Context: an optimization exercise on an open-source flow, tuned for small area. The choices shown serve that exercise and are no tape-out recipe.
At most, simulation tests tie the RTL to the original design; equivalence was not proved.
Some runs may be left out. An edit can pass the tests and still lose a function that they never use.
Function not checked in runs 5, 6 and 9: the RTL went through the layout flow alone.

File: design/flow/run.sh
#!/bin/bash
# synth_recipe.tcl (not shown) runs the flow's synth.tcl, then flattens the netlist and writes it again
# the make line also repeats each setting of config.mk as NAME=value (left out here)
make -C /OpenROAD-flow-scripts/flow DESIGN_CONFIG=/design/flow/config.mk WORK_HOME=/design/flow/orfs CLKGATE_MAP_FILE= SYNTH_SCRIPT=/design/flow/synth_recipe.tcl finish
File: design/flow/config.mk
export PLATFORM = sky130hd
export DESIGN_NAME = debayer
export DESIGN_NICKNAME = debayer
export VERILOG_FILES = /design/flow/design.v
export SDC_FILE = /design/flow/constraint.sdc
export NUM_CORES = 4
export LEC_CHECK = 0
export CAP_MARGIN = 20
export CORE_MARGIN = 2
export CORE_UTILIZATION = 40
export SLEW_MARGIN = 20
File: design/flow/constraint.sdc
create_clock -name core_clock -period 6.0 [get_ports {clk}]
set_input_delay 1.2000 -clock core_clock [delete_from_list [all_inputs] [get_ports {clk}]]
set_output_delay 1.2000 -clock core_clock [all_outputs]
set_load 0.01 [all_outputs]
File: design/flow/design.v
module line_buf
    #(
    parameter DEPTH = 64
    )
    (
        input               clock,
        input       [7:0]   data,
        input               rdreq,
        input               wrreq,
        input               sclr,
        output reg  [7:0]   q
    );
    localparam AW = $clog2(DEPTH);
    reg [7:0]   mem [0:DEPTH-1];
    reg [AW-1:0] wr_ptr;
    reg [AW-1:0] rd_ptr;
    reg [AW:0]   count;
    wire empty = (count == 0);
    wire full  = (count == DEPTH);
    wire do_rd = rdreq && !empty;
    wire do_wr = wrreq && !full;
    always @(posedge clock) begin
        if (do_wr)
            mem[wr_ptr] <= data;
        if (do_rd)
            q <= mem[rd_ptr];
        if (sclr) begin
            wr_ptr <= 0;
            rd_ptr <= 0;
            count  <= 0;
        end else begin
            if (do_wr)
                wr_ptr <= (wr_ptr == DEPTH - 1) ? 0 : wr_ptr + 1;
            if (do_rd)
                rd_ptr <= (rd_ptr == DEPTH - 1) ? 0 : rd_ptr + 1;
            count <= count + do_wr - do_rd;
        end
    end
endmodule
module debayer
    #(
    parameter line_length = 64
    )
    (
        input               clk,
        input               reset,
        input               sof_in,
        input [9:0]         pixel_data,
        input               pixel_data_valid,
        output logic [15:0] pixel_out_data,
        output logic        pixel_out_data_valid,
        output logic        sof,
        output logic        sof_2
    );
    assign sof_2 = sof;
    typedef enum {ST_WAITFIRSTLINES, ST_WAITFIRSTPIX, ST_G_B, ST_G_R, ST_R, ST_B} statetype_debayer;
    statetype_debayer db_state;
    statetype_debayer last_db_state;
    logic [23:0]    pixels_received;
    logic [3:0][23:0] pixels_recd_delay;
    logic [9:0]     pixel;
    logic [5:0]     pixel_valid;
    logic flip_bit_old;
    logic [3:0]         fifo_wr;
    logic [3:0]         fifo_rd;
    logic [3:0]         fifo_rd_data_valid;
    logic [3:0][9:0]    fifo_wr_data;
    logic [3:0][9:0]    fifo_out;
    logic [2:0][9:0]    colors;    
    logic [9:0] buf_pixel;
    logic [9:0] buf2_pixel;
    logic [4:0][4:0][9:0]   pix_sreg;
    logic [19:0]            center_pix_buf;
    logic [31:0]            pixel_x;
    logic [15:0]            line_num;
    logic [9:0]     gatrb;
    logic [11:0]    gatrb_4x1accum;
    logic [11:0]    gatrb_1x4accum;
    logic [12:0]    gatrb_4x2accum;
    logic [14:0]    gatrb_accum;
    logic [9:0]     ratg_r_b;
    logic [12:0]    ratg_r_b_2x4_accum;
    logic [12:0]    ratg_r_b_1x5_accum;
    logic [12:0]    ratg_r_b_6x1_accum;
    logic [12:0]    ratg_r_b_2x0p5_accum;
    logic [14:0]    ratg_r_b_accum;
    logic [9:0]     ratg_b_r;
    logic [12:0]    ratg_b_r_2x4_accum;
    logic [12:0]    ratg_b_r_6x1_accum;
    logic [12:0]    ratg_b_r_2x0p5_accum;
    logic [14:0]    ratg_b_r_accum;
    logic [9:0]     ratb_b_b;
    logic [12:0]    ratb_b_b_4x2_accum;
    logic [12:0]    ratb_b_b_1x6_accum;
    logic [12:0]    ratb_b_b_4x1p5_accum_neg;
    logic [14:0]    ratb_b_b_accum;
    logic [9:0]     batg_b_r;  
    logic [9:0]     batg_r_b;  
    logic [29:0] rgb_pixel;
    logic        rgb_pixel_valid;
    assign rgb_pixel = {colors[2], colors[1], colors[0]};  
    logic sclr;
    logic [3:0][7:0] fifo_out_i;
    assign fifo_out[0] = {fifo_out_i[0], 2'b10};
    assign fifo_out[1] = {fifo_out_i[1], 2'b10};
    assign fifo_out[2] = {fifo_out_i[2], 2'b10};
    assign fifo_out[3] = {fifo_out_i[3], 2'b10};
    genvar lb;
    generate
        for (lb = 0; lb < 4; lb++) begin : line_bufs
            line_buf #(.DEPTH(line_length)) line_buf_i (
                .clock(clk),
                .data ( fifo_wr_data[lb][9:2] ),
                .rdreq ( fifo_rd[lb] ),
                .wrreq ( fifo_wr[lb] ),
                .q ( fifo_out_i[lb] ),
                .sclr( sclr )
                );
        end
    endgenerate
    assign pixel = pixel_data;
    assign pixel_valid[0] = pixel_data_valid;
    logic [15:0] rgb_pix_count;
    always @(posedge clk)
    begin
        if ((reset) || (sof_in)) begin
            db_state            <= ST_WAITFIRSTLINES;
            pixels_received     <= 0;
            pixels_recd_delay   <= 0;
            fifo_wr             <= 0;
            fifo_rd             <= 0;
            pixel_x             <= 0;
            line_num            <= 0;
            pixel_valid[5:1]    <= 0;
            rgb_pix_count       <= 0;
            sclr                <= 1;
            sof                     <= 0;
            pixel_out_data_valid    <= 0;
            rgb_pixel_valid         <= 0;
        end else begin
            pixel_out_data_valid    <= rgb_pixel_valid;
            pixel_out_data          <= {rgb_pixel[29:25], rgb_pixel[19:14], rgb_pixel[9:5]};
            sclr <= 0;
            if (rgb_pixel_valid) rgb_pix_count <= rgb_pix_count + 1;
            pixel_valid[5:1]    <= pixel_valid[4:0];
            pixels_recd_delay   <= {pixels_recd_delay[2:0], pixels_received};
            buf_pixel           <= pixel;
            buf2_pixel          <= buf_pixel;
            center_pix_buf[19:10] <= pix_sreg[2][2];
            center_pix_buf[9:0]   <= center_pix_buf[19:10];
            fifo_rd <= 0;
            if (pixel_valid[0]) begin
                pixels_received     <= pixels_received + 1;
                if (pixels_received > (line_length - 2)) begin  
                    fifo_rd[3]      <= 1;
                    if (pixels_received > (line_length * 2 - 7)) begin
                        fifo_rd[2]  <= 1;
                        if (pixels_received > (line_length * 3 - 12)) begin
                            fifo_rd[1] <= 1;
                            if (pixels_received > (line_length * 4 - 17))
                                fifo_rd[0] <= 1;
                        end
                    end
                end
            end
            if (pixel_valid[2]) begin
                pix_sreg[4][4]      <= buf2_pixel;
                pix_sreg[4][3:0]    <= pix_sreg[4][4:1];
                if (pixels_recd_delay[0] > 4) begin
                    fifo_wr[3]          <= 1;
                    fifo_wr_data[3]     <= pix_sreg[4][0];
                end
            end else begin 
                fifo_wr[3] <= 0;
            end
            if (pixel_valid[4]) begin
                if (pixels_recd_delay[2] == (line_length * 4 + 5)) begin
                    db_state <= ST_G_R; 
                    sof      <= 1;
                end
            end
            for (int i = 0; i < 4; i++) begin
                if (fifo_rd[i]) begin
                    fifo_rd_data_valid[i]   <= 1;
                end else fifo_rd_data_valid[i] <= 0;
                if (fifo_rd_data_valid[i]) begin
                    pix_sreg[i][4]      <= fifo_out[i];
                    pix_sreg[i][3:0]    <= pix_sreg[i][4:1];
                    if (i > 0) begin
                        fifo_wr_data[i - 1] <= pix_sreg[i][0];
                        fifo_wr[i - 1]      <= 1;
                    end
                end else if (i > 0) fifo_wr[i - 1] <= 0;
            end
            case (db_state)
                ST_WAITFIRSTLINES: begin
                    rgb_pixel_valid <= 0;
                end
                ST_R: begin
                    sof <= 0;
                    colors[0] <= center_pix_buf[9:0];
                    colors[1] <= gatrb;
                    colors[2] <= ratb_b_b;
                    if (pixel_valid[5]) begin
                        rgb_pixel_valid <= 1;
                        if (pixel_x == (line_length - 6)) begin
                            db_state        <= ST_WAITFIRSTPIX;
                            last_db_state   <= ST_R;
                            pixel_x         <= pixel_x + 2;
                        end else begin
                            db_state    <= ST_G_R;
                            pixel_x     <= pixel_x + 2;
                        end
                    end else rgb_pixel_valid    <= 0;
                end
                ST_G_R: begin
                    colors[0] <= ratg_r_b;
                    colors[1] <= center_pix_buf[9:0];
                    colors[2] <= batg_r_b;
                    if (pixel_valid[5]) begin
                        rgb_pixel_valid      <= 1;
                        db_state             <= ST_R;
                    end else rgb_pixel_valid <= 0;
                end
                ST_G_B: begin
                    colors[0] <= ratg_b_r;
                    colors[1] <= center_pix_buf[9:0];
                    colors[2] <= batg_b_r;
                    if (pixel_valid[5]) begin
                        rgb_pixel_valid     <= 1;
                        if (pixel_x == (line_length - 6)) begin
                            db_state        <= ST_WAITFIRSTPIX;
                            last_db_state   <= ST_G_B;
                            pixel_x         <= pixel_x + 2;
                        end else begin
                            db_state    <= ST_B;
                            pixel_x     <= pixel_x + 2;
                        end
                    end else rgb_pixel_valid    <= 0;
                end
                ST_B: begin  
                    colors[0] <= ratb_b_b;
                    colors[1] <= gatrb;  
                    colors[2] <= center_pix_buf[9:0];
                    if (pixel_valid[5]) begin
                        rgb_pixel_valid      <= 1;
                        db_state            <= ST_G_B;
                    end else rgb_pixel_valid <= 0;
                end
                ST_WAITFIRSTPIX: begin
                    rgb_pixel_valid <= 0;
                    if (pixel_valid[5]) begin
                        if (pixel_x == (line_length - 1)) begin
                            pixel_x     <= 0;
                            if (last_db_state == ST_G_B)
                                db_state    <= ST_G_R;
                            else
                                db_state    <= ST_B;
                        end else pixel_x <= pixel_x + 1;
                    end
                end
            endcase
        end
    end
    always @(posedge clk) begin
        gatrb_1x4accum  <= pix_sreg[2][2] << 2;
        gatrb_4x2accum  <= (pix_sreg[1][2] + pix_sreg[2][1] + pix_sreg[2][3] + pix_sreg[3][2]) << 1;
        gatrb_4x1accum  <= pix_sreg[0][2] + pix_sreg[2][0] + pix_sreg[2][4] + pix_sreg[4][2];
        gatrb_accum     <= (gatrb_1x4accum + gatrb_4x2accum - gatrb_4x1accum);  
        ratg_r_b_1x5_accum  <= (pix_sreg[2][2] << 2) + pix_sreg[2][2];
        ratg_r_b_2x4_accum  <= (pix_sreg[2][1] + pix_sreg[2][3]) << 2;
        ratg_r_b_6x1_accum  <= pix_sreg[2][0] + pix_sreg[1][1] + pix_sreg[3][1] + pix_sreg[1][3] + pix_sreg[2][4] + pix_sreg[3][3];
        ratg_r_b_2x0p5_accum <= (pix_sreg[0][2] + pix_sreg[4][2]) >> 1;
        ratg_r_b_accum      <= ratg_r_b_1x5_accum + ratg_r_b_2x4_accum + ratg_r_b_2x0p5_accum - ratg_r_b_6x1_accum;  
        ratg_b_r_2x4_accum  <= (pix_sreg[1][2] + pix_sreg[3][2]) << 2;
        ratg_b_r_2x0p5_accum <= (pix_sreg[2][0] + pix_sreg[2][4]) >> 1;
        ratg_b_r_6x1_accum  <= pix_sreg[0][2] + pix_sreg[1][1] + pix_sreg[3][1] + pix_sreg[1][3] + pix_sreg[4][2] + pix_sreg[3][3];
        ratg_b_r_accum      <= ratg_r_b_1x5_accum + ratg_b_r_2x4_accum + ratg_b_r_2x0p5_accum - ratg_b_r_6x1_accum;  
        ratb_b_b_1x6_accum      <= (pix_sreg[2][2] << 2) + (pix_sreg[2][2] << 1);
        ratb_b_b_4x2_accum      <= (pix_sreg[1][1] + pix_sreg[1][3] + pix_sreg[3][1] + pix_sreg[3][3]) << 1;
        ratb_b_b_4x1p5_accum_neg  <= (pix_sreg[0][2] + (pix_sreg[0][2] >> 1))
                                    + (pix_sreg[2][0] + (pix_sreg[2][0] >> 1))
                                    + (pix_sreg[2][4] + (pix_sreg[2][4] >> 1))
                                    + (pix_sreg[4][2] + (pix_sreg[4][2] >> 1));
        ratb_b_b_accum          <= ratb_b_b_1x6_accum + ratb_b_b_4x2_accum - ratb_b_b_4x1p5_accum_neg;  
    end
    always_comb begin
        ratb_b_b    = ratb_b_b_accum[14] ? 0 : (ratb_b_b_accum[13] ? 10'h3FF : ratb_b_b_accum[12:3]);
        ratg_b_r    = ratg_b_r_accum[14] ? 0 : (ratg_b_r_accum[13] ? 10'h3FF : ratg_b_r_accum[12:3]);
        ratg_r_b    = ratg_r_b_accum[14] ? 0 : (ratg_r_b_accum[13] ? 10'h3FF : ratg_r_b_accum[12:3]);
        gatrb       = gatrb_accum[14] ? 0 : (gatrb_accum[13] ? 10'h3FF : gatrb_accum[12:3]);
        batg_b_r    = ratg_r_b;  
        batg_r_b    = ratg_b_r;  
    end
endmodule
==> run_1/met1.png <==
The bar under the picture is 200 um long.
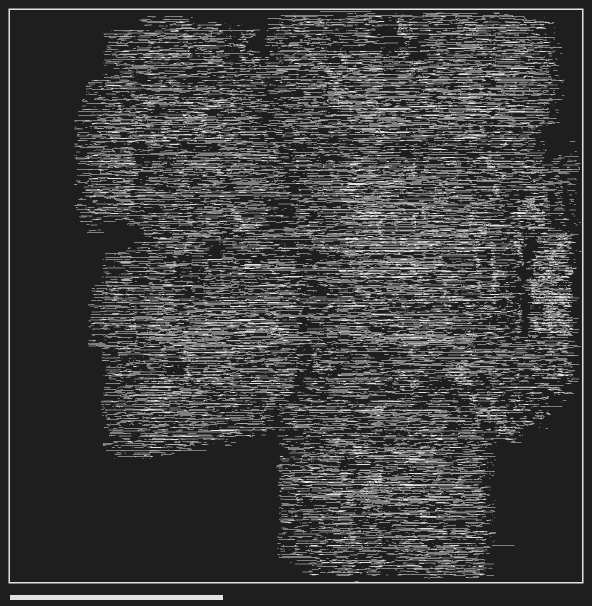
share of all routed wire = 45%
longest straight run = 107 um

==> run_1/met2.png <==
The bar under the picture is 200 um long. Cells faint in the background.
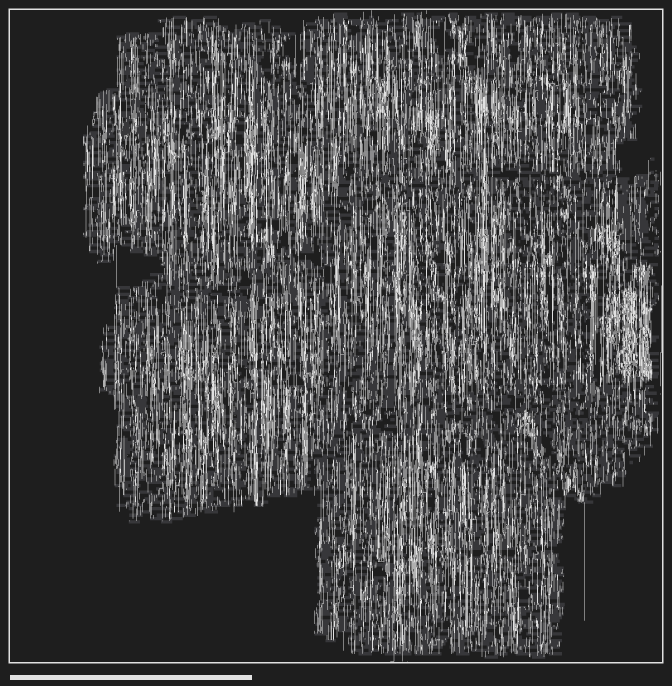
wire length on this layer = 120 mm
longest straight run = 138 um
share of all routed wire = 48%

==> run_1/met3.png <==
The bar under the picture is 200 um long. Cells faint in the background.
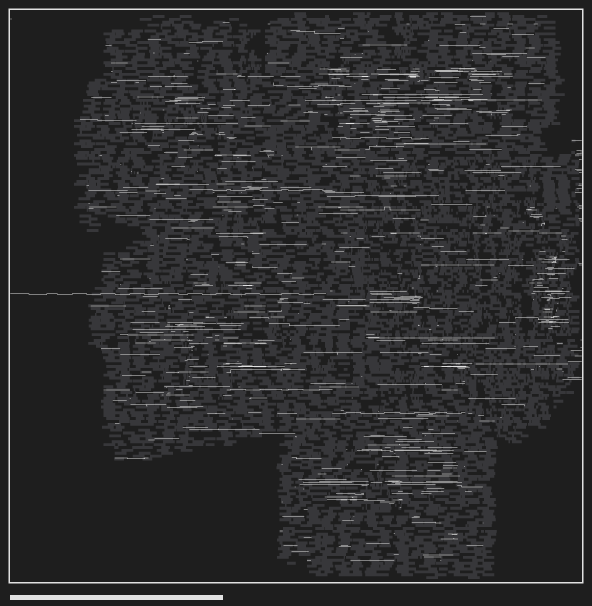
main direction = horizontal
nets with wire on the layer = 412

==> flow_summary.ini, run 1 <==
[outcome]
status = timing/DRC/antenna clean

[sta]
period_share = 0.764
finalHoldViolCount = 0
finalCriticalPeriod_ns = 4.59
rsz0062_at_grt = false
fmax_mhz = 218
finalSetupViolCount = 0
worst_pin_slew_ns = 1.10
layout_setup_ws_ns = 1.41
finalHoldWorstSlack_ns = 0.414
drv_slew = 0

[setup_path]
cp_cell_sequence = inv_1 > fa_1 > inv_1 > fa_1 > fa_1 > inv_1 > fa_1 > inv_1 > ha_1 > fa_1 > a21o_1 > a21oi_1 > o21bai_1 > a21oi_1 > nor2b_1 > o21ai_0 > nand2b_1
r2r_end = ratb_b_b_4x1p5_accum_neg[12]
worstReg2RegStart = pix_sreg[144]
startpoint_type = flop
critPathKind = flop to flop
critPathTopFamily = adder cells
reg2reg_depth = 17
worst-path-stages = 17
cp_max_fo = 5
critPathMostFrequentCell = fa_1
cpPeakStageDelay_ns = 0.52
cp_data_required_time_ns = 6.76

[layout]
top_register = line_bufs.line_buf_i.mem
drive_above_1_share = 0.184
final_util = 0.452
final_cell_mix = 2,372 x edfxtp_1, 672 x mux4_2, 493 x inv_1, 427 x nor2_1, 399 x dfxtp_1
final_common_cell = edfxtp_1
final_nets = 6915
instances_no_fill = 10400
area_growth_pct = 12.6
layout.filler_cells = 24000
largest_reg_flops = 2048

[clock_network]
clk_path_buf_depth = 4
ctsHoldBuffers = 0
h-tree-depth = 5
clk_latency_ns = 0.87
cts_root_buf = clkbuf_16
post_cts_buffers = 0
cts_tree = yes
postCtsResizedCells = 0
cts_made_buffers = 295

[global_route]
grt_max_degree = 72
grt_overflow = 0
grt_pass1_wl_mm = 375
met3_usage = 0.0251
busiest_layer = met2
use_met1 = 0.250
track_usage = 0.173
grt_use_met2 = 0.279
grt_pass1_vias = 56600
antenna_found_initial = 12

[flow_run]
maxCapViolations = 0

[die]
core_area_um2 = 284000
start_util = 0.401
die_w_um = 538
dieArea_um2 = 289000
die_h_um = 538

[route]
routed_wl_mm = 251
drt_iter0_drc = 5070
postRouteAntennaNets = 0
first_pass_iters = 5
num_vias = 55300
route.detailed.drc = 0
routed_via_density = 5.30

[yosys]
synthArstFlopShare = 0
ys_seq_area_frac = 0.697
synth-edff-count = 2372
synth_cell_type_count = 70
synth_top_family_by_area = multiplexers
postSynthCellCount = 6265
synth_ff_type = edfxtp_1
yosys_warnings = 2
synth_area_per_cell_um2 = 18.2
synth-seq-cells = 2784
synthSimpleGateAreaFrac = 0.0430
synth_area_um2 = 114000
synthAdderAreaFrac = 0.0668
synth_nets = 6757

[hold_path]
hp-class = flop to flop
min_path_cells = 0
hold_path_startpoint = pix_sreg[99]

[place]
port_buffers = 32
hpwlAfterDp_mm = 160
post-place-ws_ns = 1.40
dp.cells = 9888
[run 1: cells in the mapped netlist (4+ instances only)]
cell type / instances / area share
mux4_2: 672 / 0.13
buf_2: 5 / 0.00022
nand2b_1: 10 / 0.00055
nand3b_1: 12 / 0.00079
o221ai_1: 4 / 0.00031
inv_1: 494 / 0.016
buf_1: 72 / 0.0024
or2_2: 11 / 0.00060
o31ai_1: 11 / 0.00072
xnor2_1: 88 / 0.0068
or3_1: 35 / 0.0019
and4_1: 7 / 0.00054
nor4_2: 4 / 0.00044
nand2_1: 128 / 0.0042
and3_1: 24 / 0.0013
o21ai_0: 103 / 0.0045
dfxtp_1: 412 / 0.072
nor2_1: 428 / 0.014
o211ai_1: 6 / 0.00040
a311oi_1: 6 / 0.00046
a21boi_0: 11 / 0.00072
ha_1: 260 / 0.029
nor2b_1: 28 / 0.0015
edfxtp_1: 2372 / 0.62
nor3b_1: 9 / 0.00059
o21bai_1: 33 / 0.0022
and2_1: 119 / 0.0065
a31oi_1: 14 / 0.00077
o21a_1: 8 / 0.00053
nand4_1: 35 / 0.0019
clkbuf_1: 169 / 0.0056
xor2_1: 77 / 0.0059
nor3_1: 41 / 0.0018
a211oi_1: 8 / 0.00053
a21oi_1: 138 / 0.0061
a21o_1: 35 / 0.0023
nor4_1: 30 / 0.0016
or3b_2: 7 / 0.00054
fa_1: 218 / 0.038
nand3_1: 65 / 0.0029
mux2i_1: 11 / 0.00097
[run 1: final cells by class]
| cell class | count | area (um^2) | area share |
|---|---|---|---|
| Inverter | 494 | 1860 | 0.0145 |
| Antenna cell | 6 | 15.0 | 0.000117 |
| Sequential cell | 2784 | 79500 | 0.620 |
| Clock inverter | 161 | 1630 | 0.0127 |
| Timing Repair Buffer | 108 | 991 | 0.00772 |
| Multi-Input combinational cell | 2740 | 31700 | 0.247 |
| Tap cell | 3762 | 4710 | 0.0367 |
| Clock buffer | 372 | 7880 | 0.0614 |
[run 1: per-layer routing]
metal / wire length (um) / share of wire
met5: 0 / 0
met4: 4940 / 0.020
met3: 12900 / 0.051
met2: 120000 / 0.48
met1: 113000 / 0.45
--- run 2 (changed files replaced; the others as in run 1) ---
==> design/flow/design.v <==
module debayer
    #(
    parameter line_length = 64
    )
    (
        input               clk,
        input               reset,
        input               sof_in,
        input [9:0]         pixel_data,
        input               pixel_data_valid,
        output logic [15:0] pixel_out_data,
        output logic        pixel_out_data_valid,
        output logic        sof,
        output logic        sof_2
    );
    assign sof_2 = sof;
    localparam [2:0] ST_WAITFIRSTLINES = 3'd0,
                     ST_WAITFIRSTPIX   = 3'd1,
                     ST_G_B            = 3'd2,
                     ST_G_R            = 3'd3,
                     ST_R              = 3'd4,
                     ST_B              = 3'd5;
    localparam SEG = line_length - 5;    
    wire rst = reset | sof_in;
    logic [2:0]  db_state;
    logic        last_gb;
    logic [5:0]  pixel_x;
    logic [5:1]  pixel_valid;
    logic [8:0]  pixels_received;        
    logic [4:1]  hit;                    
    logic        sclr;
    logic [1:0]  rd_lvl;                 
    logic [1:0]  rd_lvl_d;
    logic [2:0]  xtra;                   
    logic        rgb_pixel_valid;
    logic [9:0]  buf_pixel, buf2_pixel;
    wire sh = pixel_valid[2] & ~rst;
    logic [4:0][9:0] w4;
    logic [4:0][7:0] w3, w2, w1;
    logic [4:2][7:0] w0;
    logic [SEG-1:0][7:0] d3;
    logic [SEG:0][7:0]   d2, d1, d0;
    always @(posedge clk) begin
        if (sh) begin
            w4 <= {buf2_pixel, w4[4:1]};
            d3 <= {d3[SEG-2:0], w4[0][9:2]};
            w3 <= {d3[SEG-1], w3[4:1]};
            d2 <= {d2[SEG-1:0], w3[0]};
            w2 <= {(xtra[2] ? d2[SEG] : d2[SEG-1]), w2[4:1]};
            d1 <= {d1[SEG-1:0], w2[0]};
            w1 <= {(xtra[1] ? d1[SEG] : d1[SEG-1]), w1[4:1]};
            d0 <= {d0[SEG-1:0], w1[0]};
            w0 <= {(xtra[0] ? d0[SEG] : d0[SEG-1]), w0[4:3]};
        end
    end
    function automatic [9:0] ex(input [7:0] v);
        ex = {v, 2'b10};
    endfunction
    wire [9:0] p02 = ex(w0[2]);
    wire [9:0] p11 = ex(w1[1]), p12 = ex(w1[2]), p13 = ex(w1[3]);
    wire [9:0] p20 = ex(w2[0]), p21 = ex(w2[1]), p22 = ex(w2[2]), p23 = ex(w2[3]), p24 = ex(w2[4]);
    wire [9:0] p31 = ex(w3[1]), p32 = ex(w3[2]), p33 = ex(w3[3]);
    wire [9:0] p42 = w4[2];
    wire signed [15:0] s_gatrb = 16'sd0 + (p22 << 2) + ((p12 + p21 + p23 + p32) << 1)
                                 - (p02 + p20 + p24 + p42);
    wire signed [15:0] s_ratg_r_b = 16'sd0 + (p22 << 2) + p22 + ((p21 + p23) << 2)
                                 + ((p02 + p42) >> 1)
                                 - (p20 + p11 + p31 + p13 + p24 + p33);
    wire signed [15:0] s_ratg_b_r = 16'sd0 + (p22 << 2) + p22 + ((p12 + p32) << 2)
                                 + ((p20 + p24) >> 1)
                                 - (p02 + p11 + p31 + p13 + p42 + p33);
    wire signed [15:0] s_ratb = 16'sd0 + (p22 << 2) + (p22 << 1) + ((p11 + p13 + p31 + p33) << 1)
                                 - ((p02 + (p02 >> 1)) + (p20 + (p20 >> 1))
                                  + (p24 + (p24 >> 1)) + (p42 + (p42 >> 1)));
    function automatic [5:0] top6(input signed [15:0] s);
        top6 = s[15] ? 6'd0 : (s[14] | s[13]) ? 6'h3F : s[12:7];
    endfunction
    logic [5:0] k_g;         
    logic [4:0] k_b;         
    logic [4:0] k_rgb;       
    logic [4:0] k_rgr;       
    logic [5:0] k_c;         
    always @(posedge clk) begin
        k_g   <= top6(s_gatrb);
        k_b   <= top6(s_ratb) >> 1;
        k_rgb <= top6(s_ratg_r_b) >> 1;
        k_rgr <= top6(s_ratg_b_r) >> 1;
        k_c   <= p22[9:4];
    end
    logic [2:0] nstate;
    logic       n_last_gb;
    logic [5:0] n_pixel_x;
    always_comb begin
        nstate    = db_state;
        n_last_gb = last_gb;
        n_pixel_x = pixel_x;
        if (pixel_valid[4] && hit[4])
            nstate = ST_G_R;
        case (db_state)
            ST_R: if (pixel_valid[5]) begin
                n_pixel_x = pixel_x + 6'd2;
                if (pixel_x == line_length - 6) begin
                    nstate    = ST_WAITFIRSTPIX;
                    n_last_gb = 1'b0;
                end else
                    nstate = ST_G_R;
            end
            ST_G_R: if (pixel_valid[5]) nstate = ST_R;
            ST_G_B: if (pixel_valid[5]) begin
                n_pixel_x = pixel_x + 6'd2;
                if (pixel_x == line_length - 6) begin
                    nstate    = ST_WAITFIRSTPIX;
                    n_last_gb = 1'b1;
                end else
                    nstate = ST_B;
            end
            ST_B: if (pixel_valid[5]) nstate = ST_G_B;
            ST_WAITFIRSTPIX: if (pixel_valid[5]) begin
                if (pixel_x == line_length - 1) begin
                    n_pixel_x = 6'd0;
                    nstate    = last_gb ? ST_G_R : ST_B;
                end else
                    n_pixel_x = pixel_x + 6'd1;
            end
            default: ;
        endcase
    end
    logic [15:0] c1, colors;
    always @(posedge clk) begin
        case (nstate)
            ST_R:    c1 <= {k_b,          k_g,      k_c[5:1]};
            ST_G_R:  c1 <= {k_rgr,        k_c,      k_rgb};
            ST_G_B:  c1 <= {k_rgb,        k_c,      k_rgr};
            default: c1 <= {k_c[5:1],     k_g,      k_b};
        endcase
        colors         <= c1;
        pixel_out_data <= colors;
    end
    always @(posedge clk) begin
        buf_pixel  <= pixel_data;
        buf2_pixel <= buf_pixel;
        sclr       <= rst;
        if (rst) begin
            db_state             <= ST_WAITFIRSTLINES;
            pixel_x              <= 6'd0;
            pixel_valid          <= 5'd0;
            pixels_received      <= 9'd0;
            hit                  <= 4'd0;
            rd_lvl               <= 2'd0;
            sof                  <= 1'b0;
            rgb_pixel_valid      <= 1'b0;
            pixel_out_data_valid <= 1'b0;
        end else begin
            pixel_valid          <= {pixel_valid[4:1], pixel_data_valid};
            pixel_out_data_valid <= rgb_pixel_valid;
            rd_lvl_d             <= rd_lvl;
            if (sclr)
                xtra <= (rd_lvl_d == 2'd3) ? 3'b111 : (rd_lvl_d == 2'd2) ? 3'b110 :
                        (rd_lvl_d == 2'd1) ? 3'b100 : 3'b000;
            rd_lvl <= 2'd0;
            hit    <= {hit[3:1], 1'b0};
            if (pixel_data_valid) begin
                if (pixels_received != 9'd261)
                    pixels_received <= pixels_received + 9'd1;
                hit[1] <= (pixels_received == 9'd260);
                rd_lvl <= (pixels_received > 9'd180) ? 2'd3 :
                          (pixels_received > 9'd121) ? 2'd2 :
                          (pixels_received > 9'd62)  ? 2'd1 : 2'd0;
            end
            if (pixel_valid[4] && hit[4])
                sof <= 1'b1;
            if (db_state == ST_R)
                sof <= 1'b0;
            db_state <= nstate;
            last_gb  <= n_last_gb;
            pixel_x  <= n_pixel_x;
            rgb_pixel_valid <= (db_state == ST_R || db_state == ST_G_R ||
                                db_state == ST_G_B || db_state == ST_B) && pixel_valid[5];
        end
    end
endmodule
==> run 2 against run 1 <==
Net effect:
- now fails the layout checks on negative setup slack
- synthesized cell count is 42% lower
- hold slack worse by 0.089 ns
- fmax fell by 28%
- cell count decreased by 34%
- utilization is 1.8 points higher
- highest routed layer unchanged
- via count is 44% lower
- area after synthesis decreased by 31%
- global-route usage shrank 5.0 points
- setup slack lost 1.8 ns
- register-to-register slack got worse by 1.8 ns
==> flow_summary.ini, run 2 <==
[layout]
drive_above_1_share = 0.173
layout.filler_cells = 16000
final_common_cell = edfxtp_1
seqCellArea_um2 = 65900
postLayoutCellArea_um2 = 91500
final_cell_mix = 2,108 x edfxtp_1, 374 x inv_1, 254 x buf_4, 228 x fa_1, 202 x clkbuf_16
reg_top3 = d0 (480), d1 (480), d2 (480)
final_nets = 4581
area_growth_pct = 16.8
multi_input_area_um2 = 11800

[yosys]
synth_area_per_cell_um2 = 21.6
synth-edff-count = 2108
yosys.area.top_type_share = 0.808
synth_ff_type = edfxtp_1
synth_largest_area_cell = edfxtp_1
synth_area_um2 = 78400
synthTopCellsByCount = 2,108 x edfxtp_1, 394 x inv_1, 241 x fa_1
yosysMostFrequentCell = edfxtp_1
synth-seq-cells = 2236
synth_nets = 4081
synthArstFlopShare = 0
ys_seq_area_frac = 0.840
yosys-top-cells-area = edfxtp_1 81%, fa_1 6.2%, dfxtp_1 3.3%
synth_cell_type_count = 75
postSynthCellCount = 3634
yosys_warnings = 1

[place]
routabilityCongestion = 0.850
port_buffers = 32
post-place-ws_ns = -0.637
postPlaceCellArea_um2 = 84000
hpwlAfterDp_mm = 76.8

[setup_path]
cpMaxStageDelayCell = fa_1
cp_max_fo = 4
crit_path_end_kind = flop
critPathTopFamily = adder cells
worstReg2RegStart = w2[33]
startpoint_type = flop
reg2reg_depth = 27
cpPeakStageDelay_ns = 0.52
r2r_end = k_rgr[1]
cp_num_buf_inv = 5
arrival_ns = 7.02
cp_data_required_time_ns = 6.66
reg2reg_slack_ns = -0.37
critPathKind = flop to flop

[global_route]
grt_pass1_vias = 31600
grt_pass1_wl_mm = 187
grt_overflow = 0
track_usage = 0.123
grt_max_degree = 132
antenna_found_initial = 4

[route]
drt_iter0_drc = 2646
first_pass_iters = 5
routed_via_density = 4.49
wire_per_inst_um = 17.6
route.detailed.drc = 0
postRouteAntennaNets = 0

[sta]
fmax_mhz = 157
worst_pin_slew_ns = 1.10
finalSetupViolCount = 10
finalHoldViolCount = 0
finalHoldWorstSlack_ns = 0.325
slew_headroom = 0.269
layout_setup_ws_ns = -0.367
finalCriticalPeriod_ns = 6.37
drv_slew = 0
period_share = 1.06
fin_skew_ns = 0.0367
rsz0062_at_grt = true

[hold_path]
hp-class = flop to flop
min_path_cells = 0
hold_end = pixel_out_data[5]
hold_path_startpoint = colors[5]

[clock_network]
h-tree-depth = 4
clk_path_buf_depth = 3
cts_num_sinks = 2236
cts_tree = yes
cts_root_buf = clkbuf_16
cts_made_buffers = 200
ctsHoldBuffers = 0
clk_latency_ns = 0.82
cts.reportedPaths.clkPinSlew_ns = 0.07

[flow_run]
maxCapViolations = 0

[die]
core_area_um2 = 195000
dieArea_um2 = 200000
start_util = 0.402
die_h_um = 447
rows = 162
ios = 33
die_w_um = 447

[outcome]
status = failed layout checks
so.violations = negative setup slack
==> run 2: area by class of cell <==
| type | instances | area share |
|---|---|---|
| tap | 2624 | 0.0359 |
| sequential | 2236 | 0.719 |
| multi-input combinational | 985 | 0.129 |
| antenna | 4 | 0.000109 |
| clock inverter | 119 | 0.0120 |
| inverter | 395 | 0.0163 |
| clock buffer | 247 | 0.0574 |
| timing repair buffer | 316 | 0.0303 |
==> run 2: worst max path at each step <==
stage	slack (ns)	to	from	cells past startpoint
final	-0.37	k_rgr[1]	w2[33]	27
after floorplan	-10.37	d0[0]	sof_in	3
after global placement	-0.54	k_rgr[3]	w2[33]	25
after CTS	-0.29	k_rgr[1]	w2[33]	26
after global routing	-0.58	k_rgr[1]	w2[2]	25
after detailed placement	-0.64	k_rgr[3]	w2[33]	25
==> run 2: what timing repair did <==
action                     CTS  global route
setup endpoints to repair   21            21
pin swaps                  102            94
buffers inserted            25            22
gates resized for setup    109            73
==> run 2: cell families (layout without fill, tap and decap cells) <==
| group | after synthesis | count (layout) | share of synthesized area |
|---|---|---|---|
| other | 0 | 4 | 0 |
| multiplexers | 44 | 44 | 0.00610 |
| XOR/XNOR | 66 | 66 | 0.00747 |
| AO/OA/AOI/OAI | 221 | 221 | 0.0197 |
| buffers and inverters | 413 | 1077 | 0.0200 |
| AND/OR/NAND/NOR | 221 | 221 | 0.0143 |
| flip-flops | 2236 | 2236 | 0.840 |
| adder cells (fa/ha/maj) | 433 | 433 | 0.0922 |
==> run 2: through the flow <==
stage          setup TNS [ns]  instances
2_1_floorplan               -       3634
3_3_place_gp            -8.73       6511
3_5_place_dp           -10.79       6511
4_1_cts                 -2.13       6901
5_1_grt                 -5.70       6922
6_report                -2.12       6926
==> run 2: layer usage <==
metal  up-vias  share of wire  global-route usage  wire (um)
li1      14500              -                   -          -
met2       516           0.44               0.181      53800
met1     15900           0.49               0.186      60300
met3       190          0.042              0.0247       5160
met5         -              0                   0          0
met4         0          0.021              0.0336       2590
==> run 2: worst register-to-register path: cells and delay by family, from the launching register on <==
family | cells | cell delay (ns)
adders and majority gates | 6 | 2.55
DFF | 1 | 0.43
buffers and inverters | 5 | 0.53
and+or+nand+nor | 5 | 1.00
xor gates and xnor gates | 1 | 0.09
AOI/OAI and AO/OA | 10 | 1.61
==> run_2/met3.png <==
The bar under the picture is 100 um long. Cells faint in the background.
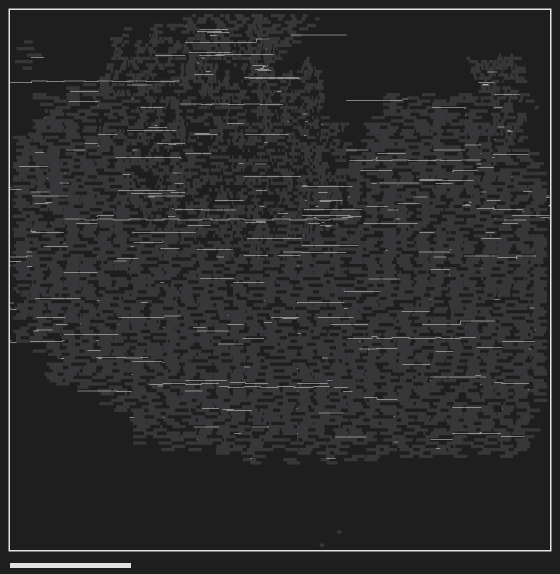
longest straight run = 58.9 um
nets with wire on the layer = 139
main direction = horizontal

==> run_2/met1.png <==
The bar under the picture is 100 um long.
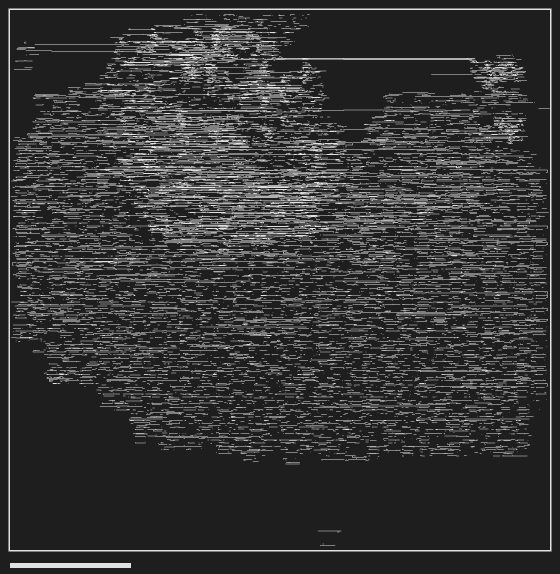
wire length on this layer = 60.3 mm
main direction = horizontal
share of all routed wire = 49%
nets with wire on the layer = 4,473

==> run_2/met4.png <==
The bar under the picture is 100 um long. Cells faint in the background.
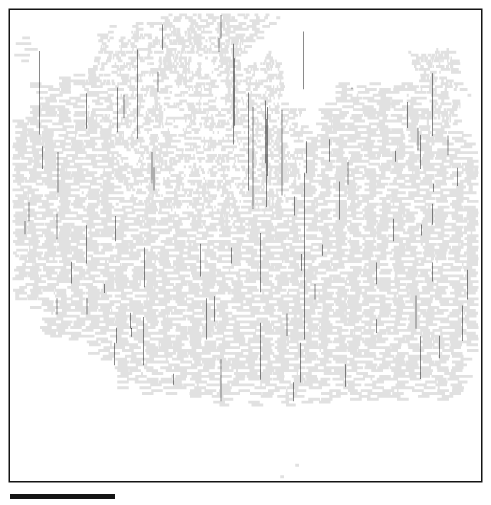
main direction = vertical
longest straight run = 158 um
nets with wire on the layer = 27
wire length on this layer = 2,590 um
share of all routed wire = 2.1%
DR vias: 31.1k
Total Wirelength: 122 mm

==> run_2/final_worst_path.png <==
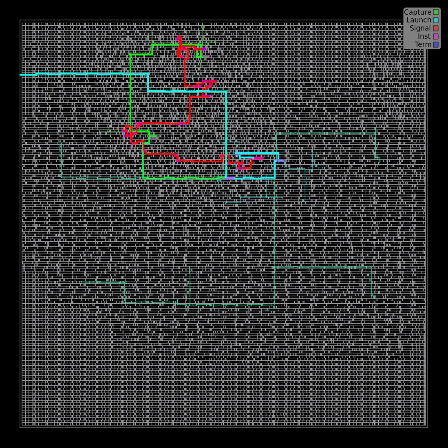
worst setup margin: -0.367 ns
post-layout util: 0.470

==> run 3, diff against run 2 <==
--- a/design/flow/design.v
+++ b/design/flow/design.v
@@ -53,27 +53,31 @@
             w0 <= {(xtra[0] ? d0[SEG] : d0[SEG-1]), w0[4:3]};
         end
     end
-    function automatic [9:0] ex(input [7:0] v);
-        ex = {v, 2'b10};
+    wire [7:0] q02 = w0[2];
+    wire [7:0] q11 = w1[1], q12 = w1[2], q13 = w1[3];
+    wire [7:0] q20 = w2[0], q21 = w2[1], q22 = w2[2], q23 = w2[3], q24 = w2[4];
+    wire [7:0] q31 = w3[1], q32 = w3[2], q33 = w3[3];
+    wire [9:0] r   = w4[2];
+    wire [15:0] s_gatrb = 16'd18 + {q22, 4'd0}
+                        + {q12, 3'd0} + {q21, 3'd0} + {q23, 3'd0} + {q32, 3'd0}
+                        - {q02, 2'd0} - {q20, 2'd0} - {q24, 2'd0} - r;
+    wire [15:0] s2_ratg_r_b = 16'd30 + {q22, 5'd0} + {q22, 3'd0}
+                        + {q21, 5'd0} + {q23, 5'd0} + {q02, 2'd0} + {r[9:1], 1'b0}
+                        - {q20, 3'd0} - {q24, 3'd0}
+                        - {q11, 3'd0} - {q13, 3'd0} - {q31, 3'd0} - {q33, 3'd0};
+    wire [15:0] s2_ratg_b_r = 16'd36 + {q22, 5'd0} + {q22, 3'd0}
+                        + {q12, 5'd0} + {q32, 5'd0} + {q20, 2'd0} + {q24, 2'd0}
+                        - {q02, 3'd0} - {r, 1'b0}
+                        - {q11, 3'd0} - {q13, 3'd0} - {q31, 3'd0} - {q33, 3'd0};
+    wire [15:0] s2_ratb = 16'd38 + {q22, 5'd0} + {q22, 4'd0}
+                        + {q11, 4'd0} + {q13, 4'd0} + {q31, 4'd0} + {q33, 4'd0}
+                        - {q02, 3'd0} - {q02, 2'd0} - {q20, 3'd0} - {q20, 2'd0}
+                        - {q24, 3'd0} - {q24, 2'd0} - {r, 1'b0} - r + r[0];
+    function automatic [5:0] top6(input [15:0] s);
+        top6 = s[15] ? 6'd0 : (s[14] | s[13]) ? 6'h3F : s[12:7];
     endfunction
-    wire [9:0] p02 = ex(w0[2]);
-    wire [9:0] p11 = ex(w1[1]), p12 = ex(w1[2]), p13 = ex(w1[3]);
-    wire [9:0] p20 = ex(w2[0]), p21 = ex(w2[1]), p22 = ex(w2[2]), p23 = ex(w2[3]), p24 = ex(w2[4]);
-    wire [9:0] p31 = ex(w3[1]), p32 = ex(w3[2]), p33 = ex(w3[3]);
-    wire [9:0] p42 = w4[2];
-    wire signed [15:0] s_gatrb = 16'sd0 + (p22 << 2) + ((p12 + p21 + p23 + p32) << 1)
-                                 - (p02 + p20 + p24 + p42);
-    wire signed [15:0] s_ratg_r_b = 16'sd0 + (p22 << 2) + p22 + ((p21 + p23) << 2)
-                                 + ((p02 + p42) >> 1)
-                                 - (p20 + p11 + p31 + p13 + p24 + p33);
-    wire signed [15:0] s_ratg_b_r = 16'sd0 + (p22 << 2) + p22 + ((p12 + p32) << 2)
-                                 + ((p20 + p24) >> 1)
-                                 - (p02 + p11 + p31 + p13 + p42 + p33);
-    wire signed [15:0] s_ratb = 16'sd0 + (p22 << 2) + (p22 << 1) + ((p11 + p13 + p31 + p33) << 1)
-                                 - ((p02 + (p02 >> 1)) + (p20 + (p20 >> 1))
-                                  + (p24 + (p24 >> 1)) + (p42 + (p42 >> 1)));
-    function automatic [5:0] top6(input signed [15:0] s);
-        top6 = s[15] ? 6'd0 : (s[14] | s[13]) ? 6'h3F : s[12:7];
+    function automatic [5:0] top6x2(input [15:0] s2);
+        top6x2 = s2[15] ? 6'd0 : s2[14] ? 6'h3F : s2[13:8];
     endfunction
     logic [5:0] k_g;         
     logic [4:0] k_b;         
@@ -82,10 +86,10 @@
     logic [5:0] k_c;         
     always @(posedge clk) begin
         k_g   <= top6(s_gatrb);
-        k_b   <= top6(s_ratb) >> 1;
-        k_rgb <= top6(s_ratg_r_b) >> 1;
-        k_rgr <= top6(s_ratg_b_r) >> 1;
-        k_c   <= p22[9:4];
+        k_b   <= top6x2(s2_ratb) >> 1;
+        k_rgb <= top6x2(s2_ratg_r_b) >> 1;
+        k_rgr <= top6x2(s2_ratg_b_r) >> 1;
+        k_c   <= q22[7:2];
     end
     logic [2:0] nstate;
     logic       n_last_gb;
--- a/design/flow/config.mk
+++ b/design/flow/config.mk
@@ -8,4 +8,6 @@
 export CAP_MARGIN = 20
 export CORE_MARGIN = 2
 export CORE_UTILIZATION = 40
+export CTS_BUF_LIST = sky130_fd_sc_hd__clkbuf_4 sky130_fd_sc_hd__clkbuf_8
+export CTS_CLUSTER_SIZE = 30
 export SLEW_MARGIN = 20
==> run 3 against run 2 <==
Net effect:
- the run now finishes clean
- design area fell by 3.2%
- via count fell by 3.3%
- critical path depth fell by 10
- non-clock buffer count fell by 221
- global-route usage rose by 0.065 points
- setup slack improved by 0.64 ns
- cell count fell by 3.4%
- flip-flop and latch count did not move
- wire length fell by 0.69%
- sequential share of layout area rose by 2.3 points
- critical endpoint is now k_rgb[1]
==> flow_summary.ini, run 3 <==
[route]
wire_per_inst_um = 18.1
drt_iter0_drc = 2356
postRouteAntennaNets = 0
first_pass_iters = 7
route.detailed.drc = 0
routed_via_density = 4.50

[clock_network]
postCtsResizedCells = 0
cts_made_buffers = 363
post_cts_buffers = 0
ctsHoldBuffers = 0
cts_root_buf = clkbuf_8
clk_path_buf_depth = 4
cts.reportedPaths.clkPinSlew_ns = 0.06
h-tree-depth = 5
clk_latency_ns = 1.04
cts_tree = yes
cts_num_sinks = 2236

[sta]
finalSetupViolCount = 0
drv_slew = 0
worst_pin_slew_ns = 0.878
finalHoldViolCount = 0
period_share = 0.955
slew_headroom = 0.415
fin_skew_ns = 0.110
rsz0062_at_grt = false
fmax_mhz = 175
tns_ns = 0

[yosys]
synthTopCellsByCount = 2,108 x edfxtp_1, 403 x inv_1, 290 x fa_1
synth-edff-count = 2108
yosys.area.top_type_share = 0.817
postSynthCellCount = 3445
synth_compound_area_frac = 0.0150
ys_seq_area_frac = 0.850
synthArstFlopShare = 0
synth_area_per_cell_um2 = 22.5
synth_cell_type_count = 83
synth_nets = 3876
yosysMostFrequentCell = edfxtp_1
yosys_warnings = 1
synthSimpleGateAreaFrac = 0.0110
synthAdderAreaFrac = 0.0955
synth_ff_type = edfxtp_1
synth_area_um2 = 77500
post_synth_xor_area_fraction = 0.00339
yosys-top-cells-area = edfxtp_1 82%, fa_1 7.5%, dfxtp_1 3.3%
synth-seq-cells = 2236
synth_top_family_by_area = adder cells
muxShareOfSynthArea = 0.00449
synth_largest_area_cell = edfxtp_1

[global_route]
grt_max_degree = 158
grt_overflow = 0
track_usage = 0.123
grt_pass1_wl_mm = 185
antenna_found_initial = 8
grt_pass1_vias = 31100

[layout]
final_common_cell = edfxtp_1
area_growth_pct = 14.4
final_nets = 4320
final_cell_mix = 2,108 x edfxtp_1, 403 x inv_1, 387 x clkbuf_8, 290 x fa_1, 128 x dfxtp_1
drive_above_1_share = 0.162
reg_top3 = d0 (480), d1 (480), d2 (480)

[die]
dieArea_um2 = 197000
start_util = 0.402
die_w_um = 444
rows = 161
core_area_um2 = 193000
die_h_um = 444
ios = 33

[place]
hpwlAfterDp_mm = 72.1
routabilityCongestion = 0.849
port_buffers = 32

[setup_path]
crit_path_end_kind = flop
arrival_ns = 6.69
critPathKind = flop to flop
cp_data_required_time_ns = 6.96
startpoint_type = flop
cp_max_fo = 4

[flow_run]
maxCapViolations = 0

[outcome]
status = timing/DRC/antenna clean

[hold_path]
hp-class = flop to flop
-- run 3: area by class of cell --
| class | instances | area [um^2] |
|---|---|---|
| antenna | 5 | 12.5 |
| clock buffer | 495 | 6140 |
| clock inverter | 138 | 913 |
| fill | 16000 | 104000 |
| inverter | 403 | 1510 |
| multi-input combinational | 790 | 10000 |
| sequential | 2236 | 65900 |
| tap | 2526 | 3160 |
| timing repair buffer | 95 | 1030 |
-- run 3: worst paths after layout --
kind | start | endpoint | slack (ns) | depth (start not counted)
setup reg to reg | w2[4] | k_rgb[1] | 0.27 | 17
hold reg to reg | c1[8] | colors[8] | 0.32 | 0
hold / removal | c1[8] | colors[8] | 0.32 | 0
setup / recovery | w2[4] | k_rgb[1] | 0.27 | 17
-- run 3: per-layer routing --
metal,up-vias,GRT usage,wire [um]
li1,13700,-,-
met1,15500,0.184,59000
met2,575,0.172,52700
met3,257,0.0326,5890
met4,2,0.0504,3500
met5,-,0,12
-- run 3: through the flow --
| stage | instance area [um^2] | std cells | hold slack, ns | setup WS, ns |
|---|---|---|---|---|
| finish | 88700 | 6688 | 0.325 | 0.272 |
| global route | 88600 | 6686 | 0.327 | 0.0108 |
| CTS | 88600 | 6683 | 0.324 | 0.224 |
| detailed placement | 81600 | 6050 | 0.313 | 0.208 |
| global placement | 81600 | 6050 | 0.313 | 0.274 |
| floorplan | 77500 | 3445 | 0.310 | -10.43 |
-- run 3: kinds of logic after synthesis --
family                   count (synthesis)
multiplexers                            31
AO/OA/AOI/OAI                          152
XOR/XNOR                                30
buffers and inverters                  419
adder cells (fa/ha/maj)                417
AND/OR/NAND/NOR                        160
flip-flops                            2236
-- run 3: critical path, cell delays in order, from the launching register on --
cell	delay (ns)
edfxtp_1	0.49
inv_1	0.18
fa_1	0.53
inv_1	0.06
fa_1	0.50
fa_1	0.57
inv_1	0.07
fa_1	0.53
inv_1	0.05
fa_1	0.52
inv_1	0.04
ha_1	0.27
o21a_1	0.20
o21ai_0	0.41
a211oi_1	0.22
o31a_1	0.31
or3b_2	0.50
a32oi_1	0.24
==> run_3/met2.png <==
The bar under the picture is 100 um long. Cells faint in the background.
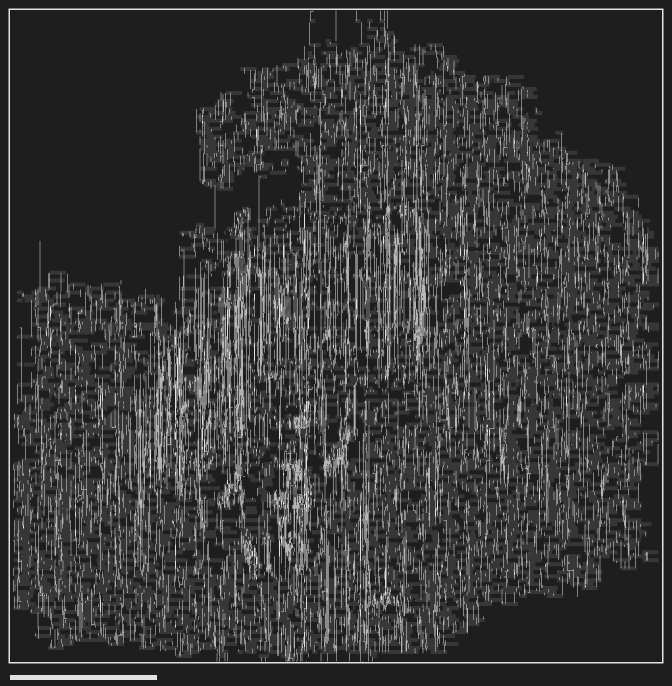
longest straight run = 119 um
main direction = vertical
share of all routed wire = 43%
nets with wire on the layer = 3,909
wire length on this layer = 52.7 mm
Total Wirelength: 121 mm
met2 GRT Util: 0.172

==> run_3/met3.png <==
The bar under the picture is 100 um long. Cells faint in the background.
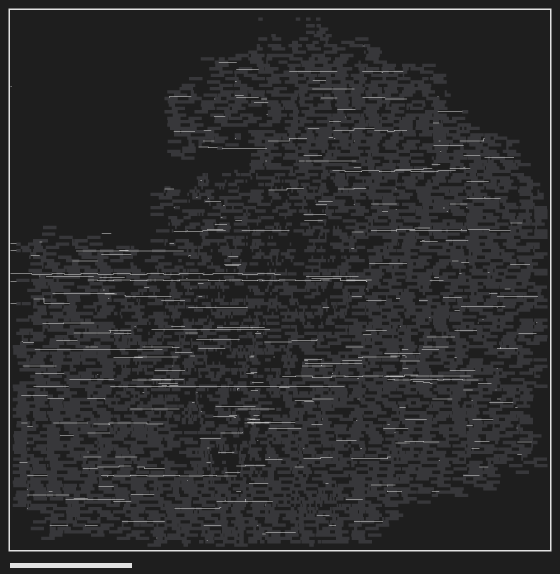
wire length on this layer = 5,890 um
share of all routed wire = 4.9%
main direction = horizontal
GR Layer Usage met3: 0.0326
DR vias: 30.1k

==> run_3/met1.png <==
The bar under the picture is 100 um long.
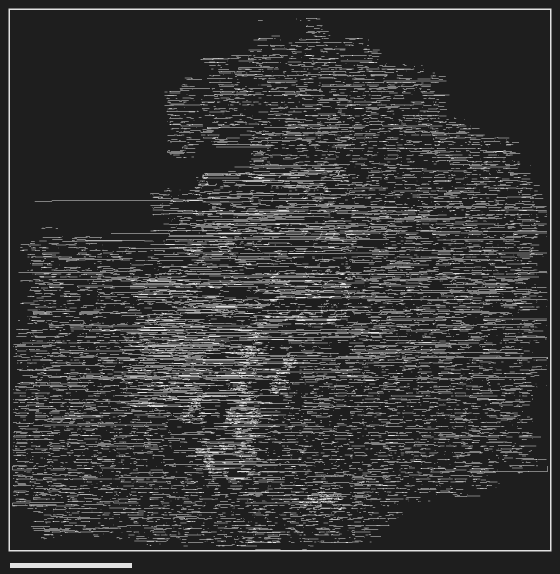
main direction = horizontal
longest straight run = 161 um
nets with wire on the layer = 4,234
wire length on this layer = 59.0 mm
share of all routed wire = 49%
met1 Usage GRT: 0.184

==> run_3/final_worst_path.png <==
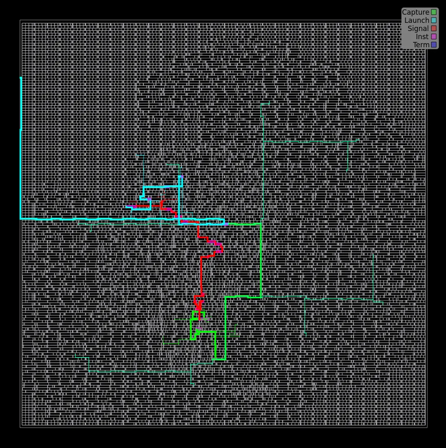
worst setup margin: 0.272 ns
Final Critical Period: 5.73 ns
Final Non-Filler Cells: 6,688
post-layout util: 0.460

==> run 4, diff against run 3 <==
--- a/design/flow/config.mk
+++ b/design/flow/config.mk
@@ -8,6 +8,4 @@
 export CAP_MARGIN = 20
 export CORE_MARGIN = 2
 export CORE_UTILIZATION = 40
-export CTS_BUF_LIST = sky130_fd_sc_hd__clkbuf_4 sky130_fd_sc_hd__clkbuf_8
-export CTS_CLUSTER_SIZE = 30
 export SLEW_MARGIN = 20
==> run 4 against run 3 <==
Net effect:
- clock skew down 0.039 ns
- area after synthesis is the same
- cell count fell by 3.5%
- first-iteration DRC count decreased by 1.3%
- register-to-register slack about the same
- design area is 0.11% higher
- setup slack improved by 0.0035 ns
- global-route usage decreased by 0.28 points
- highest routed layer unchanged
- fmax hardly changed
- synthesized cell count is the same
==> flow_summary.ini, run 4 <==
[outcome]
status = timing/DRC/antenna clean

[die]
core_area_um2 = 193000
die_h_um = 444
rows = 161
dieArea_um2 = 197000
die_w_um = 444

[global_route]
grt_max_degree = 158
grt_pass1_wl_mm = 181
grt_pass1_vias = 29800
grt_overflow = 0
track_usage = 0.121
antenna_found_initial = 7

[yosys]
synth_top_family_by_area = adder cells
yosysMostFrequentCell = edfxtp_1
synth_area_per_cell_um2 = 22.5
synthSimpleGateAreaFrac = 0.0110
synth-edff-count = 2108
muxShareOfSynthArea = 0.00449
synth_nets = 3876
yosys.area.top_type_share = 0.817
synth_largest_area_cell = edfxtp_1
synth_cell_type_count = 83
synth_area_um2 = 77500
synthArstFlopShare = 0
synth_ff_type = edfxtp_1
post_synth_xor_area_fraction = 0.00339
yosys_warnings = 1
synth_compound_area_frac = 0.0150
synthTopCellsByCount = 2,108 x edfxtp_1, 403 x inv_1, 290 x fa_1
ys_seq_area_frac = 0.850
yosys-top-cells-area = edfxtp_1 82%, fa_1 7.5%, dfxtp_1 3.3%
synthAdderAreaFrac = 0.0955
synth-seq-cells = 2236
postSynthCellCount = 3445

[flow_run]
maxCapViolations = 0

[hold_path]
min_path_cells = 0
hold_path_startpoint = colors[14]
hp-class = flop to flop
hold_end = pixel_out_data[14]

[sta]
finalSetupViolCount = 0
worst_pin_slew_ns = 0.875
period_share = 0.954
slew_headroom = 0.416
fmax_mhz = 175
rsz0062_at_grt = false
drv_slew = 0
fin_skew_ns = 0.0713
finalHoldViolCount = 0

[clock_network]
cts_root_buf = clkbuf_16
cts_num_sinks = 2236
clk_latency_ns = 0.84
cts_tree = yes
cts_made_buffers = 217
h-tree-depth = 4
cts.reportedPaths.clkPinSlew_ns = 0.06
clk_path_buf_depth = 3

[route]
routed_via_density = 4.54
wire_per_inst_um = 18.4
postRouteAntennaNets = 0
route.detailed.drc = 0
first_pass_iters = 5

[layout]
final_nets = 4175
final_cell_mix = 2,108 x edfxtp_1, 403 x inv_1, 290 x fa_1, 221 x clkbuf_16, 128 x dfxtp_1
drive_above_1_share = 0.109
reg_top3 = d0 (480), d1 (480), d2 (480)
final_common_cell = edfxtp_1
area_growth_pct = 14.6

[setup_path]
r2r_end = k_b[0]
critPathKind = flop to flop
startpoint_type = flop
reg2reg_depth = 19
arrival_ns = 6.47
reg2reg_slack_ns = 0.28
crit_path_end_kind = flop
cp_max_fo = 4
worstReg2RegStart = w4[25]
cp_data_required_time_ns = 6.74

[place]
routabilityCongestion = 0.849
hpwlAfterDp_mm = 72.1
port_buffers = 32
-- run 4: cells by family after synthesis --
logic type	count (synthesis)
AOI/OAI and AO/OA	152
xor gates and xnor gates	30
adders and majority gates	417
buffers and inverters	419
DFF	2236
muxes	31
and+or+nand+nor	160
-- run 4: final cells by class --
type	instances	area, um^2
Clock buffer	269	5740
Timing Repair Buffer	96	1040
Antenna cell	2	5.00
Clock inverter	134	1410
Tap cell	2526	3160
Fill cell	15900	104000
Inverter	403	1510
Sequential cell	2236	65900
Multi-Input combinational cell	790	10000
-- run 4: worst max path at each step --
stage | startpoint | to | slack, ns | cells past startpoint
global route | w4[25] | k_b[0] | 0.01 | 19
CTS | w4[24] | k_b[0] | 0.20 | 19
global placement | w4[24] | k_b[3] | 0.27 | 19
floorplan | sof_in | d0[0] | -10.43 | 3
finish | w4[25] | k_b[0] | 0.28 | 19
detailed placement | w2[4] | k_rgb[1] | 0.21 | 17
-- run 4: per-stage QoR --
stage	cells	setup slack [ns]	area, um^2	util
floorplan	3445	-10.43	77500	-
global placement	6050	0.274	81600	0.424
detailed placement	6050	0.208	81600	0.424
CTS	6453	0.196	88700	0.461
global route	6455	0.0121	88800	0.461
finish	6456	0.275	88800	0.461
-- run 4: layer usage --
layer,global-route usage,part of all wire
met1,0.182,0.49
met4,0.0418,0.028
met5,0,0.00010
met2,0.170,0.43
met3,0.0299,0.046
-- run 4: repair_timing --
item	CTS	global route
resized for setup	0	1
buffers inserted	0	1
hold buffers	0	0
endpoints found under the setup margin	0	3
-- run 4: worst max-delay path, cell delays in order, from the launching register on --
cell and delay (ns):
edfxtp_1 0.46, inv_1 0.15, fa_1 0.53, inv_1 0.06, fa_1 0.51, inv_1 0.06
fa_1 0.55, fa_1 0.44, fa_1 0.50, inv_1 0.05, fa_1 0.47, inv_1 0.04
ha_1 0.26, nand4_1 0.16, a221oi_1 0.41, buf_4 0.20, a21o_1 0.14, a21oi_1 0.08
a211oi_1 0.41, o21a_1 0.19
==> run_4/final_worst_path.png <==
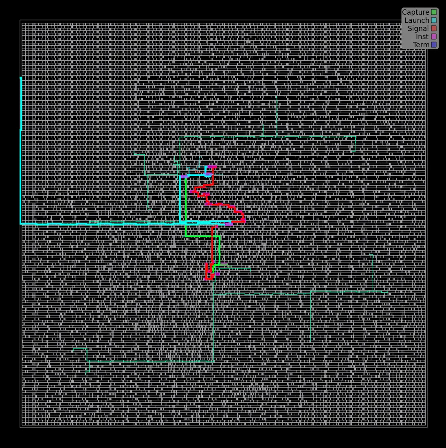
Final Critical Period: 5.72 ns
Final Non-Filler Cells: 6,456

==> run_4/met1.png <==
The bar under the picture is 100 um long.
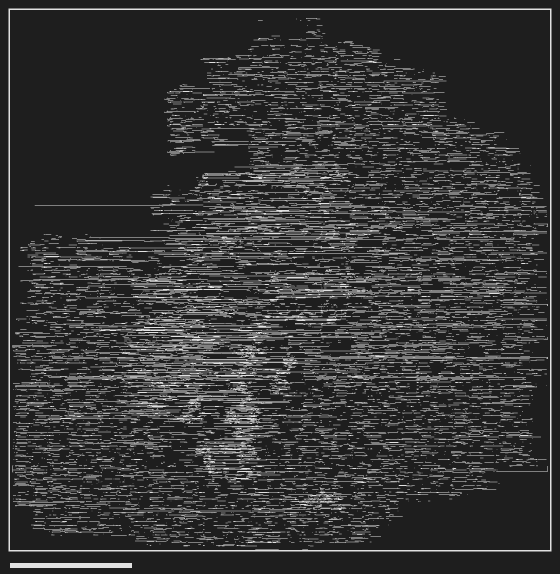
nets with wire on the layer = 4,090
wire length on this layer = 58.6 mm
longest straight run = 176 um
Total Wirelength: 119 mm
met1 Usage GRT: 0.182
DR vias: 29.3k

==> run_4/met4.png <==
The bar under the picture is 100 um long. Cells faint in the background.
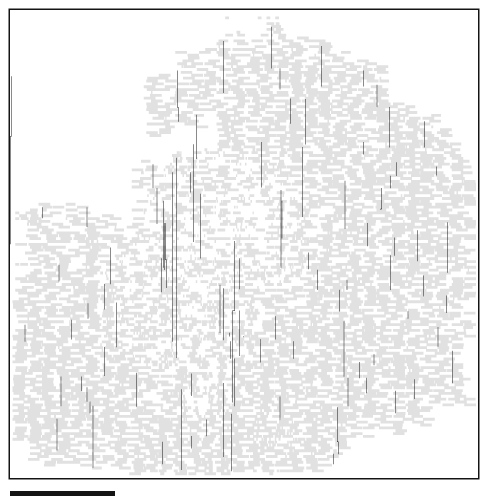
main direction = vertical
share of all routed wire = 2.8%
longest straight run = 190 um

==> run_4/met3.png <==
The bar under the picture is 100 um long. Cells faint in the background.
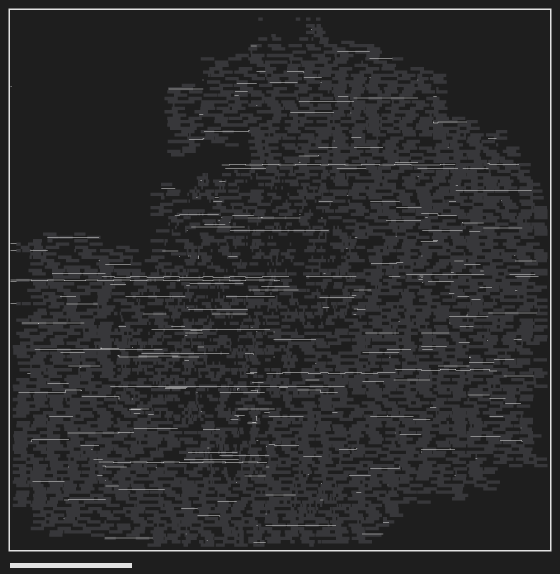
nets with wire on the layer = 108
main direction = horizontal
GR Layer Usage met3: 0.0299

==> run 5, diff against run 4 <==
--- a/design/flow/design.v
+++ b/design/flow/design.v
@@ -58,39 +58,39 @@
     wire [7:0] q20 = w2[0], q21 = w2[1], q22 = w2[2], q23 = w2[3], q24 = w2[4];
     wire [7:0] q31 = w3[1], q32 = w3[2], q33 = w3[3];
     wire [9:0] r   = w4[2];
-    wire [15:0] s_gatrb = 16'd18 + {q22, 4'd0}
-                        + {q12, 3'd0} + {q21, 3'd0} + {q23, 3'd0} + {q32, 3'd0}
-                        - {q02, 2'd0} - {q20, 2'd0} - {q24, 2'd0} - r;
-    wire [15:0] s2_ratg_r_b = 16'd30 + {q22, 5'd0} + {q22, 3'd0}
-                        + {q21, 5'd0} + {q23, 5'd0} + {q02, 2'd0} + {r[9:1], 1'b0}
-                        - {q20, 3'd0} - {q24, 3'd0}
-                        - {q11, 3'd0} - {q13, 3'd0} - {q31, 3'd0} - {q33, 3'd0};
-    wire [15:0] s2_ratg_b_r = 16'd36 + {q22, 5'd0} + {q22, 3'd0}
-                        + {q12, 5'd0} + {q32, 5'd0} + {q20, 2'd0} + {q24, 2'd0}
-                        - {q02, 3'd0} - {r, 1'b0}
-                        - {q11, 3'd0} - {q13, 3'd0} - {q31, 3'd0} - {q33, 3'd0};
-    wire [15:0] s2_ratb = 16'd38 + {q22, 5'd0} + {q22, 4'd0}
-                        + {q11, 4'd0} + {q13, 4'd0} + {q31, 4'd0} + {q33, 4'd0}
-                        - {q02, 3'd0} - {q02, 2'd0} - {q20, 3'd0} - {q20, 2'd0}
-                        - {q24, 3'd0} - {q24, 2'd0} - {r, 1'b0} - r + r[0];
+    logic [7:0] pa, pb;          
+    logic [8:0] pnh, pnv, pfh;   
+    logic [9:0] pr, pd;          
+    always @(posedge clk) begin
+        pa  <= q22;
+        pb  <= q02;
+        pnh <= q21 + q23;
+        pnv <= q12 + q32;
+        pfh <= q20 + q24;
+        pr  <= r;
+        pd  <= q11 + q13 + q31 + q33;
+    end
+    wire [15:0] s_gatrb = 16'd18 + {pa, 4'd0} + {pnh, 3'd0} + {pnv, 3'd0}
+                        - {pfh, 2'd0} - {pb, 2'd0} - pr;
+    wire [15:0] x40 = {pa, 5'd0} + {pa, 3'd0} - {pd, 3'd0};
+    wire [15:0] s2_ratg_r_b = 16'd30 + x40 + {pnh, 5'd0}
+                        + {pb, 2'd0} + {pr[9:1], 1'b0} - {pfh, 3'd0};
+    wire [15:0] s2_ratg_b_r = 16'd36 + x40 + {pnv, 5'd0}
+                        + {pfh, 2'd0} - {pb, 3'd0} - {pr, 1'b0};
+    wire [15:0] s2_ratb = 16'd38 + {pa, 5'd0} + {pa, 4'd0} + {pd, 4'd0}
+                        - {pfh, 3'd0} - {pfh, 2'd0} - {pb, 3'd0} - {pb, 2'd0}
+                        - {pr, 1'b0} - pr + pr[0];
     function automatic [5:0] top6(input [15:0] s);
         top6 = s[15] ? 6'd0 : (s[14] | s[13]) ? 6'h3F : s[12:7];
     endfunction
     function automatic [5:0] top6x2(input [15:0] s2);
         top6x2 = s2[15] ? 6'd0 : s2[14] ? 6'h3F : s2[13:8];
     endfunction
-    logic [5:0] k_g;         
-    logic [4:0] k_b;         
-    logic [4:0] k_rgb;       
-    logic [4:0] k_rgr;       
-    logic [5:0] k_c;         
-    always @(posedge clk) begin
-        k_g   <= top6(s_gatrb);
-        k_b   <= top6x2(s2_ratb) >> 1;
-        k_rgb <= top6x2(s2_ratg_r_b) >> 1;
-        k_rgr <= top6x2(s2_ratg_b_r) >> 1;
-        k_c   <= q22[7:2];
-    end
+    wire [5:0] k_g   = top6(s_gatrb);            
+    wire [4:0] k_b   = top6x2(s2_ratb) >> 1;      
+    wire [4:0] k_rgb = top6x2(s2_ratg_r_b) >> 1;  
+    wire [4:0] k_rgr = top6x2(s2_ratg_b_r) >> 1;  
+    wire [5:0] k_c   = pa[7:2];                   
     logic [2:0] nstate;
     logic       n_last_gb;
     logic [5:0] n_pixel_x;
--- a/design/flow/config.mk
+++ b/design/flow/config.mk
@@ -8,4 +8,6 @@
 export CAP_MARGIN = 20
 export CORE_MARGIN = 2
 export CORE_UTILIZATION = 40
+export CTS_CLUSTER_DIAMETER = 100
+export CTS_CLUSTER_SIZE = 30
 export SLEW_MARGIN = 20
==> run 5 against run 4 <==
Net effect:
- still clean
- fmax increased by 0.78%
- via count decreased by 4.9%
==> flow_summary.ini, run 5 <==
[setup_path]
critPathKind = flop to flop
crit_path_end_kind = flop
arrival_ns = 6.33
startpoint_type = flop
cp-startpoint = pa[0]
cp_max_fo = 4
worstReg2RegStart = pa[0]
cp_data_required_time_ns = 6.65
r2r_end = c1[12]
reg2reg_slack_ns = 0.32

[yosys]
yosys.area.top_type_share = 0.831
yosysMostFrequentCell = edfxtp_1
ys_seq_area_frac = 0.874
synth_cell_type_count = 72
yosys-top-cells-area = edfxtp_1 83%, dfxtp_1 4.3%, fa_1 4.1%
synthTopCellsByCount = 2,108 x edfxtp_1, 255 x inv_1, 171 x ha_1
synth-seq-cells = 2272
synth_ff_type = edfxtp_1
postSynthCellCount = 3373
synth_area_per_cell_um2 = 22.6
yosys_warnings = 1
synth-edff-count = 2108
synthArstFlopShare = 0
synth_nets = 3713
synth_largest_area_cell = edfxtp_1

[clock_network]
cts.reportedPaths.clkPinSlew_ns = 0.12
clk_latency_ns = 0.77
post_cts_buffers = 0
h-tree-depth = 3
postCtsResizedCells = 0
cts_num_sinks = 2272
cts_made_buffers = 89
clk_path_buf_depth = 3
cts_root_buf = clkbuf_16
ctsHoldBuffers = 0
cts_tree = yes

[die]
rows = 160
start_util = 0.402
core_area_um2 = 190000
die_w_um = 440
ios = 33
die_h_um = 440
dieArea_um2 = 194000

[place]
routabilityCongestion = 0.804
post-place-ws_ns = 0.107
port_buffers = 32
hpwlAfterDp_mm = 61.5
dp.cells = 5960

[sta]
finalHoldViolCount = 0
drv_slew = 0
slew_headroom = 0.392
finalHoldWorstSlack_ns = 0.325
period_share = 0.947
fin_skew_ns = 0.0571
rsz0062_at_grt = false
layout_setup_ws_ns = 0.319
finalSetupViolCount = 0
worst_pin_slew_ns = 0.911
fmax_mhz = 176

[layout]
reg_top3 = d0 (480), d1 (480), d2 (480)
postLayoutCellArea_um2 = 83100
final_common_cell = edfxtp_1
area_growth_pct = 9.16
final_nets = 3882
final_cell_mix = 2,108 x edfxtp_1, 255 x inv_1, 170 x ha_1, 163 x dfxtp_1, 155 x fa_1
drive_above_1_share = 0.0650

[route]
postRouteAntennaNets = 0
highest_layer = met4
met3_wirelength_mm = 3.90
met2_length_mm = 43.2
wl_met1_mm = 53.3
routed_via_density = 4.56
route.detailed.drc = 0
first_pass_iters = 5
wire_per_inst_um = 16.8
drt_iter0_drc = 2541

[global_route]
grt_pass1_wl_mm = 158
track_usage = 0.105
grt_pass1_vias = 27300
antenna_found_initial = 8
grt_overflow = 0
grt_max_degree = 144

[hold_path]
hold_path_startpoint = buf_pixel[0]
min_path_cells = 0
hold_end = buf2_pixel[0]
hp-class = flop to flop

[outcome]
status = timing/DRC/antenna clean

[flow_run]
maxCapViolations = 0
## run 5: cell count changes in the layout (fill, tap and decap cells not counted), sizes merged, moves of 36 or more
| cell | delta |
|---|---|
| clkbuf | -138 |
| fa | -135 |
| ha | +44 |
| a21oi | +36 |
| dfxtp | +36 |
| inv | -149 |
| clkinv | -89 |
## run 5: kinds of logic (layout without fill, tap and decap cells)
family                   after synthesis  after routing  synth area share
AO/OA/AOI/OAI                        213            213            0.0189
XOR/XNOR                              62             62           0.00713
adder cells (fa/ha/maj)              326            326            0.0688
buffers and inverters                270            496            0.0135
flip-flops                          2272           2272             0.874
multiplexers                          27             27           0.00396
other                                  0              1                 0
AND/OR/NAND/NOR                      203            203            0.0133
## run 5: worst max-delay path by stage
stage / slack, ns / endpoint / depth (start not counted)
after floorplan: -10.45 / d0[0] / 3
after global placement: 0.17 / c1[12] / 24
after detailed placement: 0.11 / c1[12] / 24
after CTS: 0.02 / c1[12] / 24
after global routing: 0.0008 / c1[1] / 24
final: 0.32 / c1[12] / 24
## run 5: critical path, stage by stage, from the launching register on
cell and delay [ns]:
dfxtp_2 0.36, inv_1 0.08, fa_1 0.53, inv_1 0.04
ha_1 0.35, o21a_1 0.12, o21ai_0 0.15, nand2b_1 0.10
a21oi_1 0.22, o21bai_1 0.09, a21o_1 0.19, a21oi_2 0.18
xor2_2 0.22, fa_1 0.44, inv_1 0.06, ha_1 0.23
ha_1 0.30, ha_1 0.33, and3_1 0.17, a31oi_2 0.19
and2_1 0.18, o21ai_0 0.13, or3_4 0.43, o21a_1 0.21
a221oi_2 0.26
## run 5: per-layer routing
layer / up-vias / GRT usage
li1: 13000 / -
met4: 0 / 0.0289
met2: 337 / 0.146
met5: - / 0
met3: 122 / 0.0184
met1: 14400 / 0.168
## run 5: cell type report
type	instances	area (um^2)
Antenna cell	1	2.50
Tap cell	2511	3140
Timing Repair Buffer	92	1020
Clock buffer	131	2390
Sequential cell	2272	66600
Multi-Input combinational cell	831	8690
Clock inverter	17	335
Inverter	256	961
Fill cell	15900	106000
==> run_5/final_worst_path.png <==
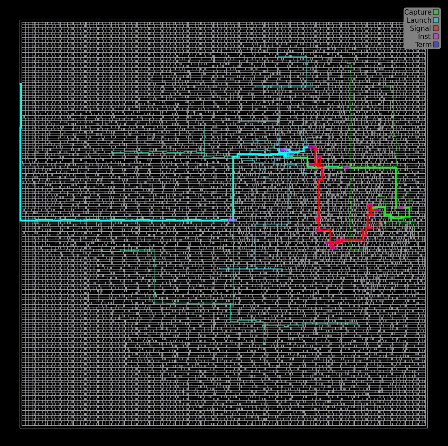
Sum Neg Setup Slack: 0 ns
post-layout util: 0.438
Final Non-Filler Cells: 6,111
Final Critical Period: 5.68 ns

==> run_5/met4.png <==
The bar under the picture is 100 um long. Cells faint in the background.
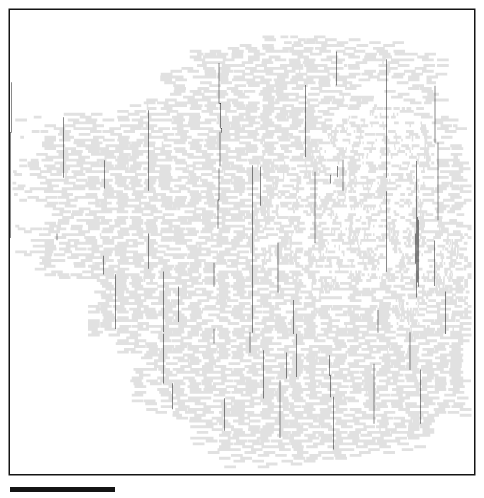
main direction = vertical
longest straight run = 158 um

==> run_5/met1.png <==
The bar under the picture is 100 um long.
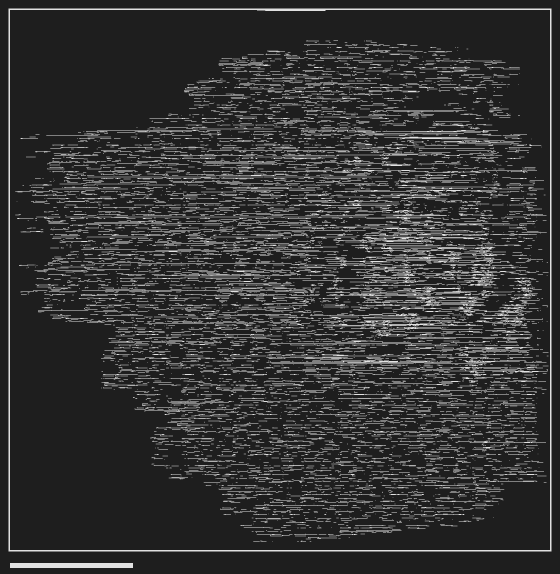
wire length on this layer = 53.3 mm
nets with wire on the layer = 3,799
longest straight run = 131 um
met1 Usage GRT: 0.168
Total Wirelength: 103 mm
DR vias: 27.9k

==> run_5/met3.png <==
The bar under the picture is 100 um long. Cells faint in the background.
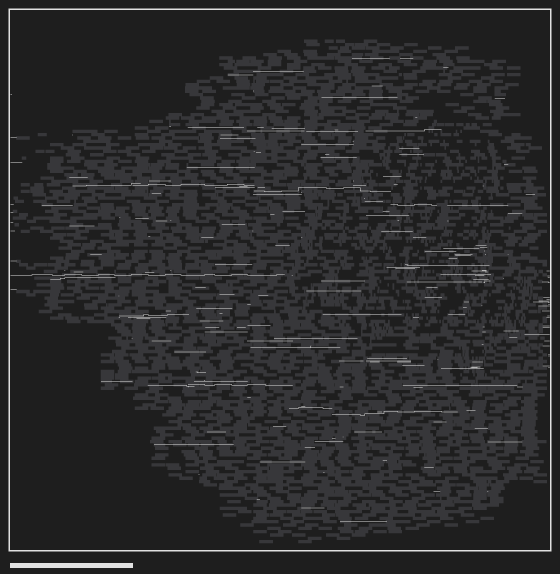
GR Layer Usage met3: 0.0184

==> run 6, diff against run 5 <==
--- a/design/flow/config.mk
+++ b/design/flow/config.mk
@@ -7,7 +7,7 @@
 export LEC_CHECK = 0
 export CAP_MARGIN = 20
 export CORE_MARGIN = 2
-export CORE_UTILIZATION = 40
+export CORE_UTILIZATION = 60
 export CTS_CLUSTER_DIAMETER = 100
 export CTS_CLUSTER_SIZE = 30
 export SLEW_MARGIN = 20
==> run 6 against run 5 <==
Net effect:
- critical endpoint unchanged
- clock-buffer cell count grew 20
- register-to-register slack lost 0.07 ns
- still clean on timing, DRC and antenna
- wire length grew 1.8%
- flip-flop and latch count is the same
- die area shrank 33%
- setup slack lost 0.067 ns
- non-clock buffer count grew 12
- clock skew shrank 0.028 ns
- utilization grew 21 points
==> flow_summary.ini, run 6 <==
[layout]
final_common_cell = edfxtp_1
final_cell_mix = 2,108 x edfxtp_1, 254 x inv_1, 169 x ha_1, 163 x dfxtp_1, 155 x fa_1
diodes = 0
area_growth_pct = 7.59
reg_top3 = d0 (480), d1 (480), d2 (480)
layout.filler_cells = 8109
drive_above_1_share = 0.0643

[yosys]
synthArstFlopShare = 0
yosys-top-cells-area = edfxtp_1 83%, dfxtp_1 4.3%, fa_1 4.1%
synthTopCellsByCount = 2,108 x edfxtp_1, 255 x inv_1, 171 x ha_1
synth_area_per_cell_um2 = 22.6
synth_largest_area_cell = edfxtp_1
synth_compound_area_frac = 0.0189
ys_seq_area_frac = 0.874
postSynthCellCount = 3373
synthSimpleGateAreaFrac = 0.0133
synth_nets = 3713
synth_top_family_by_area = adder cells
synth_ff_type = edfxtp_1
yosysMostFrequentCell = edfxtp_1

[global_route]
grt_overflow = 0
grt_pass1_wl_mm = 162
grt_max_degree = 150

[sta]
fin_skew_ns = 0.0286
finalHoldWorstSlack_ns = 0.324
slew_headroom = 0.405
worst_pin_slew_ns = 0.893
fmax_mhz = 174
tns_ns = 0
layout_setup_ws_ns = 0.252
finalHoldViolCount = 0

[setup_path]
critPathKind = flop to flop
critPathTopFamily = adder cells
cpMaxStageDelayCell = fa_1
crit_path_end_kind = flop
cp_data_required_time_ns = 6.62
arrival_ns = 6.37
startpoint_type = flop

[die]
die_w_um = 360
start_util = 0.606
die_h_um = 360
core_area_um2 = 126000
dieArea_um2 = 130000

[place]
port_buffers = 32
post-place-ws_ns = -0.123
hpwlAfterDp_mm = 65.0

[route]
wire_per_inst_um = 19.9
routed_via_density = 5.31
postRouteAntennaNets = 0

[clock_network]
clk_latency_ns = 0.73
ctsHoldBuffers = 0
h-tree-depth = 3
cts_root_buf = clkbuf_16
cts_num_sinks = 2272
clk_path_buf_depth = 3

[flow_run]
maxCapViolations = 0

[outcome]
status = timing/DRC/antenna clean
[run 6: cell counts after synthesis]
Identical to the previous run, type by type.
[run 6: layer usage]
layer  up-vias  wire [um]  GRT usage
li1      13000          -          -
met2       444      46600      0.238
met1     14400      52700      0.264
met3       139       3540     0.0232
met4         0       1900     0.0413
met5         -          0          0
[run 6: worst paths after layout]
check	cells past startpoint	slack, ns	to	startpoint
hold reg to reg	0	0.32	buf2_pixel[6]	buf_pixel[6]
hold / removal	0	0.32	buf2_pixel[6]	buf_pixel[6]
setup / recovery	24	0.25	c1[12]	pa[0]
setup reg to reg	24	0.25	c1[12]	pa[0]
[run 6: cell families after synthesis]
family,count (synthesis)
AND/OR/NAND/NOR,203
AO/OA/AOI/OAI,213
XOR/XNOR,62
flip-flops,2272
buffers and inverters,270
multiplexers,27
adder cells (fa/ha/maj),326
[run 6: timing repair]
| action | 4_1_cts | 5_1_grt |
|---|---|---|
| setup endpoints to repair | 6 | 10 |
| resized for setup | 5 | 26 |
| setup buffers | 1 | 0 |
| pin swaps | 2 | 3 |
[run 6: per-stage QoR]
stage,std cells,instance area (um^2),utilization
2_1_floorplan,3373,76200,-
3_3_place_gp,5112,79200,0.630
3_5_place_dp,5112,79200,0.630
4_1_cts,5273,81800,0.651
5_1_grt,5273,81900,0.652
6_report,5273,81900,0.652
[run 6: area by class of cell]
type | count | area, um^2 | share of cell area
repair buffers | 104 | 1090 | 0.0133
clock buffers | 151 | 2430 | 0.0296
flip-flops and latches | 2272 | 66600 | 0.813
inverters | 256 | 961 | 0.0117
clock inverters | 9 | 138 | 0.00168
well taps | 1650 | 2060 | 0.0252
multi-input cells | 831 | 8660 | 0.106
==> run_6/met1.png <==
The bar under the picture is 100 um long.
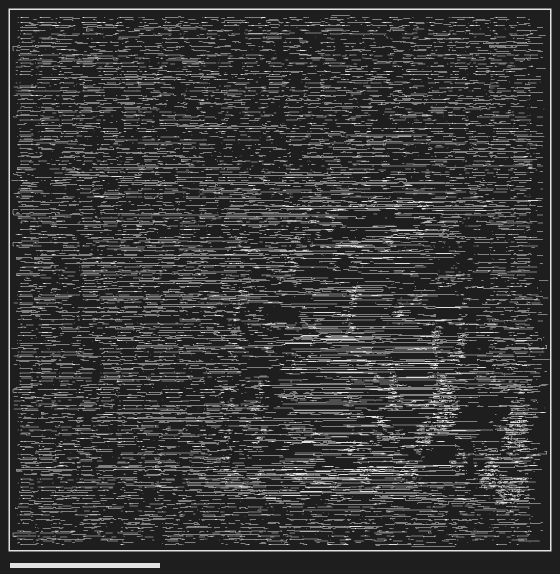
longest straight run = 146 um
main direction = horizontal
share of all routed wire = 50%
nets with wire on the layer = 3,819
wire length on this layer = 52.7 mm

==> run_6/met2.png <==
The bar under the picture is 100 um long. Cells faint in the background.
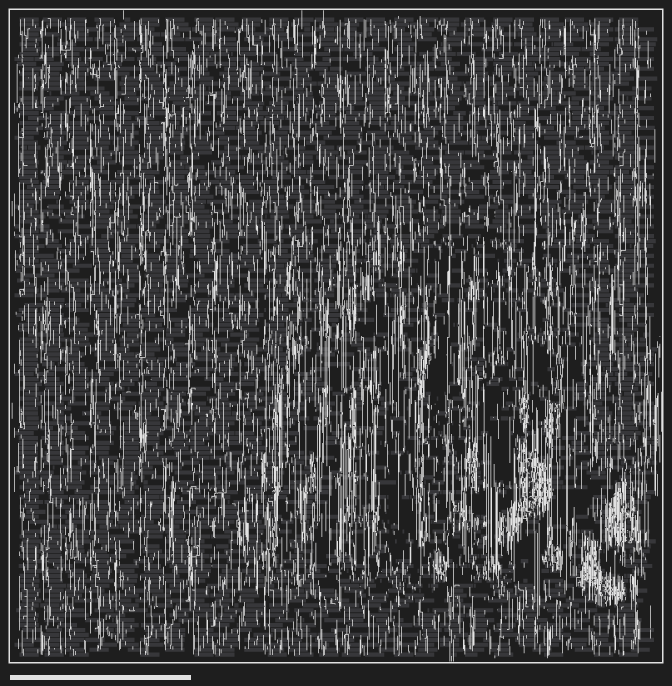
Total Wirelength: 105 mm
DR vias: 28.0k
met2 GRT Util: 0.238

==> run_6/met4.png <==
The bar under the picture is 100 um long. Cells faint in the background.
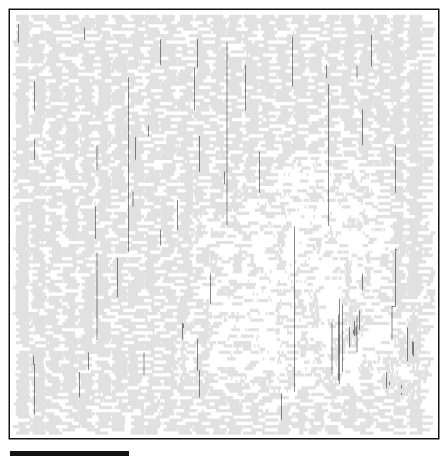
main direction = vertical
share of all routed wire = 1.8%
wire length on this layer = 1,900 um
longest straight run = 154 um

==> run_6/met3.png <==
The bar under the picture is 100 um long. Cells faint in the background.
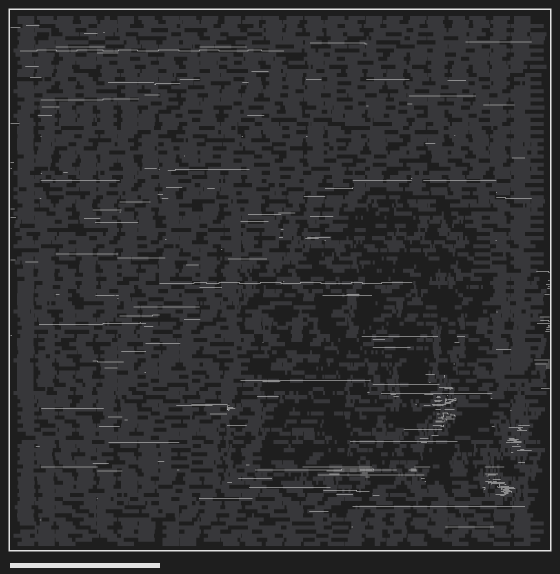
nets with wire on the layer = 164
share of all routed wire = 3.4%

==> run 7, diff against run 6 <==
--- a/design/flow/design.v
+++ b/design/flow/design.v
@@ -70,16 +70,16 @@
         pr  <= r;
         pd  <= q11 + q13 + q31 + q33;
     end
+    wire [15:0] x40 = {pa, 5'd0} + {pa, 3'd0} - {pd, 3'd0};    
+    wire [15:0] g   = pfh + pb;
     wire [15:0] s_gatrb = 16'd18 + {pa, 4'd0} + {pnh, 3'd0} + {pnv, 3'd0}
-                        - {pfh, 2'd0} - {pb, 2'd0} - pr;
-    wire [15:0] x40 = {pa, 5'd0} + {pa, 3'd0} - {pd, 3'd0};
+                        - {g, 2'd0} - pr;
     wire [15:0] s2_ratg_r_b = 16'd30 + x40 + {pnh, 5'd0}
                         + {pb, 2'd0} + {pr[9:1], 1'b0} - {pfh, 3'd0};
     wire [15:0] s2_ratg_b_r = 16'd36 + x40 + {pnv, 5'd0}
                         + {pfh, 2'd0} - {pb, 3'd0} - {pr, 1'b0};
-    wire [15:0] s2_ratb = 16'd38 + {pa, 5'd0} + {pa, 4'd0} + {pd, 4'd0}
-                        - {pfh, 3'd0} - {pfh, 2'd0} - {pb, 3'd0} - {pb, 2'd0}
-                        - {pr, 1'b0} - pr + pr[0];
+    wire [15:0] s2_ratb = 16'd38 + {pa, 7'd0} - {x40, 1'b0}
+                        - {g, 3'd0} - {g, 2'd0} - {pr, 1'b0} - pr + pr[0];
     function automatic [5:0] top6(input [15:0] s);
         top6 = s[15] ? 6'd0 : (s[14] | s[13]) ? 6'h3F : s[12:7];
     endfunction
--- a/design/flow/config.mk
+++ b/design/flow/config.mk
@@ -9,5 +9,5 @@
 export CORE_MARGIN = 2
 export CORE_UTILIZATION = 60
 export CTS_CLUSTER_DIAMETER = 100
-export CTS_CLUSTER_SIZE = 30
+export CTS_CLUSTER_SIZE = 25
 export SLEW_MARGIN = 20
==> run 7 against run 6 <==
Net effect:
- design area is essentially flat
- wire length decreased by 0.36%
- flip-flop and latch count unchanged
- global-route usage grew 0.10 points
- non-clock buffer count up 16
- hold slack improved by 0.010 ns
- synthesized cell count hardly changed
==> flow_summary.ini, run 7 <==
[die]
die_w_um = 359
die_h_um = 359
rows = 130
dieArea_um2 = 129000
core_area_um2 = 125000

[setup_path]
reg2reg_slack_ns = 0.28
cp_data_required_time_ns = 6.59
cp_max_fo = 5
critPathMostFrequentCell = inv_1
r2r_end = c1[4]

[layout]
seqCellArea_um2 = 66600
drive_above_1_share = 0.0757
final_nets = 3884
layout.filler_cells = 8046
area_growth_pct = 8.26

[sta]
drv_slew = 0
finalHoldViolCount = 0
period_share = 0.953
fmax_mhz = 175

[route]
met3_wirelength_mm = 3.26
route.detailed.drc = 0
postRouteAntennaNets = 0
met2_length_mm = 46.9
routed_via_density = 5.27

[clock_network]
cts_made_buffers = 101
cts_num_sinks = 2272
cts_root_buf = clkbuf_16
clk_path_buf_depth = 3

[global_route]
grt_pass1_wl_mm = 163
grt_pass1_vias = 28400
antenna_found_initial = 3
track_usage = 0.164
grt_max_degree = 156

[place]
port_buffers = 32
dp.cells = 5127

[hold_path]
hold_path_startpoint = buf_pixel[3]
hp-class = flop to flop

[outcome]
status = timing/DRC/antenna clean

[yosys]
synth-seq-cells = 2272
synth_cell_type_count = 76
postSynthCellCount = 3372
run 7: what timing repair did:
item | CTS | global route
buffers inserted | 0 | 2
setup endpoints to repair | 0 | 15
resized for setup | 0 | 35
endpoints found under the hold margin | 0 | 0
hold buffers | 0 | 0
run 7: cell families (layout without fill, tap and decap cells):
group	count (synthesis)	after routing	share of synthesized area
buffers and inverters	286	558	0.0144
AO/OA/AOI/OAI	221	221	0.0195
adder cells (fa/ha/maj)	293	293	0.0607
multiplexers	28	28	0.00411
AND/OR/NAND/NOR	199	199	0.0135
XOR/XNOR	73	73	0.00844
flip-flops	2272	2272	0.879
run 7: worst max path at each step:
| stage | slack [ns] | cells past startpoint | endpoint | startpoint |
|---|---|---|---|---|
| 2_1_floorplan | -10.44 | 3 | d0[0] | sof_in |
| 3_3_place_gp | 0.06 | 23 | c1[4] | pa[0] |
| 3_5_place_dp | 0.05 | 25 | c1[13] | pa[0] |
| 4_1_cts | 0.03 | 25 | c1[13] | pa[0] |
| 5_1_grt | -0.01 | 23 | c1[4] | pfh[0] |
| 6_report | 0.28 | 21 | c1[4] | pa[4] |
run 7: cell type report:
class	instances	share of cell area
inverters	273	0.0125
repair buffers	120	0.0144
multi-input cells	814	0.100
clock buffers	156	0.0334
flip-flops and latches	2272	0.812
clock inverters	9	0.00189
well taps	1650	0.0252
run 7: worst reg2reg max path, cell delays in order (launching register included):
cell and delay, ns:
dfxtp_2 0.37, inv_1 0.13, fa_1 0.50, inv_1 0.04, ha_1 0.36, o21a_1 0.21
o21a_1 0.19, o22ai_1 0.19, xnor2_1 0.20, inv_1 0.12, fa_1 0.54, inv_1 0.05
fa_1 0.50, fa_1 0.56, inv_1 0.05, ha_1 0.30, a21o_1 0.19, a21oi_2 0.21
a21boi_2 0.09, or3_4 0.37, o2bb2a_2 0.27, o221ai_1 0.13
run 7: through the flow:
stage	instance area (um^2)	setup slack, ns
2_1_floorplan	75700	-10.44
3_3_place_gp	78900	0.0642
3_5_place_dp	78900	0.0482
4_1_cts	81800	0.0302
5_1_grt	82000	-0.0138
6_report	82000	0.282
==> run_7/met2.png <==
The bar under the picture is 100 um long. Cells faint in the background.
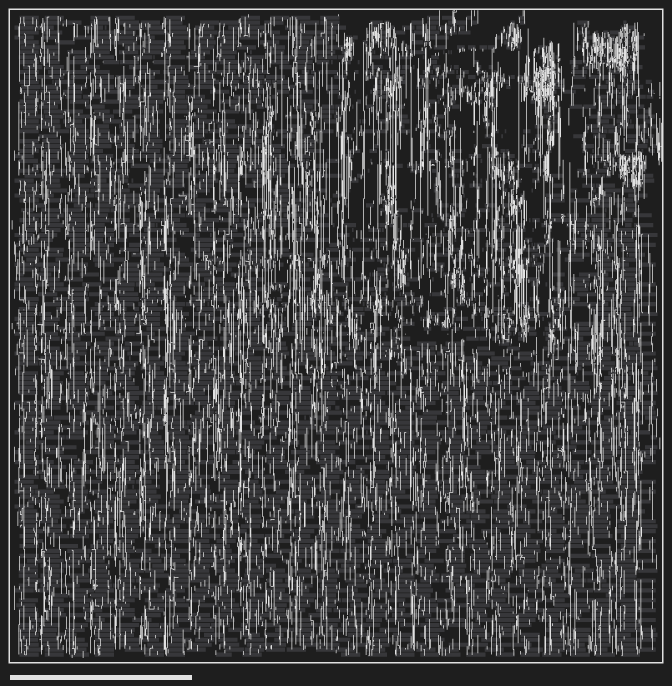
longest straight run = 83.6 um
main direction = vertical

==> run_7/met1.png <==
The bar under the picture is 100 um long.
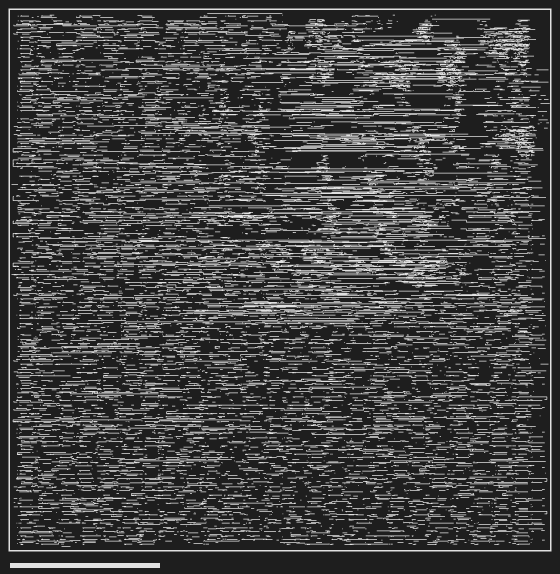
nets with wire on the layer = 3,824
main direction = horizontal
met1 Usage GRT: 0.263
Total Wirelength: 104 mm
DR vias: 27.9k

==> run_7/met3.png <==
The bar under the picture is 100 um long. Cells faint in the background.
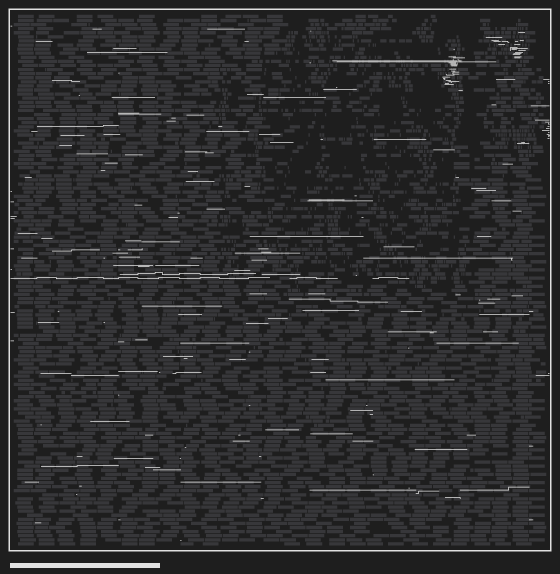
share of all routed wire = 3.1%
wire length on this layer = 3,260 um
main direction = horizontal
longest straight run = 106 um
nets with wire on the layer = 127
GR Layer Usage met3: 0.0210

==> run_7/final_worst_path.png <==
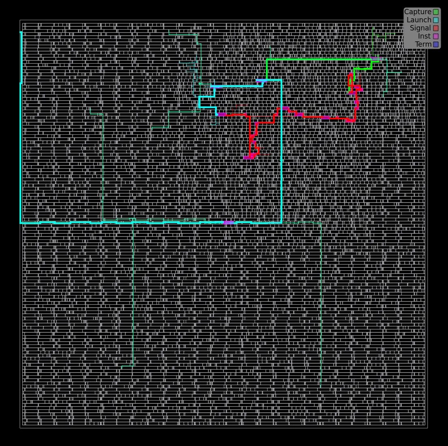
post-layout util: 0.654
Final Non-Filler Cells: 5,294
worst setup margin: 0.282 ns
Final Critical Period: 5.72 ns

==> run 8, diff against run 7 <==
==> design/flow/flow/run.sh (new file) <==
#!/bin/bash
set -euo pipefail
export CTS_ARGS="-sink_clustering_enable -repair_clock_nets -dont_use_dummy_load -buf_list sky130_fd_sc_hd__clkbuf_8 -sink_clustering_size 18 -sink_clustering_max_diameter 60 -sink_clustering_levels 2"
bash standard.sh > run_standard.log 2>&1
==> design/flow/standard.sh (new file) <==
#!/bin/bash
# synth_recipe.tcl (not shown) runs the flow's synth.tcl, then flattens the netlist and writes it again
# the make line also repeats each setting of config.mk as NAME=value (left out here)
make -C /OpenROAD-flow-scripts/flow DESIGN_CONFIG=/design/flow/config.mk WORK_HOME=/design/flow/orfs CLKGATE_MAP_FILE= SYNTH_SCRIPT=/design/flow/synth_recipe.tcl "${@:-finish}"
--- a/design/flow/config.mk
+++ b/design/flow/config.mk
@@ -8,6 +8,4 @@
 export CAP_MARGIN = 20
 export CORE_MARGIN = 2
 export CORE_UTILIZATION = 60
-export CTS_CLUSTER_DIAMETER = 100
-export CTS_CLUSTER_SIZE = 25
 export SLEW_MARGIN = 20
removed: design/flow/run.sh
==> run 8 against run 7 <==
Net effect:
- hold slack worse by 0.021 ns
- critical path depth up 3
- clock skew up 0.049 ns
- non-clock buffer count grew 1
- register-to-register slack worse by 0.02 ns
- critical path type unchanged
- critical endpoint is now c1[11]
==> flow_summary.ini, run 8 <==
[yosys]
synth_cell_type_count = 76
synth-edff-count = 2108
yosysMostFrequentCell = edfxtp_1
synth_largest_area_cell = edfxtp_1
ys_seq_area_frac = 0.879
yosys_warnings = 1
synthAdderAreaFrac = 0.0607
synth_compound_area_frac = 0.0195
postSynthCellCount = 3372
synth_top_family_by_area = adder cells
synth_area_per_cell_um2 = 22.5

[sta]
fmax_mhz = 174
fin_skew_ns = 0.0798
drv_slew = 0
finalHoldWorstSlack_ns = 0.314
finalHoldViolCount = 0
period_share = 0.957
worst_pin_slew_ns = 1.03

[global_route]
antenna_found_initial = 4
grt_pass1_wl_mm = 164
grt_overflow = 0
grt_max_degree = 156

[route]
first_pass_iters = 5
route.detailed.drc = 0
routed_via_density = 5.31
wire_per_inst_um = 20.0
drt_iter0_drc = 2360

[hold_path]
hp-class = flop to flop

[die]
ios = 33
core_area_um2 = 125000
die_w_um = 359
dieArea_um2 = 129000
start_util = 0.604

[flow_run]
maxCapViolations = 0

[setup_path]
cp_data_required_time_ns = 6.69
critPathMostFrequentCell = a21o_1
cpPeakStageDelay_ns = 0.51
arrival_ns = 6.43
cpMaxStageDelayCell = fa_1
critPathTopFamily = adder cells
cp_cell_sequence = buf_4 > fa_1 > ha_1 > o21ai_1 > nand2b_1 > a21o_1 > a21o_1 > a21o_1 > a21o_1 > xnor2_2 > buf_4 > fa_1 > inv_1 > fa_1 > ha_4 > nand3_1 > or3b_4 > o211ai_4 > o21ai_2 > a311oi_4 > buf_4 > a211oi_1 > a21oi_1 > o211ai_1

[outcome]
status = timing/DRC/antenna clean

[clock_network]
cts_tree = yes
cts.reportedPaths.clkPinSlew_ns = 0.10
cts_num_sinks = 2272
cts_made_buffers = 150
clk_latency_ns = 0.90
cts_root_buf = clkbuf_8
h-tree-depth = 4

[place]
dp.cells = 5127
routabilityCongestion = 0.818
port_buffers = 32

[layout]
area_growth_pct = 7.20
final_cell_mix = 2,108 x edfxtp_1, 271 x inv_1, 159 x ha_1, 159 x dfxtp_1, 150 x clkbuf_8
reg_top3 = d0 (480), d1 (480), d2 (480)
final_common_cell = edfxtp_1
drive_above_1_share = 0.0873
run 8: cell counts after synthesis:
Identical to the previous run, type by type.
run 8: kinds of logic (layout without fill, tap and decap cells):
group / Yosys count / count (layout)
adder cells (fa/ha/maj): 293 / 293
multiplexers: 28 / 28
AO/OA/AOI/OAI: 221 / 221
flip-flops: 2272 / 2272
buffers and inverters: 286 / 544
AND/OR/NAND/NOR: 199 / 199
other: 0 / 1
XOR/XNOR: 73 / 73
run 8: repair_timing:
action                     in CTS  in global routing
pin swaps                       1                 10
setup endpoints to repair       1                 15
resized for setup               0                 36
setup buffers                   0                  3
run 8: through the flow:
stage / util / instance area, um^2 / worst slack (ns)
2_1_floorplan: - / 75700 / -10.44
3_3_place_gp: 0.629 / 78900 / 0.0642
3_5_place_dp: 0.629 / 78900 / 0.0482
4_1_cts: 0.645 / 81000 / 0.0143
5_1_grt: 0.647 / 81200 / -0.00703
6_report: 0.647 / 81200 / 0.259
run 8: path summary, 6_finish.rpt:
kind	start	endpoint	slack, ns	depth (start not counted)
setup / recovery	pa[1]	c1[11]	0.26	24
hold / removal	buf_pixel[2]	buf2_pixel[2]	0.31	0
setup reg to reg	pa[1]	c1[11]	0.26	24
hold reg to reg	buf_pixel[2]	buf2_pixel[2]	0.31	0
run 8: final cells by class:
type | instances | area, um^2
tap | 1650 | 2060
antenna | 1 | 2.50
clock buffer | 150 | 2060
timing repair buffer | 121 | 1190
fill | 8090 | 44200
sequential | 2272 | 66600
multi-input combinational | 814 | 8230
inverter | 273 | 1020
run 8: routing by layer:
layer  up-vias  wire length, um  track usage
met1     14400            52400        0.263
met3       186             3820       0.0294
li1      13100                -            -
met2       434            47000        0.243
met5         -                0            0
met4         0             2330       0.0477
==> run_8/final_worst_path.png <==
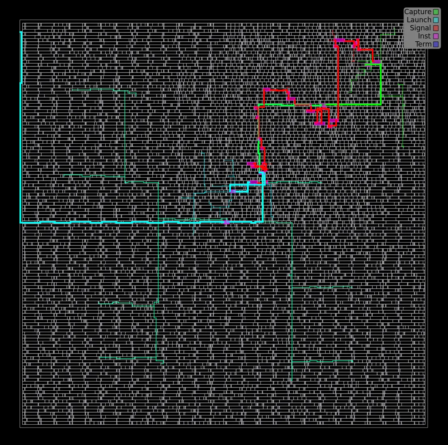
worst setup margin: 0.259 ns
post-layout util: 0.647
Final Non-Filler Cells: 5,281
Final Critical Period: 5.74 ns

==> run_8/met2.png <==
The bar under the picture is 100 um long. Cells faint in the background.
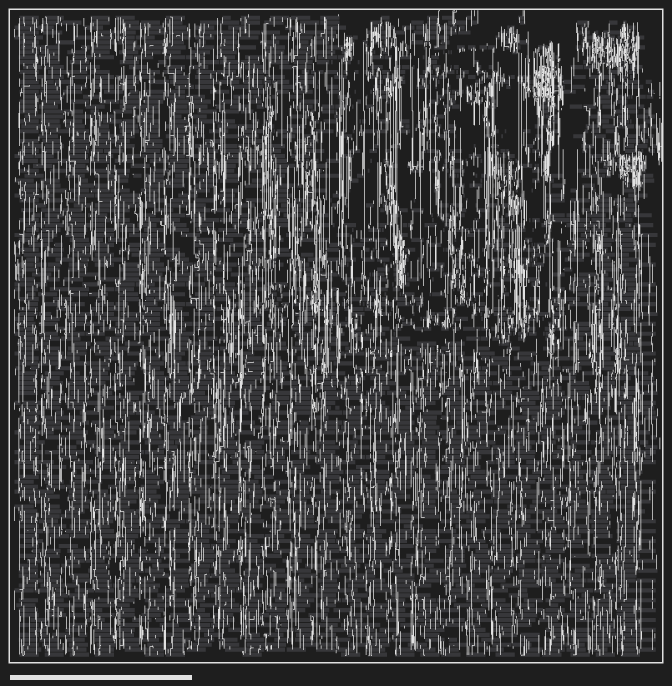
DR vias: 28.1k
met2 GRT Util: 0.243
Total Wirelength: 106 mm

==> run_8/met3.png <==
The bar under the picture is 100 um long. Cells faint in the background.
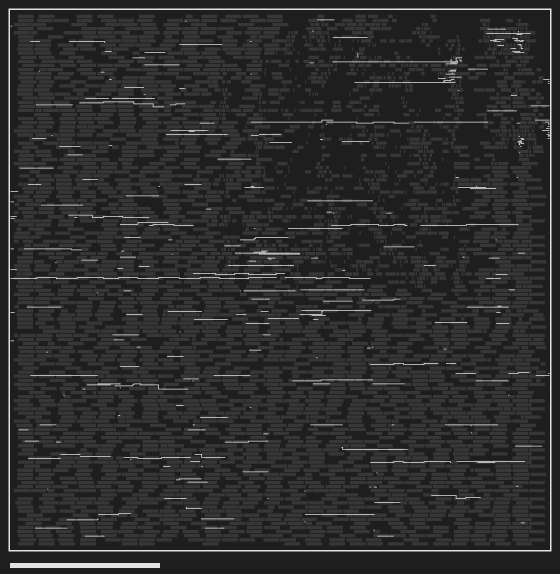
longest straight run = 82.1 um
share of all routed wire = 3.6%
GR Layer Usage met3: 0.0294

==> run_8/met4.png <==
The bar under the picture is 100 um long. Cells faint in the background.
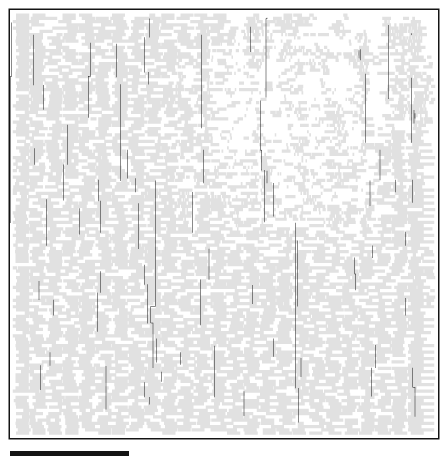

==> run 9, diff against run 8 <==
--- a/design/flow/design.v
+++ b/design/flow/design.v
@@ -33,25 +33,36 @@
     logic [1:0]  rd_lvl_d;
     logic [2:0]  xtra;                   
     logic        rgb_pixel_valid;
-    logic [9:0]  buf_pixel, buf2_pixel;
-    wire sh = pixel_valid[2] & ~rst;
+    logic [9:0]  buf_pixel, buf2_pixel, buf3_pixel;
+    logic sh, hold;
+    always @(posedge clk) begin
+        sh   <= pixel_valid[2] & ~rst;
+        hold <= ~(pixel_valid[2] & ~rst);
+    end
     logic [4:0][9:0] w4;
     logic [4:0][7:0] w3, w2, w1;
     logic [4:2][7:0] w0;
     logic [SEG-1:0][7:0] d3;
     logic [SEG:0][7:0]   d2, d1, d0;
+    wire [4:0][9:0]     w4_n = {buf3_pixel, w4[4:1]};
+    wire [SEG-1:0][7:0] d3_n = {d3[SEG-2:0], w4[0][9:2]};
+    wire [4:0][7:0]     w3_n = {d3[SEG-1], w3[4:1]};
+    wire [SEG:0][7:0]   d2_n = {d2[SEG-1:0], w3[0]};
+    wire [4:0][7:0]     w2_n = {(xtra[2] ? d2[SEG] : d2[SEG-1]), w2[4:1]};
+    wire [SEG:0][7:0]   d1_n = {d1[SEG-1:0], w2[0]};
+    wire [4:0][7:0]     w1_n = {(xtra[1] ? d1[SEG] : d1[SEG-1]), w1[4:1]};
+    wire [SEG:0][7:0]   d0_n = {d0[SEG-1:0], w1[0]};
+    wire [4:2][7:0]     w0_n = {(xtra[0] ? d0[SEG] : d0[SEG-1]), w0[4:3]};
     always @(posedge clk) begin
-        if (sh) begin
-            w4 <= {buf2_pixel, w4[4:1]};
-            d3 <= {d3[SEG-2:0], w4[0][9:2]};
-            w3 <= {d3[SEG-1], w3[4:1]};
-            d2 <= {d2[SEG-1:0], w3[0]};
-            w2 <= {(xtra[2] ? d2[SEG] : d2[SEG-1]), w2[4:1]};
-            d1 <= {d1[SEG-1:0], w2[0]};
-            w1 <= {(xtra[1] ? d1[SEG] : d1[SEG-1]), w1[4:1]};
-            d0 <= {d0[SEG-1:0], w1[0]};
-            w0 <= {(xtra[0] ? d0[SEG] : d0[SEG-1]), w0[4:3]};
-        end
+        w4 <= (w4_n & {$bits(w4){sh}}) | (w4 & {$bits(w4){hold}});
+        d3 <= (d3_n & {$bits(d3){sh}}) | (d3 & {$bits(d3){hold}});
+        w3 <= (w3_n & {$bits(w3){sh}}) | (w3 & {$bits(w3){hold}});
+        d2 <= (d2_n & {$bits(d2){sh}}) | (d2 & {$bits(d2){hold}});
+        w2 <= (w2_n & {$bits(w2){sh}}) | (w2 & {$bits(w2){hold}});
+        d1 <= (d1_n & {$bits(d1){sh}}) | (d1 & {$bits(d1){hold}});
+        w1 <= (w1_n & {$bits(w1){sh}}) | (w1 & {$bits(w1){hold}});
+        d0 <= (d0_n & {$bits(d0){sh}}) | (d0 & {$bits(d0){hold}});
+        w0 <= (w0_n & {$bits(w0){sh}}) | (w0 & {$bits(w0){hold}});
     end
     wire [7:0] q02 = w0[2];
     wire [7:0] q11 = w1[1], q12 = w1[2], q13 = w1[3];
@@ -129,20 +140,20 @@
             default: ;
         endcase
     end
-    logic [15:0] c1, colors;
+    logic [15:0] colors;
     always @(posedge clk) begin
-        case (nstate)
-            ST_R:    c1 <= {k_b,          k_g,      k_c[5:1]};
-            ST_G_R:  c1 <= {k_rgr,        k_c,      k_rgb};
-            ST_G_B:  c1 <= {k_rgb,        k_c,      k_rgr};
-            default: c1 <= {k_c[5:1],     k_g,      k_b};
+        case (db_state)
+            ST_R:    colors <= {k_b,          k_g,      k_c[5:1]};
+            ST_G_R:  colors <= {k_rgr,        k_c,      k_rgb};
+            ST_G_B:  colors <= {k_rgb,        k_c,      k_rgr};
+            default: colors <= {k_c[5:1],     k_g,      k_b};
         endcase
-        colors         <= c1;
         pixel_out_data <= colors;
     end
     always @(posedge clk) begin
         buf_pixel  <= pixel_data;
         buf2_pixel <= buf_pixel;
+        buf3_pixel <= buf2_pixel;
         sclr       <= rst;
         if (rst) begin
             db_state             <= ST_WAITFIRSTLINES;
==> design/flow/run.sh (new file) <==
#!/bin/bash
# synth_recipe.tcl (not shown) runs the flow's synth.tcl, then flattens the netlist and writes it again
# the make line also repeats each setting of config.mk as NAME=value (left out here)
make -C /OpenROAD-flow-scripts/flow DESIGN_CONFIG=/design/flow/config.mk WORK_HOME=/design/flow/orfs CLKGATE_MAP_FILE= SYNTH_SCRIPT=/design/flow/synth_recipe.tcl finish
--- a/design/flow/config.mk
+++ b/design/flow/config.mk
@@ -8,4 +8,6 @@
 export CAP_MARGIN = 20
 export CORE_MARGIN = 2
 export CORE_UTILIZATION = 60
+export CTS_CLUSTER_DIAMETER = 100
+export CTS_CLUSTER_SIZE = 25
 export SLEW_MARGIN = 20
removed: design/flow/flow/run.sh
removed: design/flow/standard.sh
==> run 9 against run 8 <==
Net effect:
- fmax shrank 0.47%
- first-iteration DRC count grew 39%
- wire length grew 28%
- via count grew 53%
- area after synthesis shrank 1.4%
- largest cell class unchanged
- highest routed layer unchanged
==> flow_summary.ini, run 9 <==
[outcome]
status = timing/DRC/antenna clean

[global_route]
grt_pass1_vias = 40800
antenna_found_initial = 2
grt_max_degree = 234
grt_pass1_wl_mm = 220
grt_overflow = 0
track_usage = 0.208

[sta]
slew_headroom = 0.283
drv_slew = 0
finalCriticalPeriod_ns = 5.77
worst_pin_slew_ns = 1.08
layout_setup_ws_ns = 0.231
fmax_mhz = 173
finalHoldWorstSlack_ns = 0.328
finalHoldViolCount = 0
fin_skew_ns = 0.0259
finalSetupViolCount = 0
period_share = 0.961

[place]
port_buffers = 32
post-place-ws_ns = 0.157
hpwlAfterDp_mm = 85.2
postPlaceCellArea_um2 = 76000
routabilityCongestion = 0.874

[die]
dieArea_um2 = 127000
start_util = 0.604
core_area_um2 = 124000
die_h_um = 357
die_w_um = 357
rows = 129
ios = 33

[clock_network]
ctsHoldBuffers = 0
cts_made_buffers = 101
clk_latency_ns = 0.73
h-tree-depth = 3
cts_num_sinks = 2268
cts_root_buf = clkbuf_16
clk_path_buf_depth = 3
cts.reportedPaths.clkPinSlew_ns = 0.10
cts_tree = yes

[layout]
final_nets = 5960
final_common_cell = dfxtp_1
postLayoutCellArea_um2 = 78800
final_cell_mix = 2,259 x dfxtp_1, 2,104 x a22o_1, 281 x inv_1, 162 x ha_1, 125 x fa_1
diodes = 0
drive_above_1_share = 0.0408
area_growth_pct = 5.55
reg_top3 = d0 (480), d1 (480), d2 (480)

[route]
first_pass_iters = 5
route.detailed.drc = 0
routed_via_density = 5.88
wire_per_inst_um = 18.5
postRouteAntennaNets = 0
drt_iter0_drc = 3288

[yosys]
synth_largest_area_cell = dfxtp_1
synth-seq-cells = 2268
yosys.area.top_type_share = 0.607
synth_ff_type = dfxtp_1
synthArstFlopShare = 0
yosysMostFrequentCell = dfxtp_1
synth_nets = 6239
synth_area_um2 = 74700
synth_area_per_cell_um2 = 12.6
synthTopCellsByCount = 2,262 x dfxtp_1, 2,104 x a22o_1, 472 x clkbuf_1
synth-edff-count = 6
postSynthCellCount = 5937
ys_seq_area_frac = 0.609
synth_cell_type_count = 61
yosys_warnings = 1
yosys-top-cells-area = dfxtp_1 61%, a22o_1 25%, fa_1 3.4%

[setup_path]
startpoint_type = flop
cp_data_required_time_ns = 6.63
critPathKind = flop to flop
arrival_ns = 6.40
crit_path_end_kind = flop
cp_max_fo = 4

[flow_run]
maxCapViolations = 0

[hold_path]
hp-class = flop to flop
## run 9: final cells by class
type                       instances  area (um^2)
clock inverter                     6         88.8
fill                            9742        44800
tap                             1637         2050
multi-input combinational       2905        26400
clock buffer                     107         2590
sequential                      2268        45500
inverter                         281         1050
timing repair buffer             101         1130
## run 9: timing repair
| action | in CTS | in global routing |
|---|---|---|
| setup buffers | 0 | 4 |
| gates resized for setup | 0 | 20 |
| endpoints found under the hold margin | 0 | 0 |
| endpoints found under the setup margin | 0 | 15 |
## run 9: layer usage
layer  vias to the layer above  part of all wire  GRT usage
li1                      21500                 -          -
met1                     21000              0.50      0.302
met2                       308              0.46      0.330
met3                       147             0.023     0.0249
met4                         0             0.022     0.0583
met5                         -                 0          0
## run 9: cell families (layout without fill, tap and decap cells)
kind of cell    after synthesis  after routing  synth area share
compound gates             2325           2325             0.266
flops                      2268           2268             0.609
buf+inv                     764            495            0.0385
fa+ha+maj                   293            293            0.0615
simple gates                189            189            0.0124
xor+xnor                     72             72           0.00845
mux                          26             26           0.00391
## run 9: worst max-delay path: stages, from the launching register on
cell,delay (ns)
dfxtp_1,0.33
inv_1,0.06
fa_1,0.53
inv_1,0.04
ha_1,0.30
nor2b_1,0.14
o21a_1,0.17
o21a_1,0.17
o21ai_1,0.12
nand2b_1,0.11
xnor2_1,0.15
buf_4,0.15
fa_1,0.48
inv_1,0.05
fa_1,0.47
inv_1,0.05
fa_1,0.48
ha_4,0.30
nand2_1,0.05
a211o_1,0.25
a31o_1,0.19
a221o_1,0.38
xor2_1,0.17
a21boi_1,0.18
a221o_1,0.36
## run 9: worst paths after layout
path / startpoint / endpoint / slack, ns / cells after the start
hold / removal: buf_pixel[0] / buf2_pixel[0] / 0.33 / 0
hold reg to reg: buf_pixel[0] / buf2_pixel[0] / 0.33 / 0
setup / recovery: pa[0] / colors[3] / 0.23 / 24
setup reg to reg: pa[0] / colors[3] / 0.23 / 24
## run 9: through the flow
step                std cells  utilization  TNS [ns]
detailed placement       7188        0.615         0
global placement         7188        0.615         0
global route             7305        0.637  -0.00652
CTS                      7301        0.636         0
finish                   7305        0.637         0
floorplan                5937            -         0
==> run_9/met1.png <==
The bar under the picture is 100 um long.
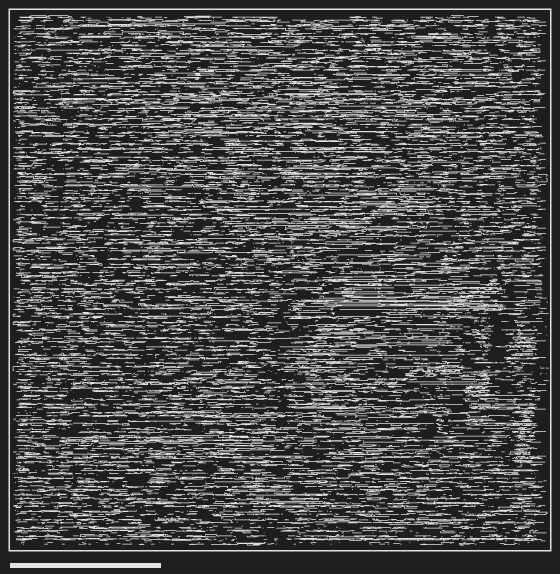
share of all routed wire = 50%
main direction = horizontal
wire length on this layer = 67.1 mm
nets with wire on the layer = 5,917

==> run_9/met4.png <==
The bar under the picture is 100 um long. Cells faint in the background.
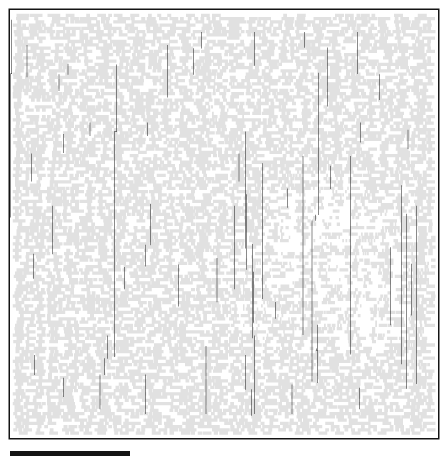
DR vias: 42.9k
Total Wirelength: 135 mm

==> run_9/met3.png <==
The bar under the picture is 100 um long. Cells faint in the background.
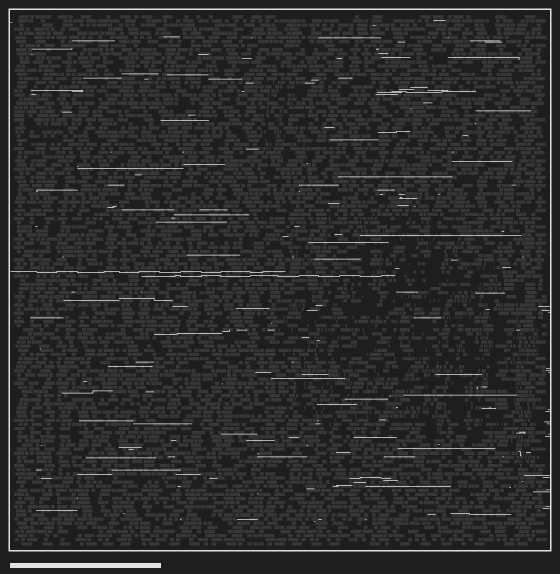
GR Layer Usage met3: 0.0249

==> run_9/met2.png <==
The bar under the picture is 100 um long. Cells faint in the background.
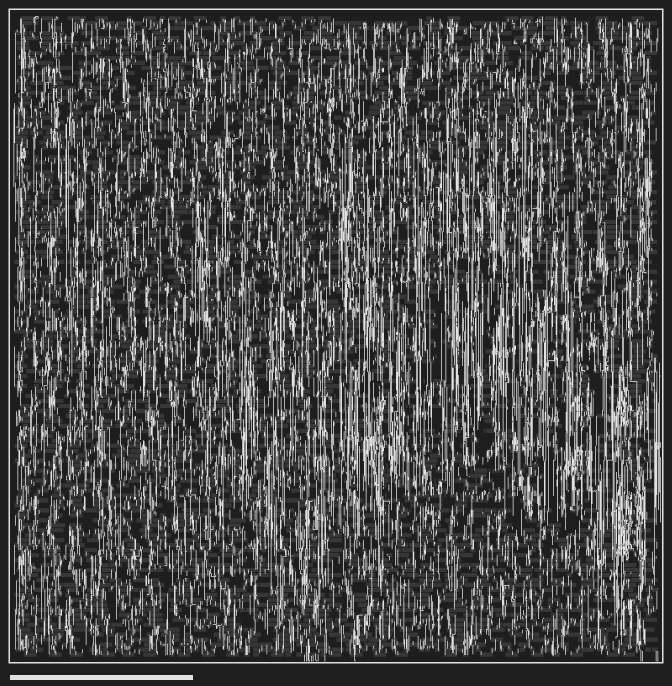
wire length on this layer = 62.1 mm
longest straight run = 130 um
nets with wire on the layer = 5,220
main direction = vertical
share of all routed wire = 46%


## Gallery

Met2 routing.
The bar under the picture is 100 um long. Cells faint in the background.
picture 1
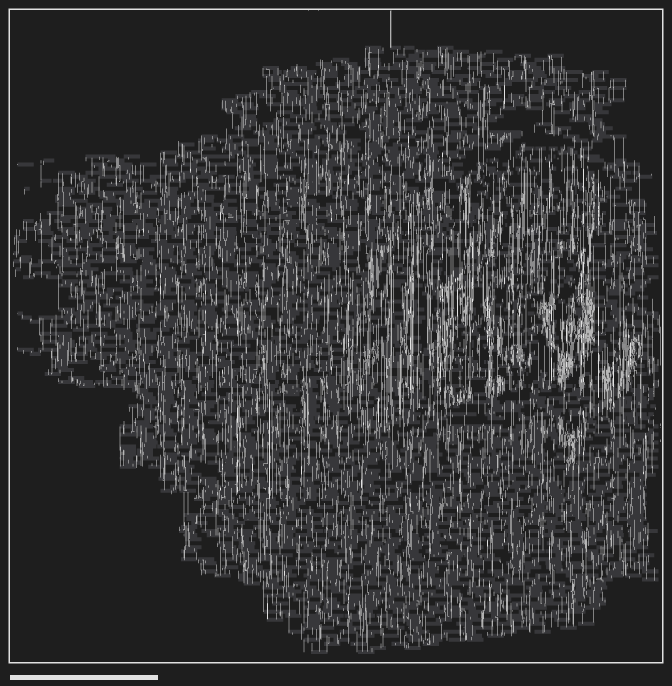
picture 2
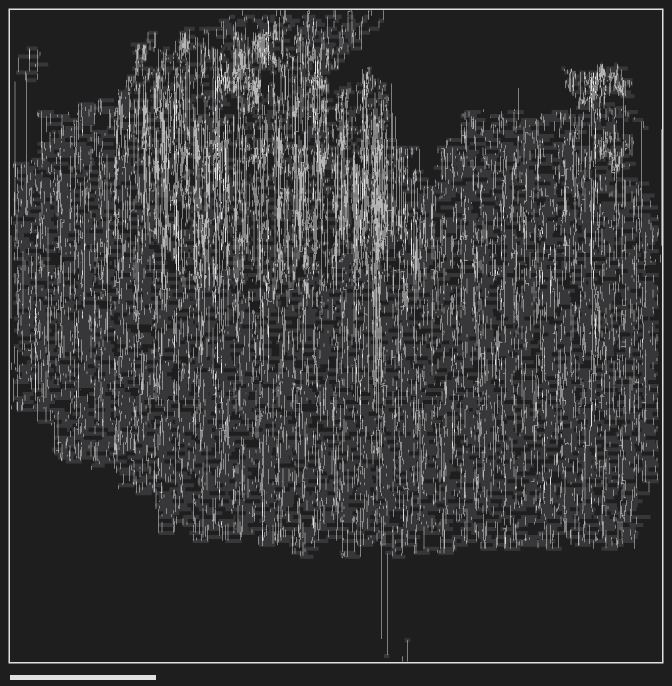
picture 3
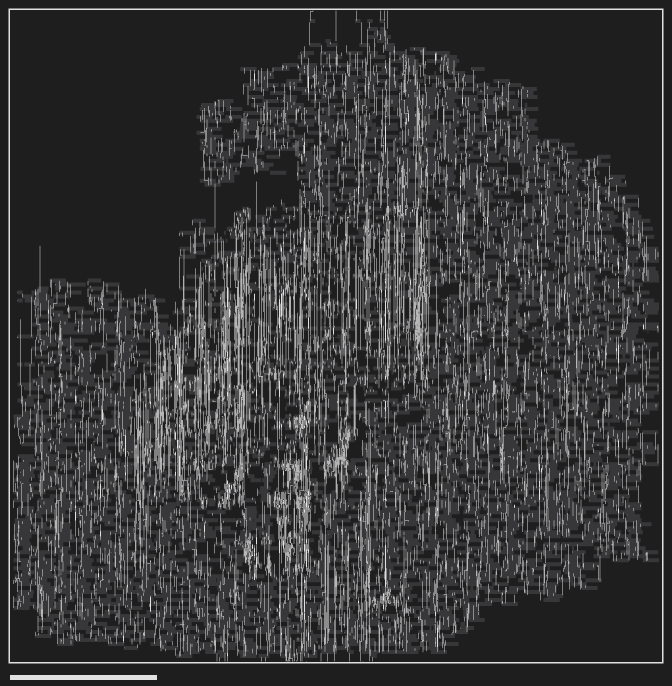
- picture 3 = run 4
- picture 1 = run 5
- picture 2 = run 2


==> layout pictures side by side <==
Path with the least slack.
panel A
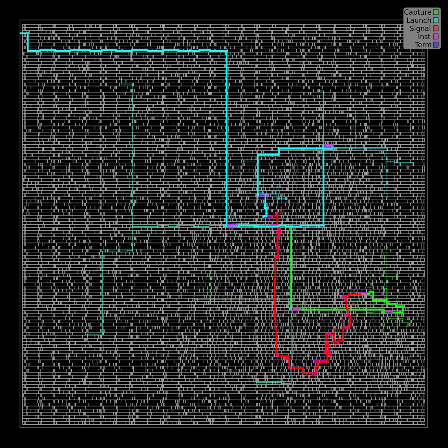
panel B
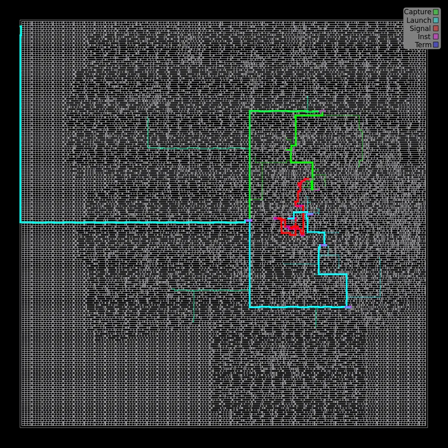
run 6: panel A
run 1: panel B
- highest utilization: panel A
- most cells: panel B

static timing again, ports no longer ideal:
How much do the figures lean on ideal ports? The routed layouts below were timed once more, with nothing changed but the port constraints. Step 1 assumes that a clkbuf_16 drives the clock port and a buf_2 every other input. Step 2 times the ports against the registers' clock, not the clock port: input delays grow and output delays shrink by t, the midpoint of the rising clock arrivals with the driver on. Three values: ideal, step 1, step 2; two values: the first two.
| run | t (ns) | setup WS [ns] | worst setup path at the end | worst slew at a driven data input, ns |
|---|---|---|---|---|
| run 1 | 0.923 | 1.414 / 1.414 / 1.414 | register to register | 0.15 |
| run 2 | 0.875 | -0.367 / -0.367 / -0.367 | register to register | 0.07 |
| run 3 | 1.062 | 0.272 / 0.272 / 0.272 | register to register | 0.05 |
| run 4 | 0.879 | 0.275 / 0.275 / 0.275 | register to register | 0.05 |
| run 5 | 0.812 | 0.319 / 0.319 / 0.319 | register to register | 0.08 |
| run 6 | 0.788 | 0.252 / 0.252 / 0.252 | register to register | 0.03 |
| run 7 | 0.794 | 0.282 / 0.282 / 0.282 | register to register | 0.03 |
| run 8 | 0.899 | 0.259 / 0.259 / 0.259 | register to register | 0.03 |
| run 9 | 0.790 | 0.231 / 0.231 / 0.231 | register to register | 0.05 |
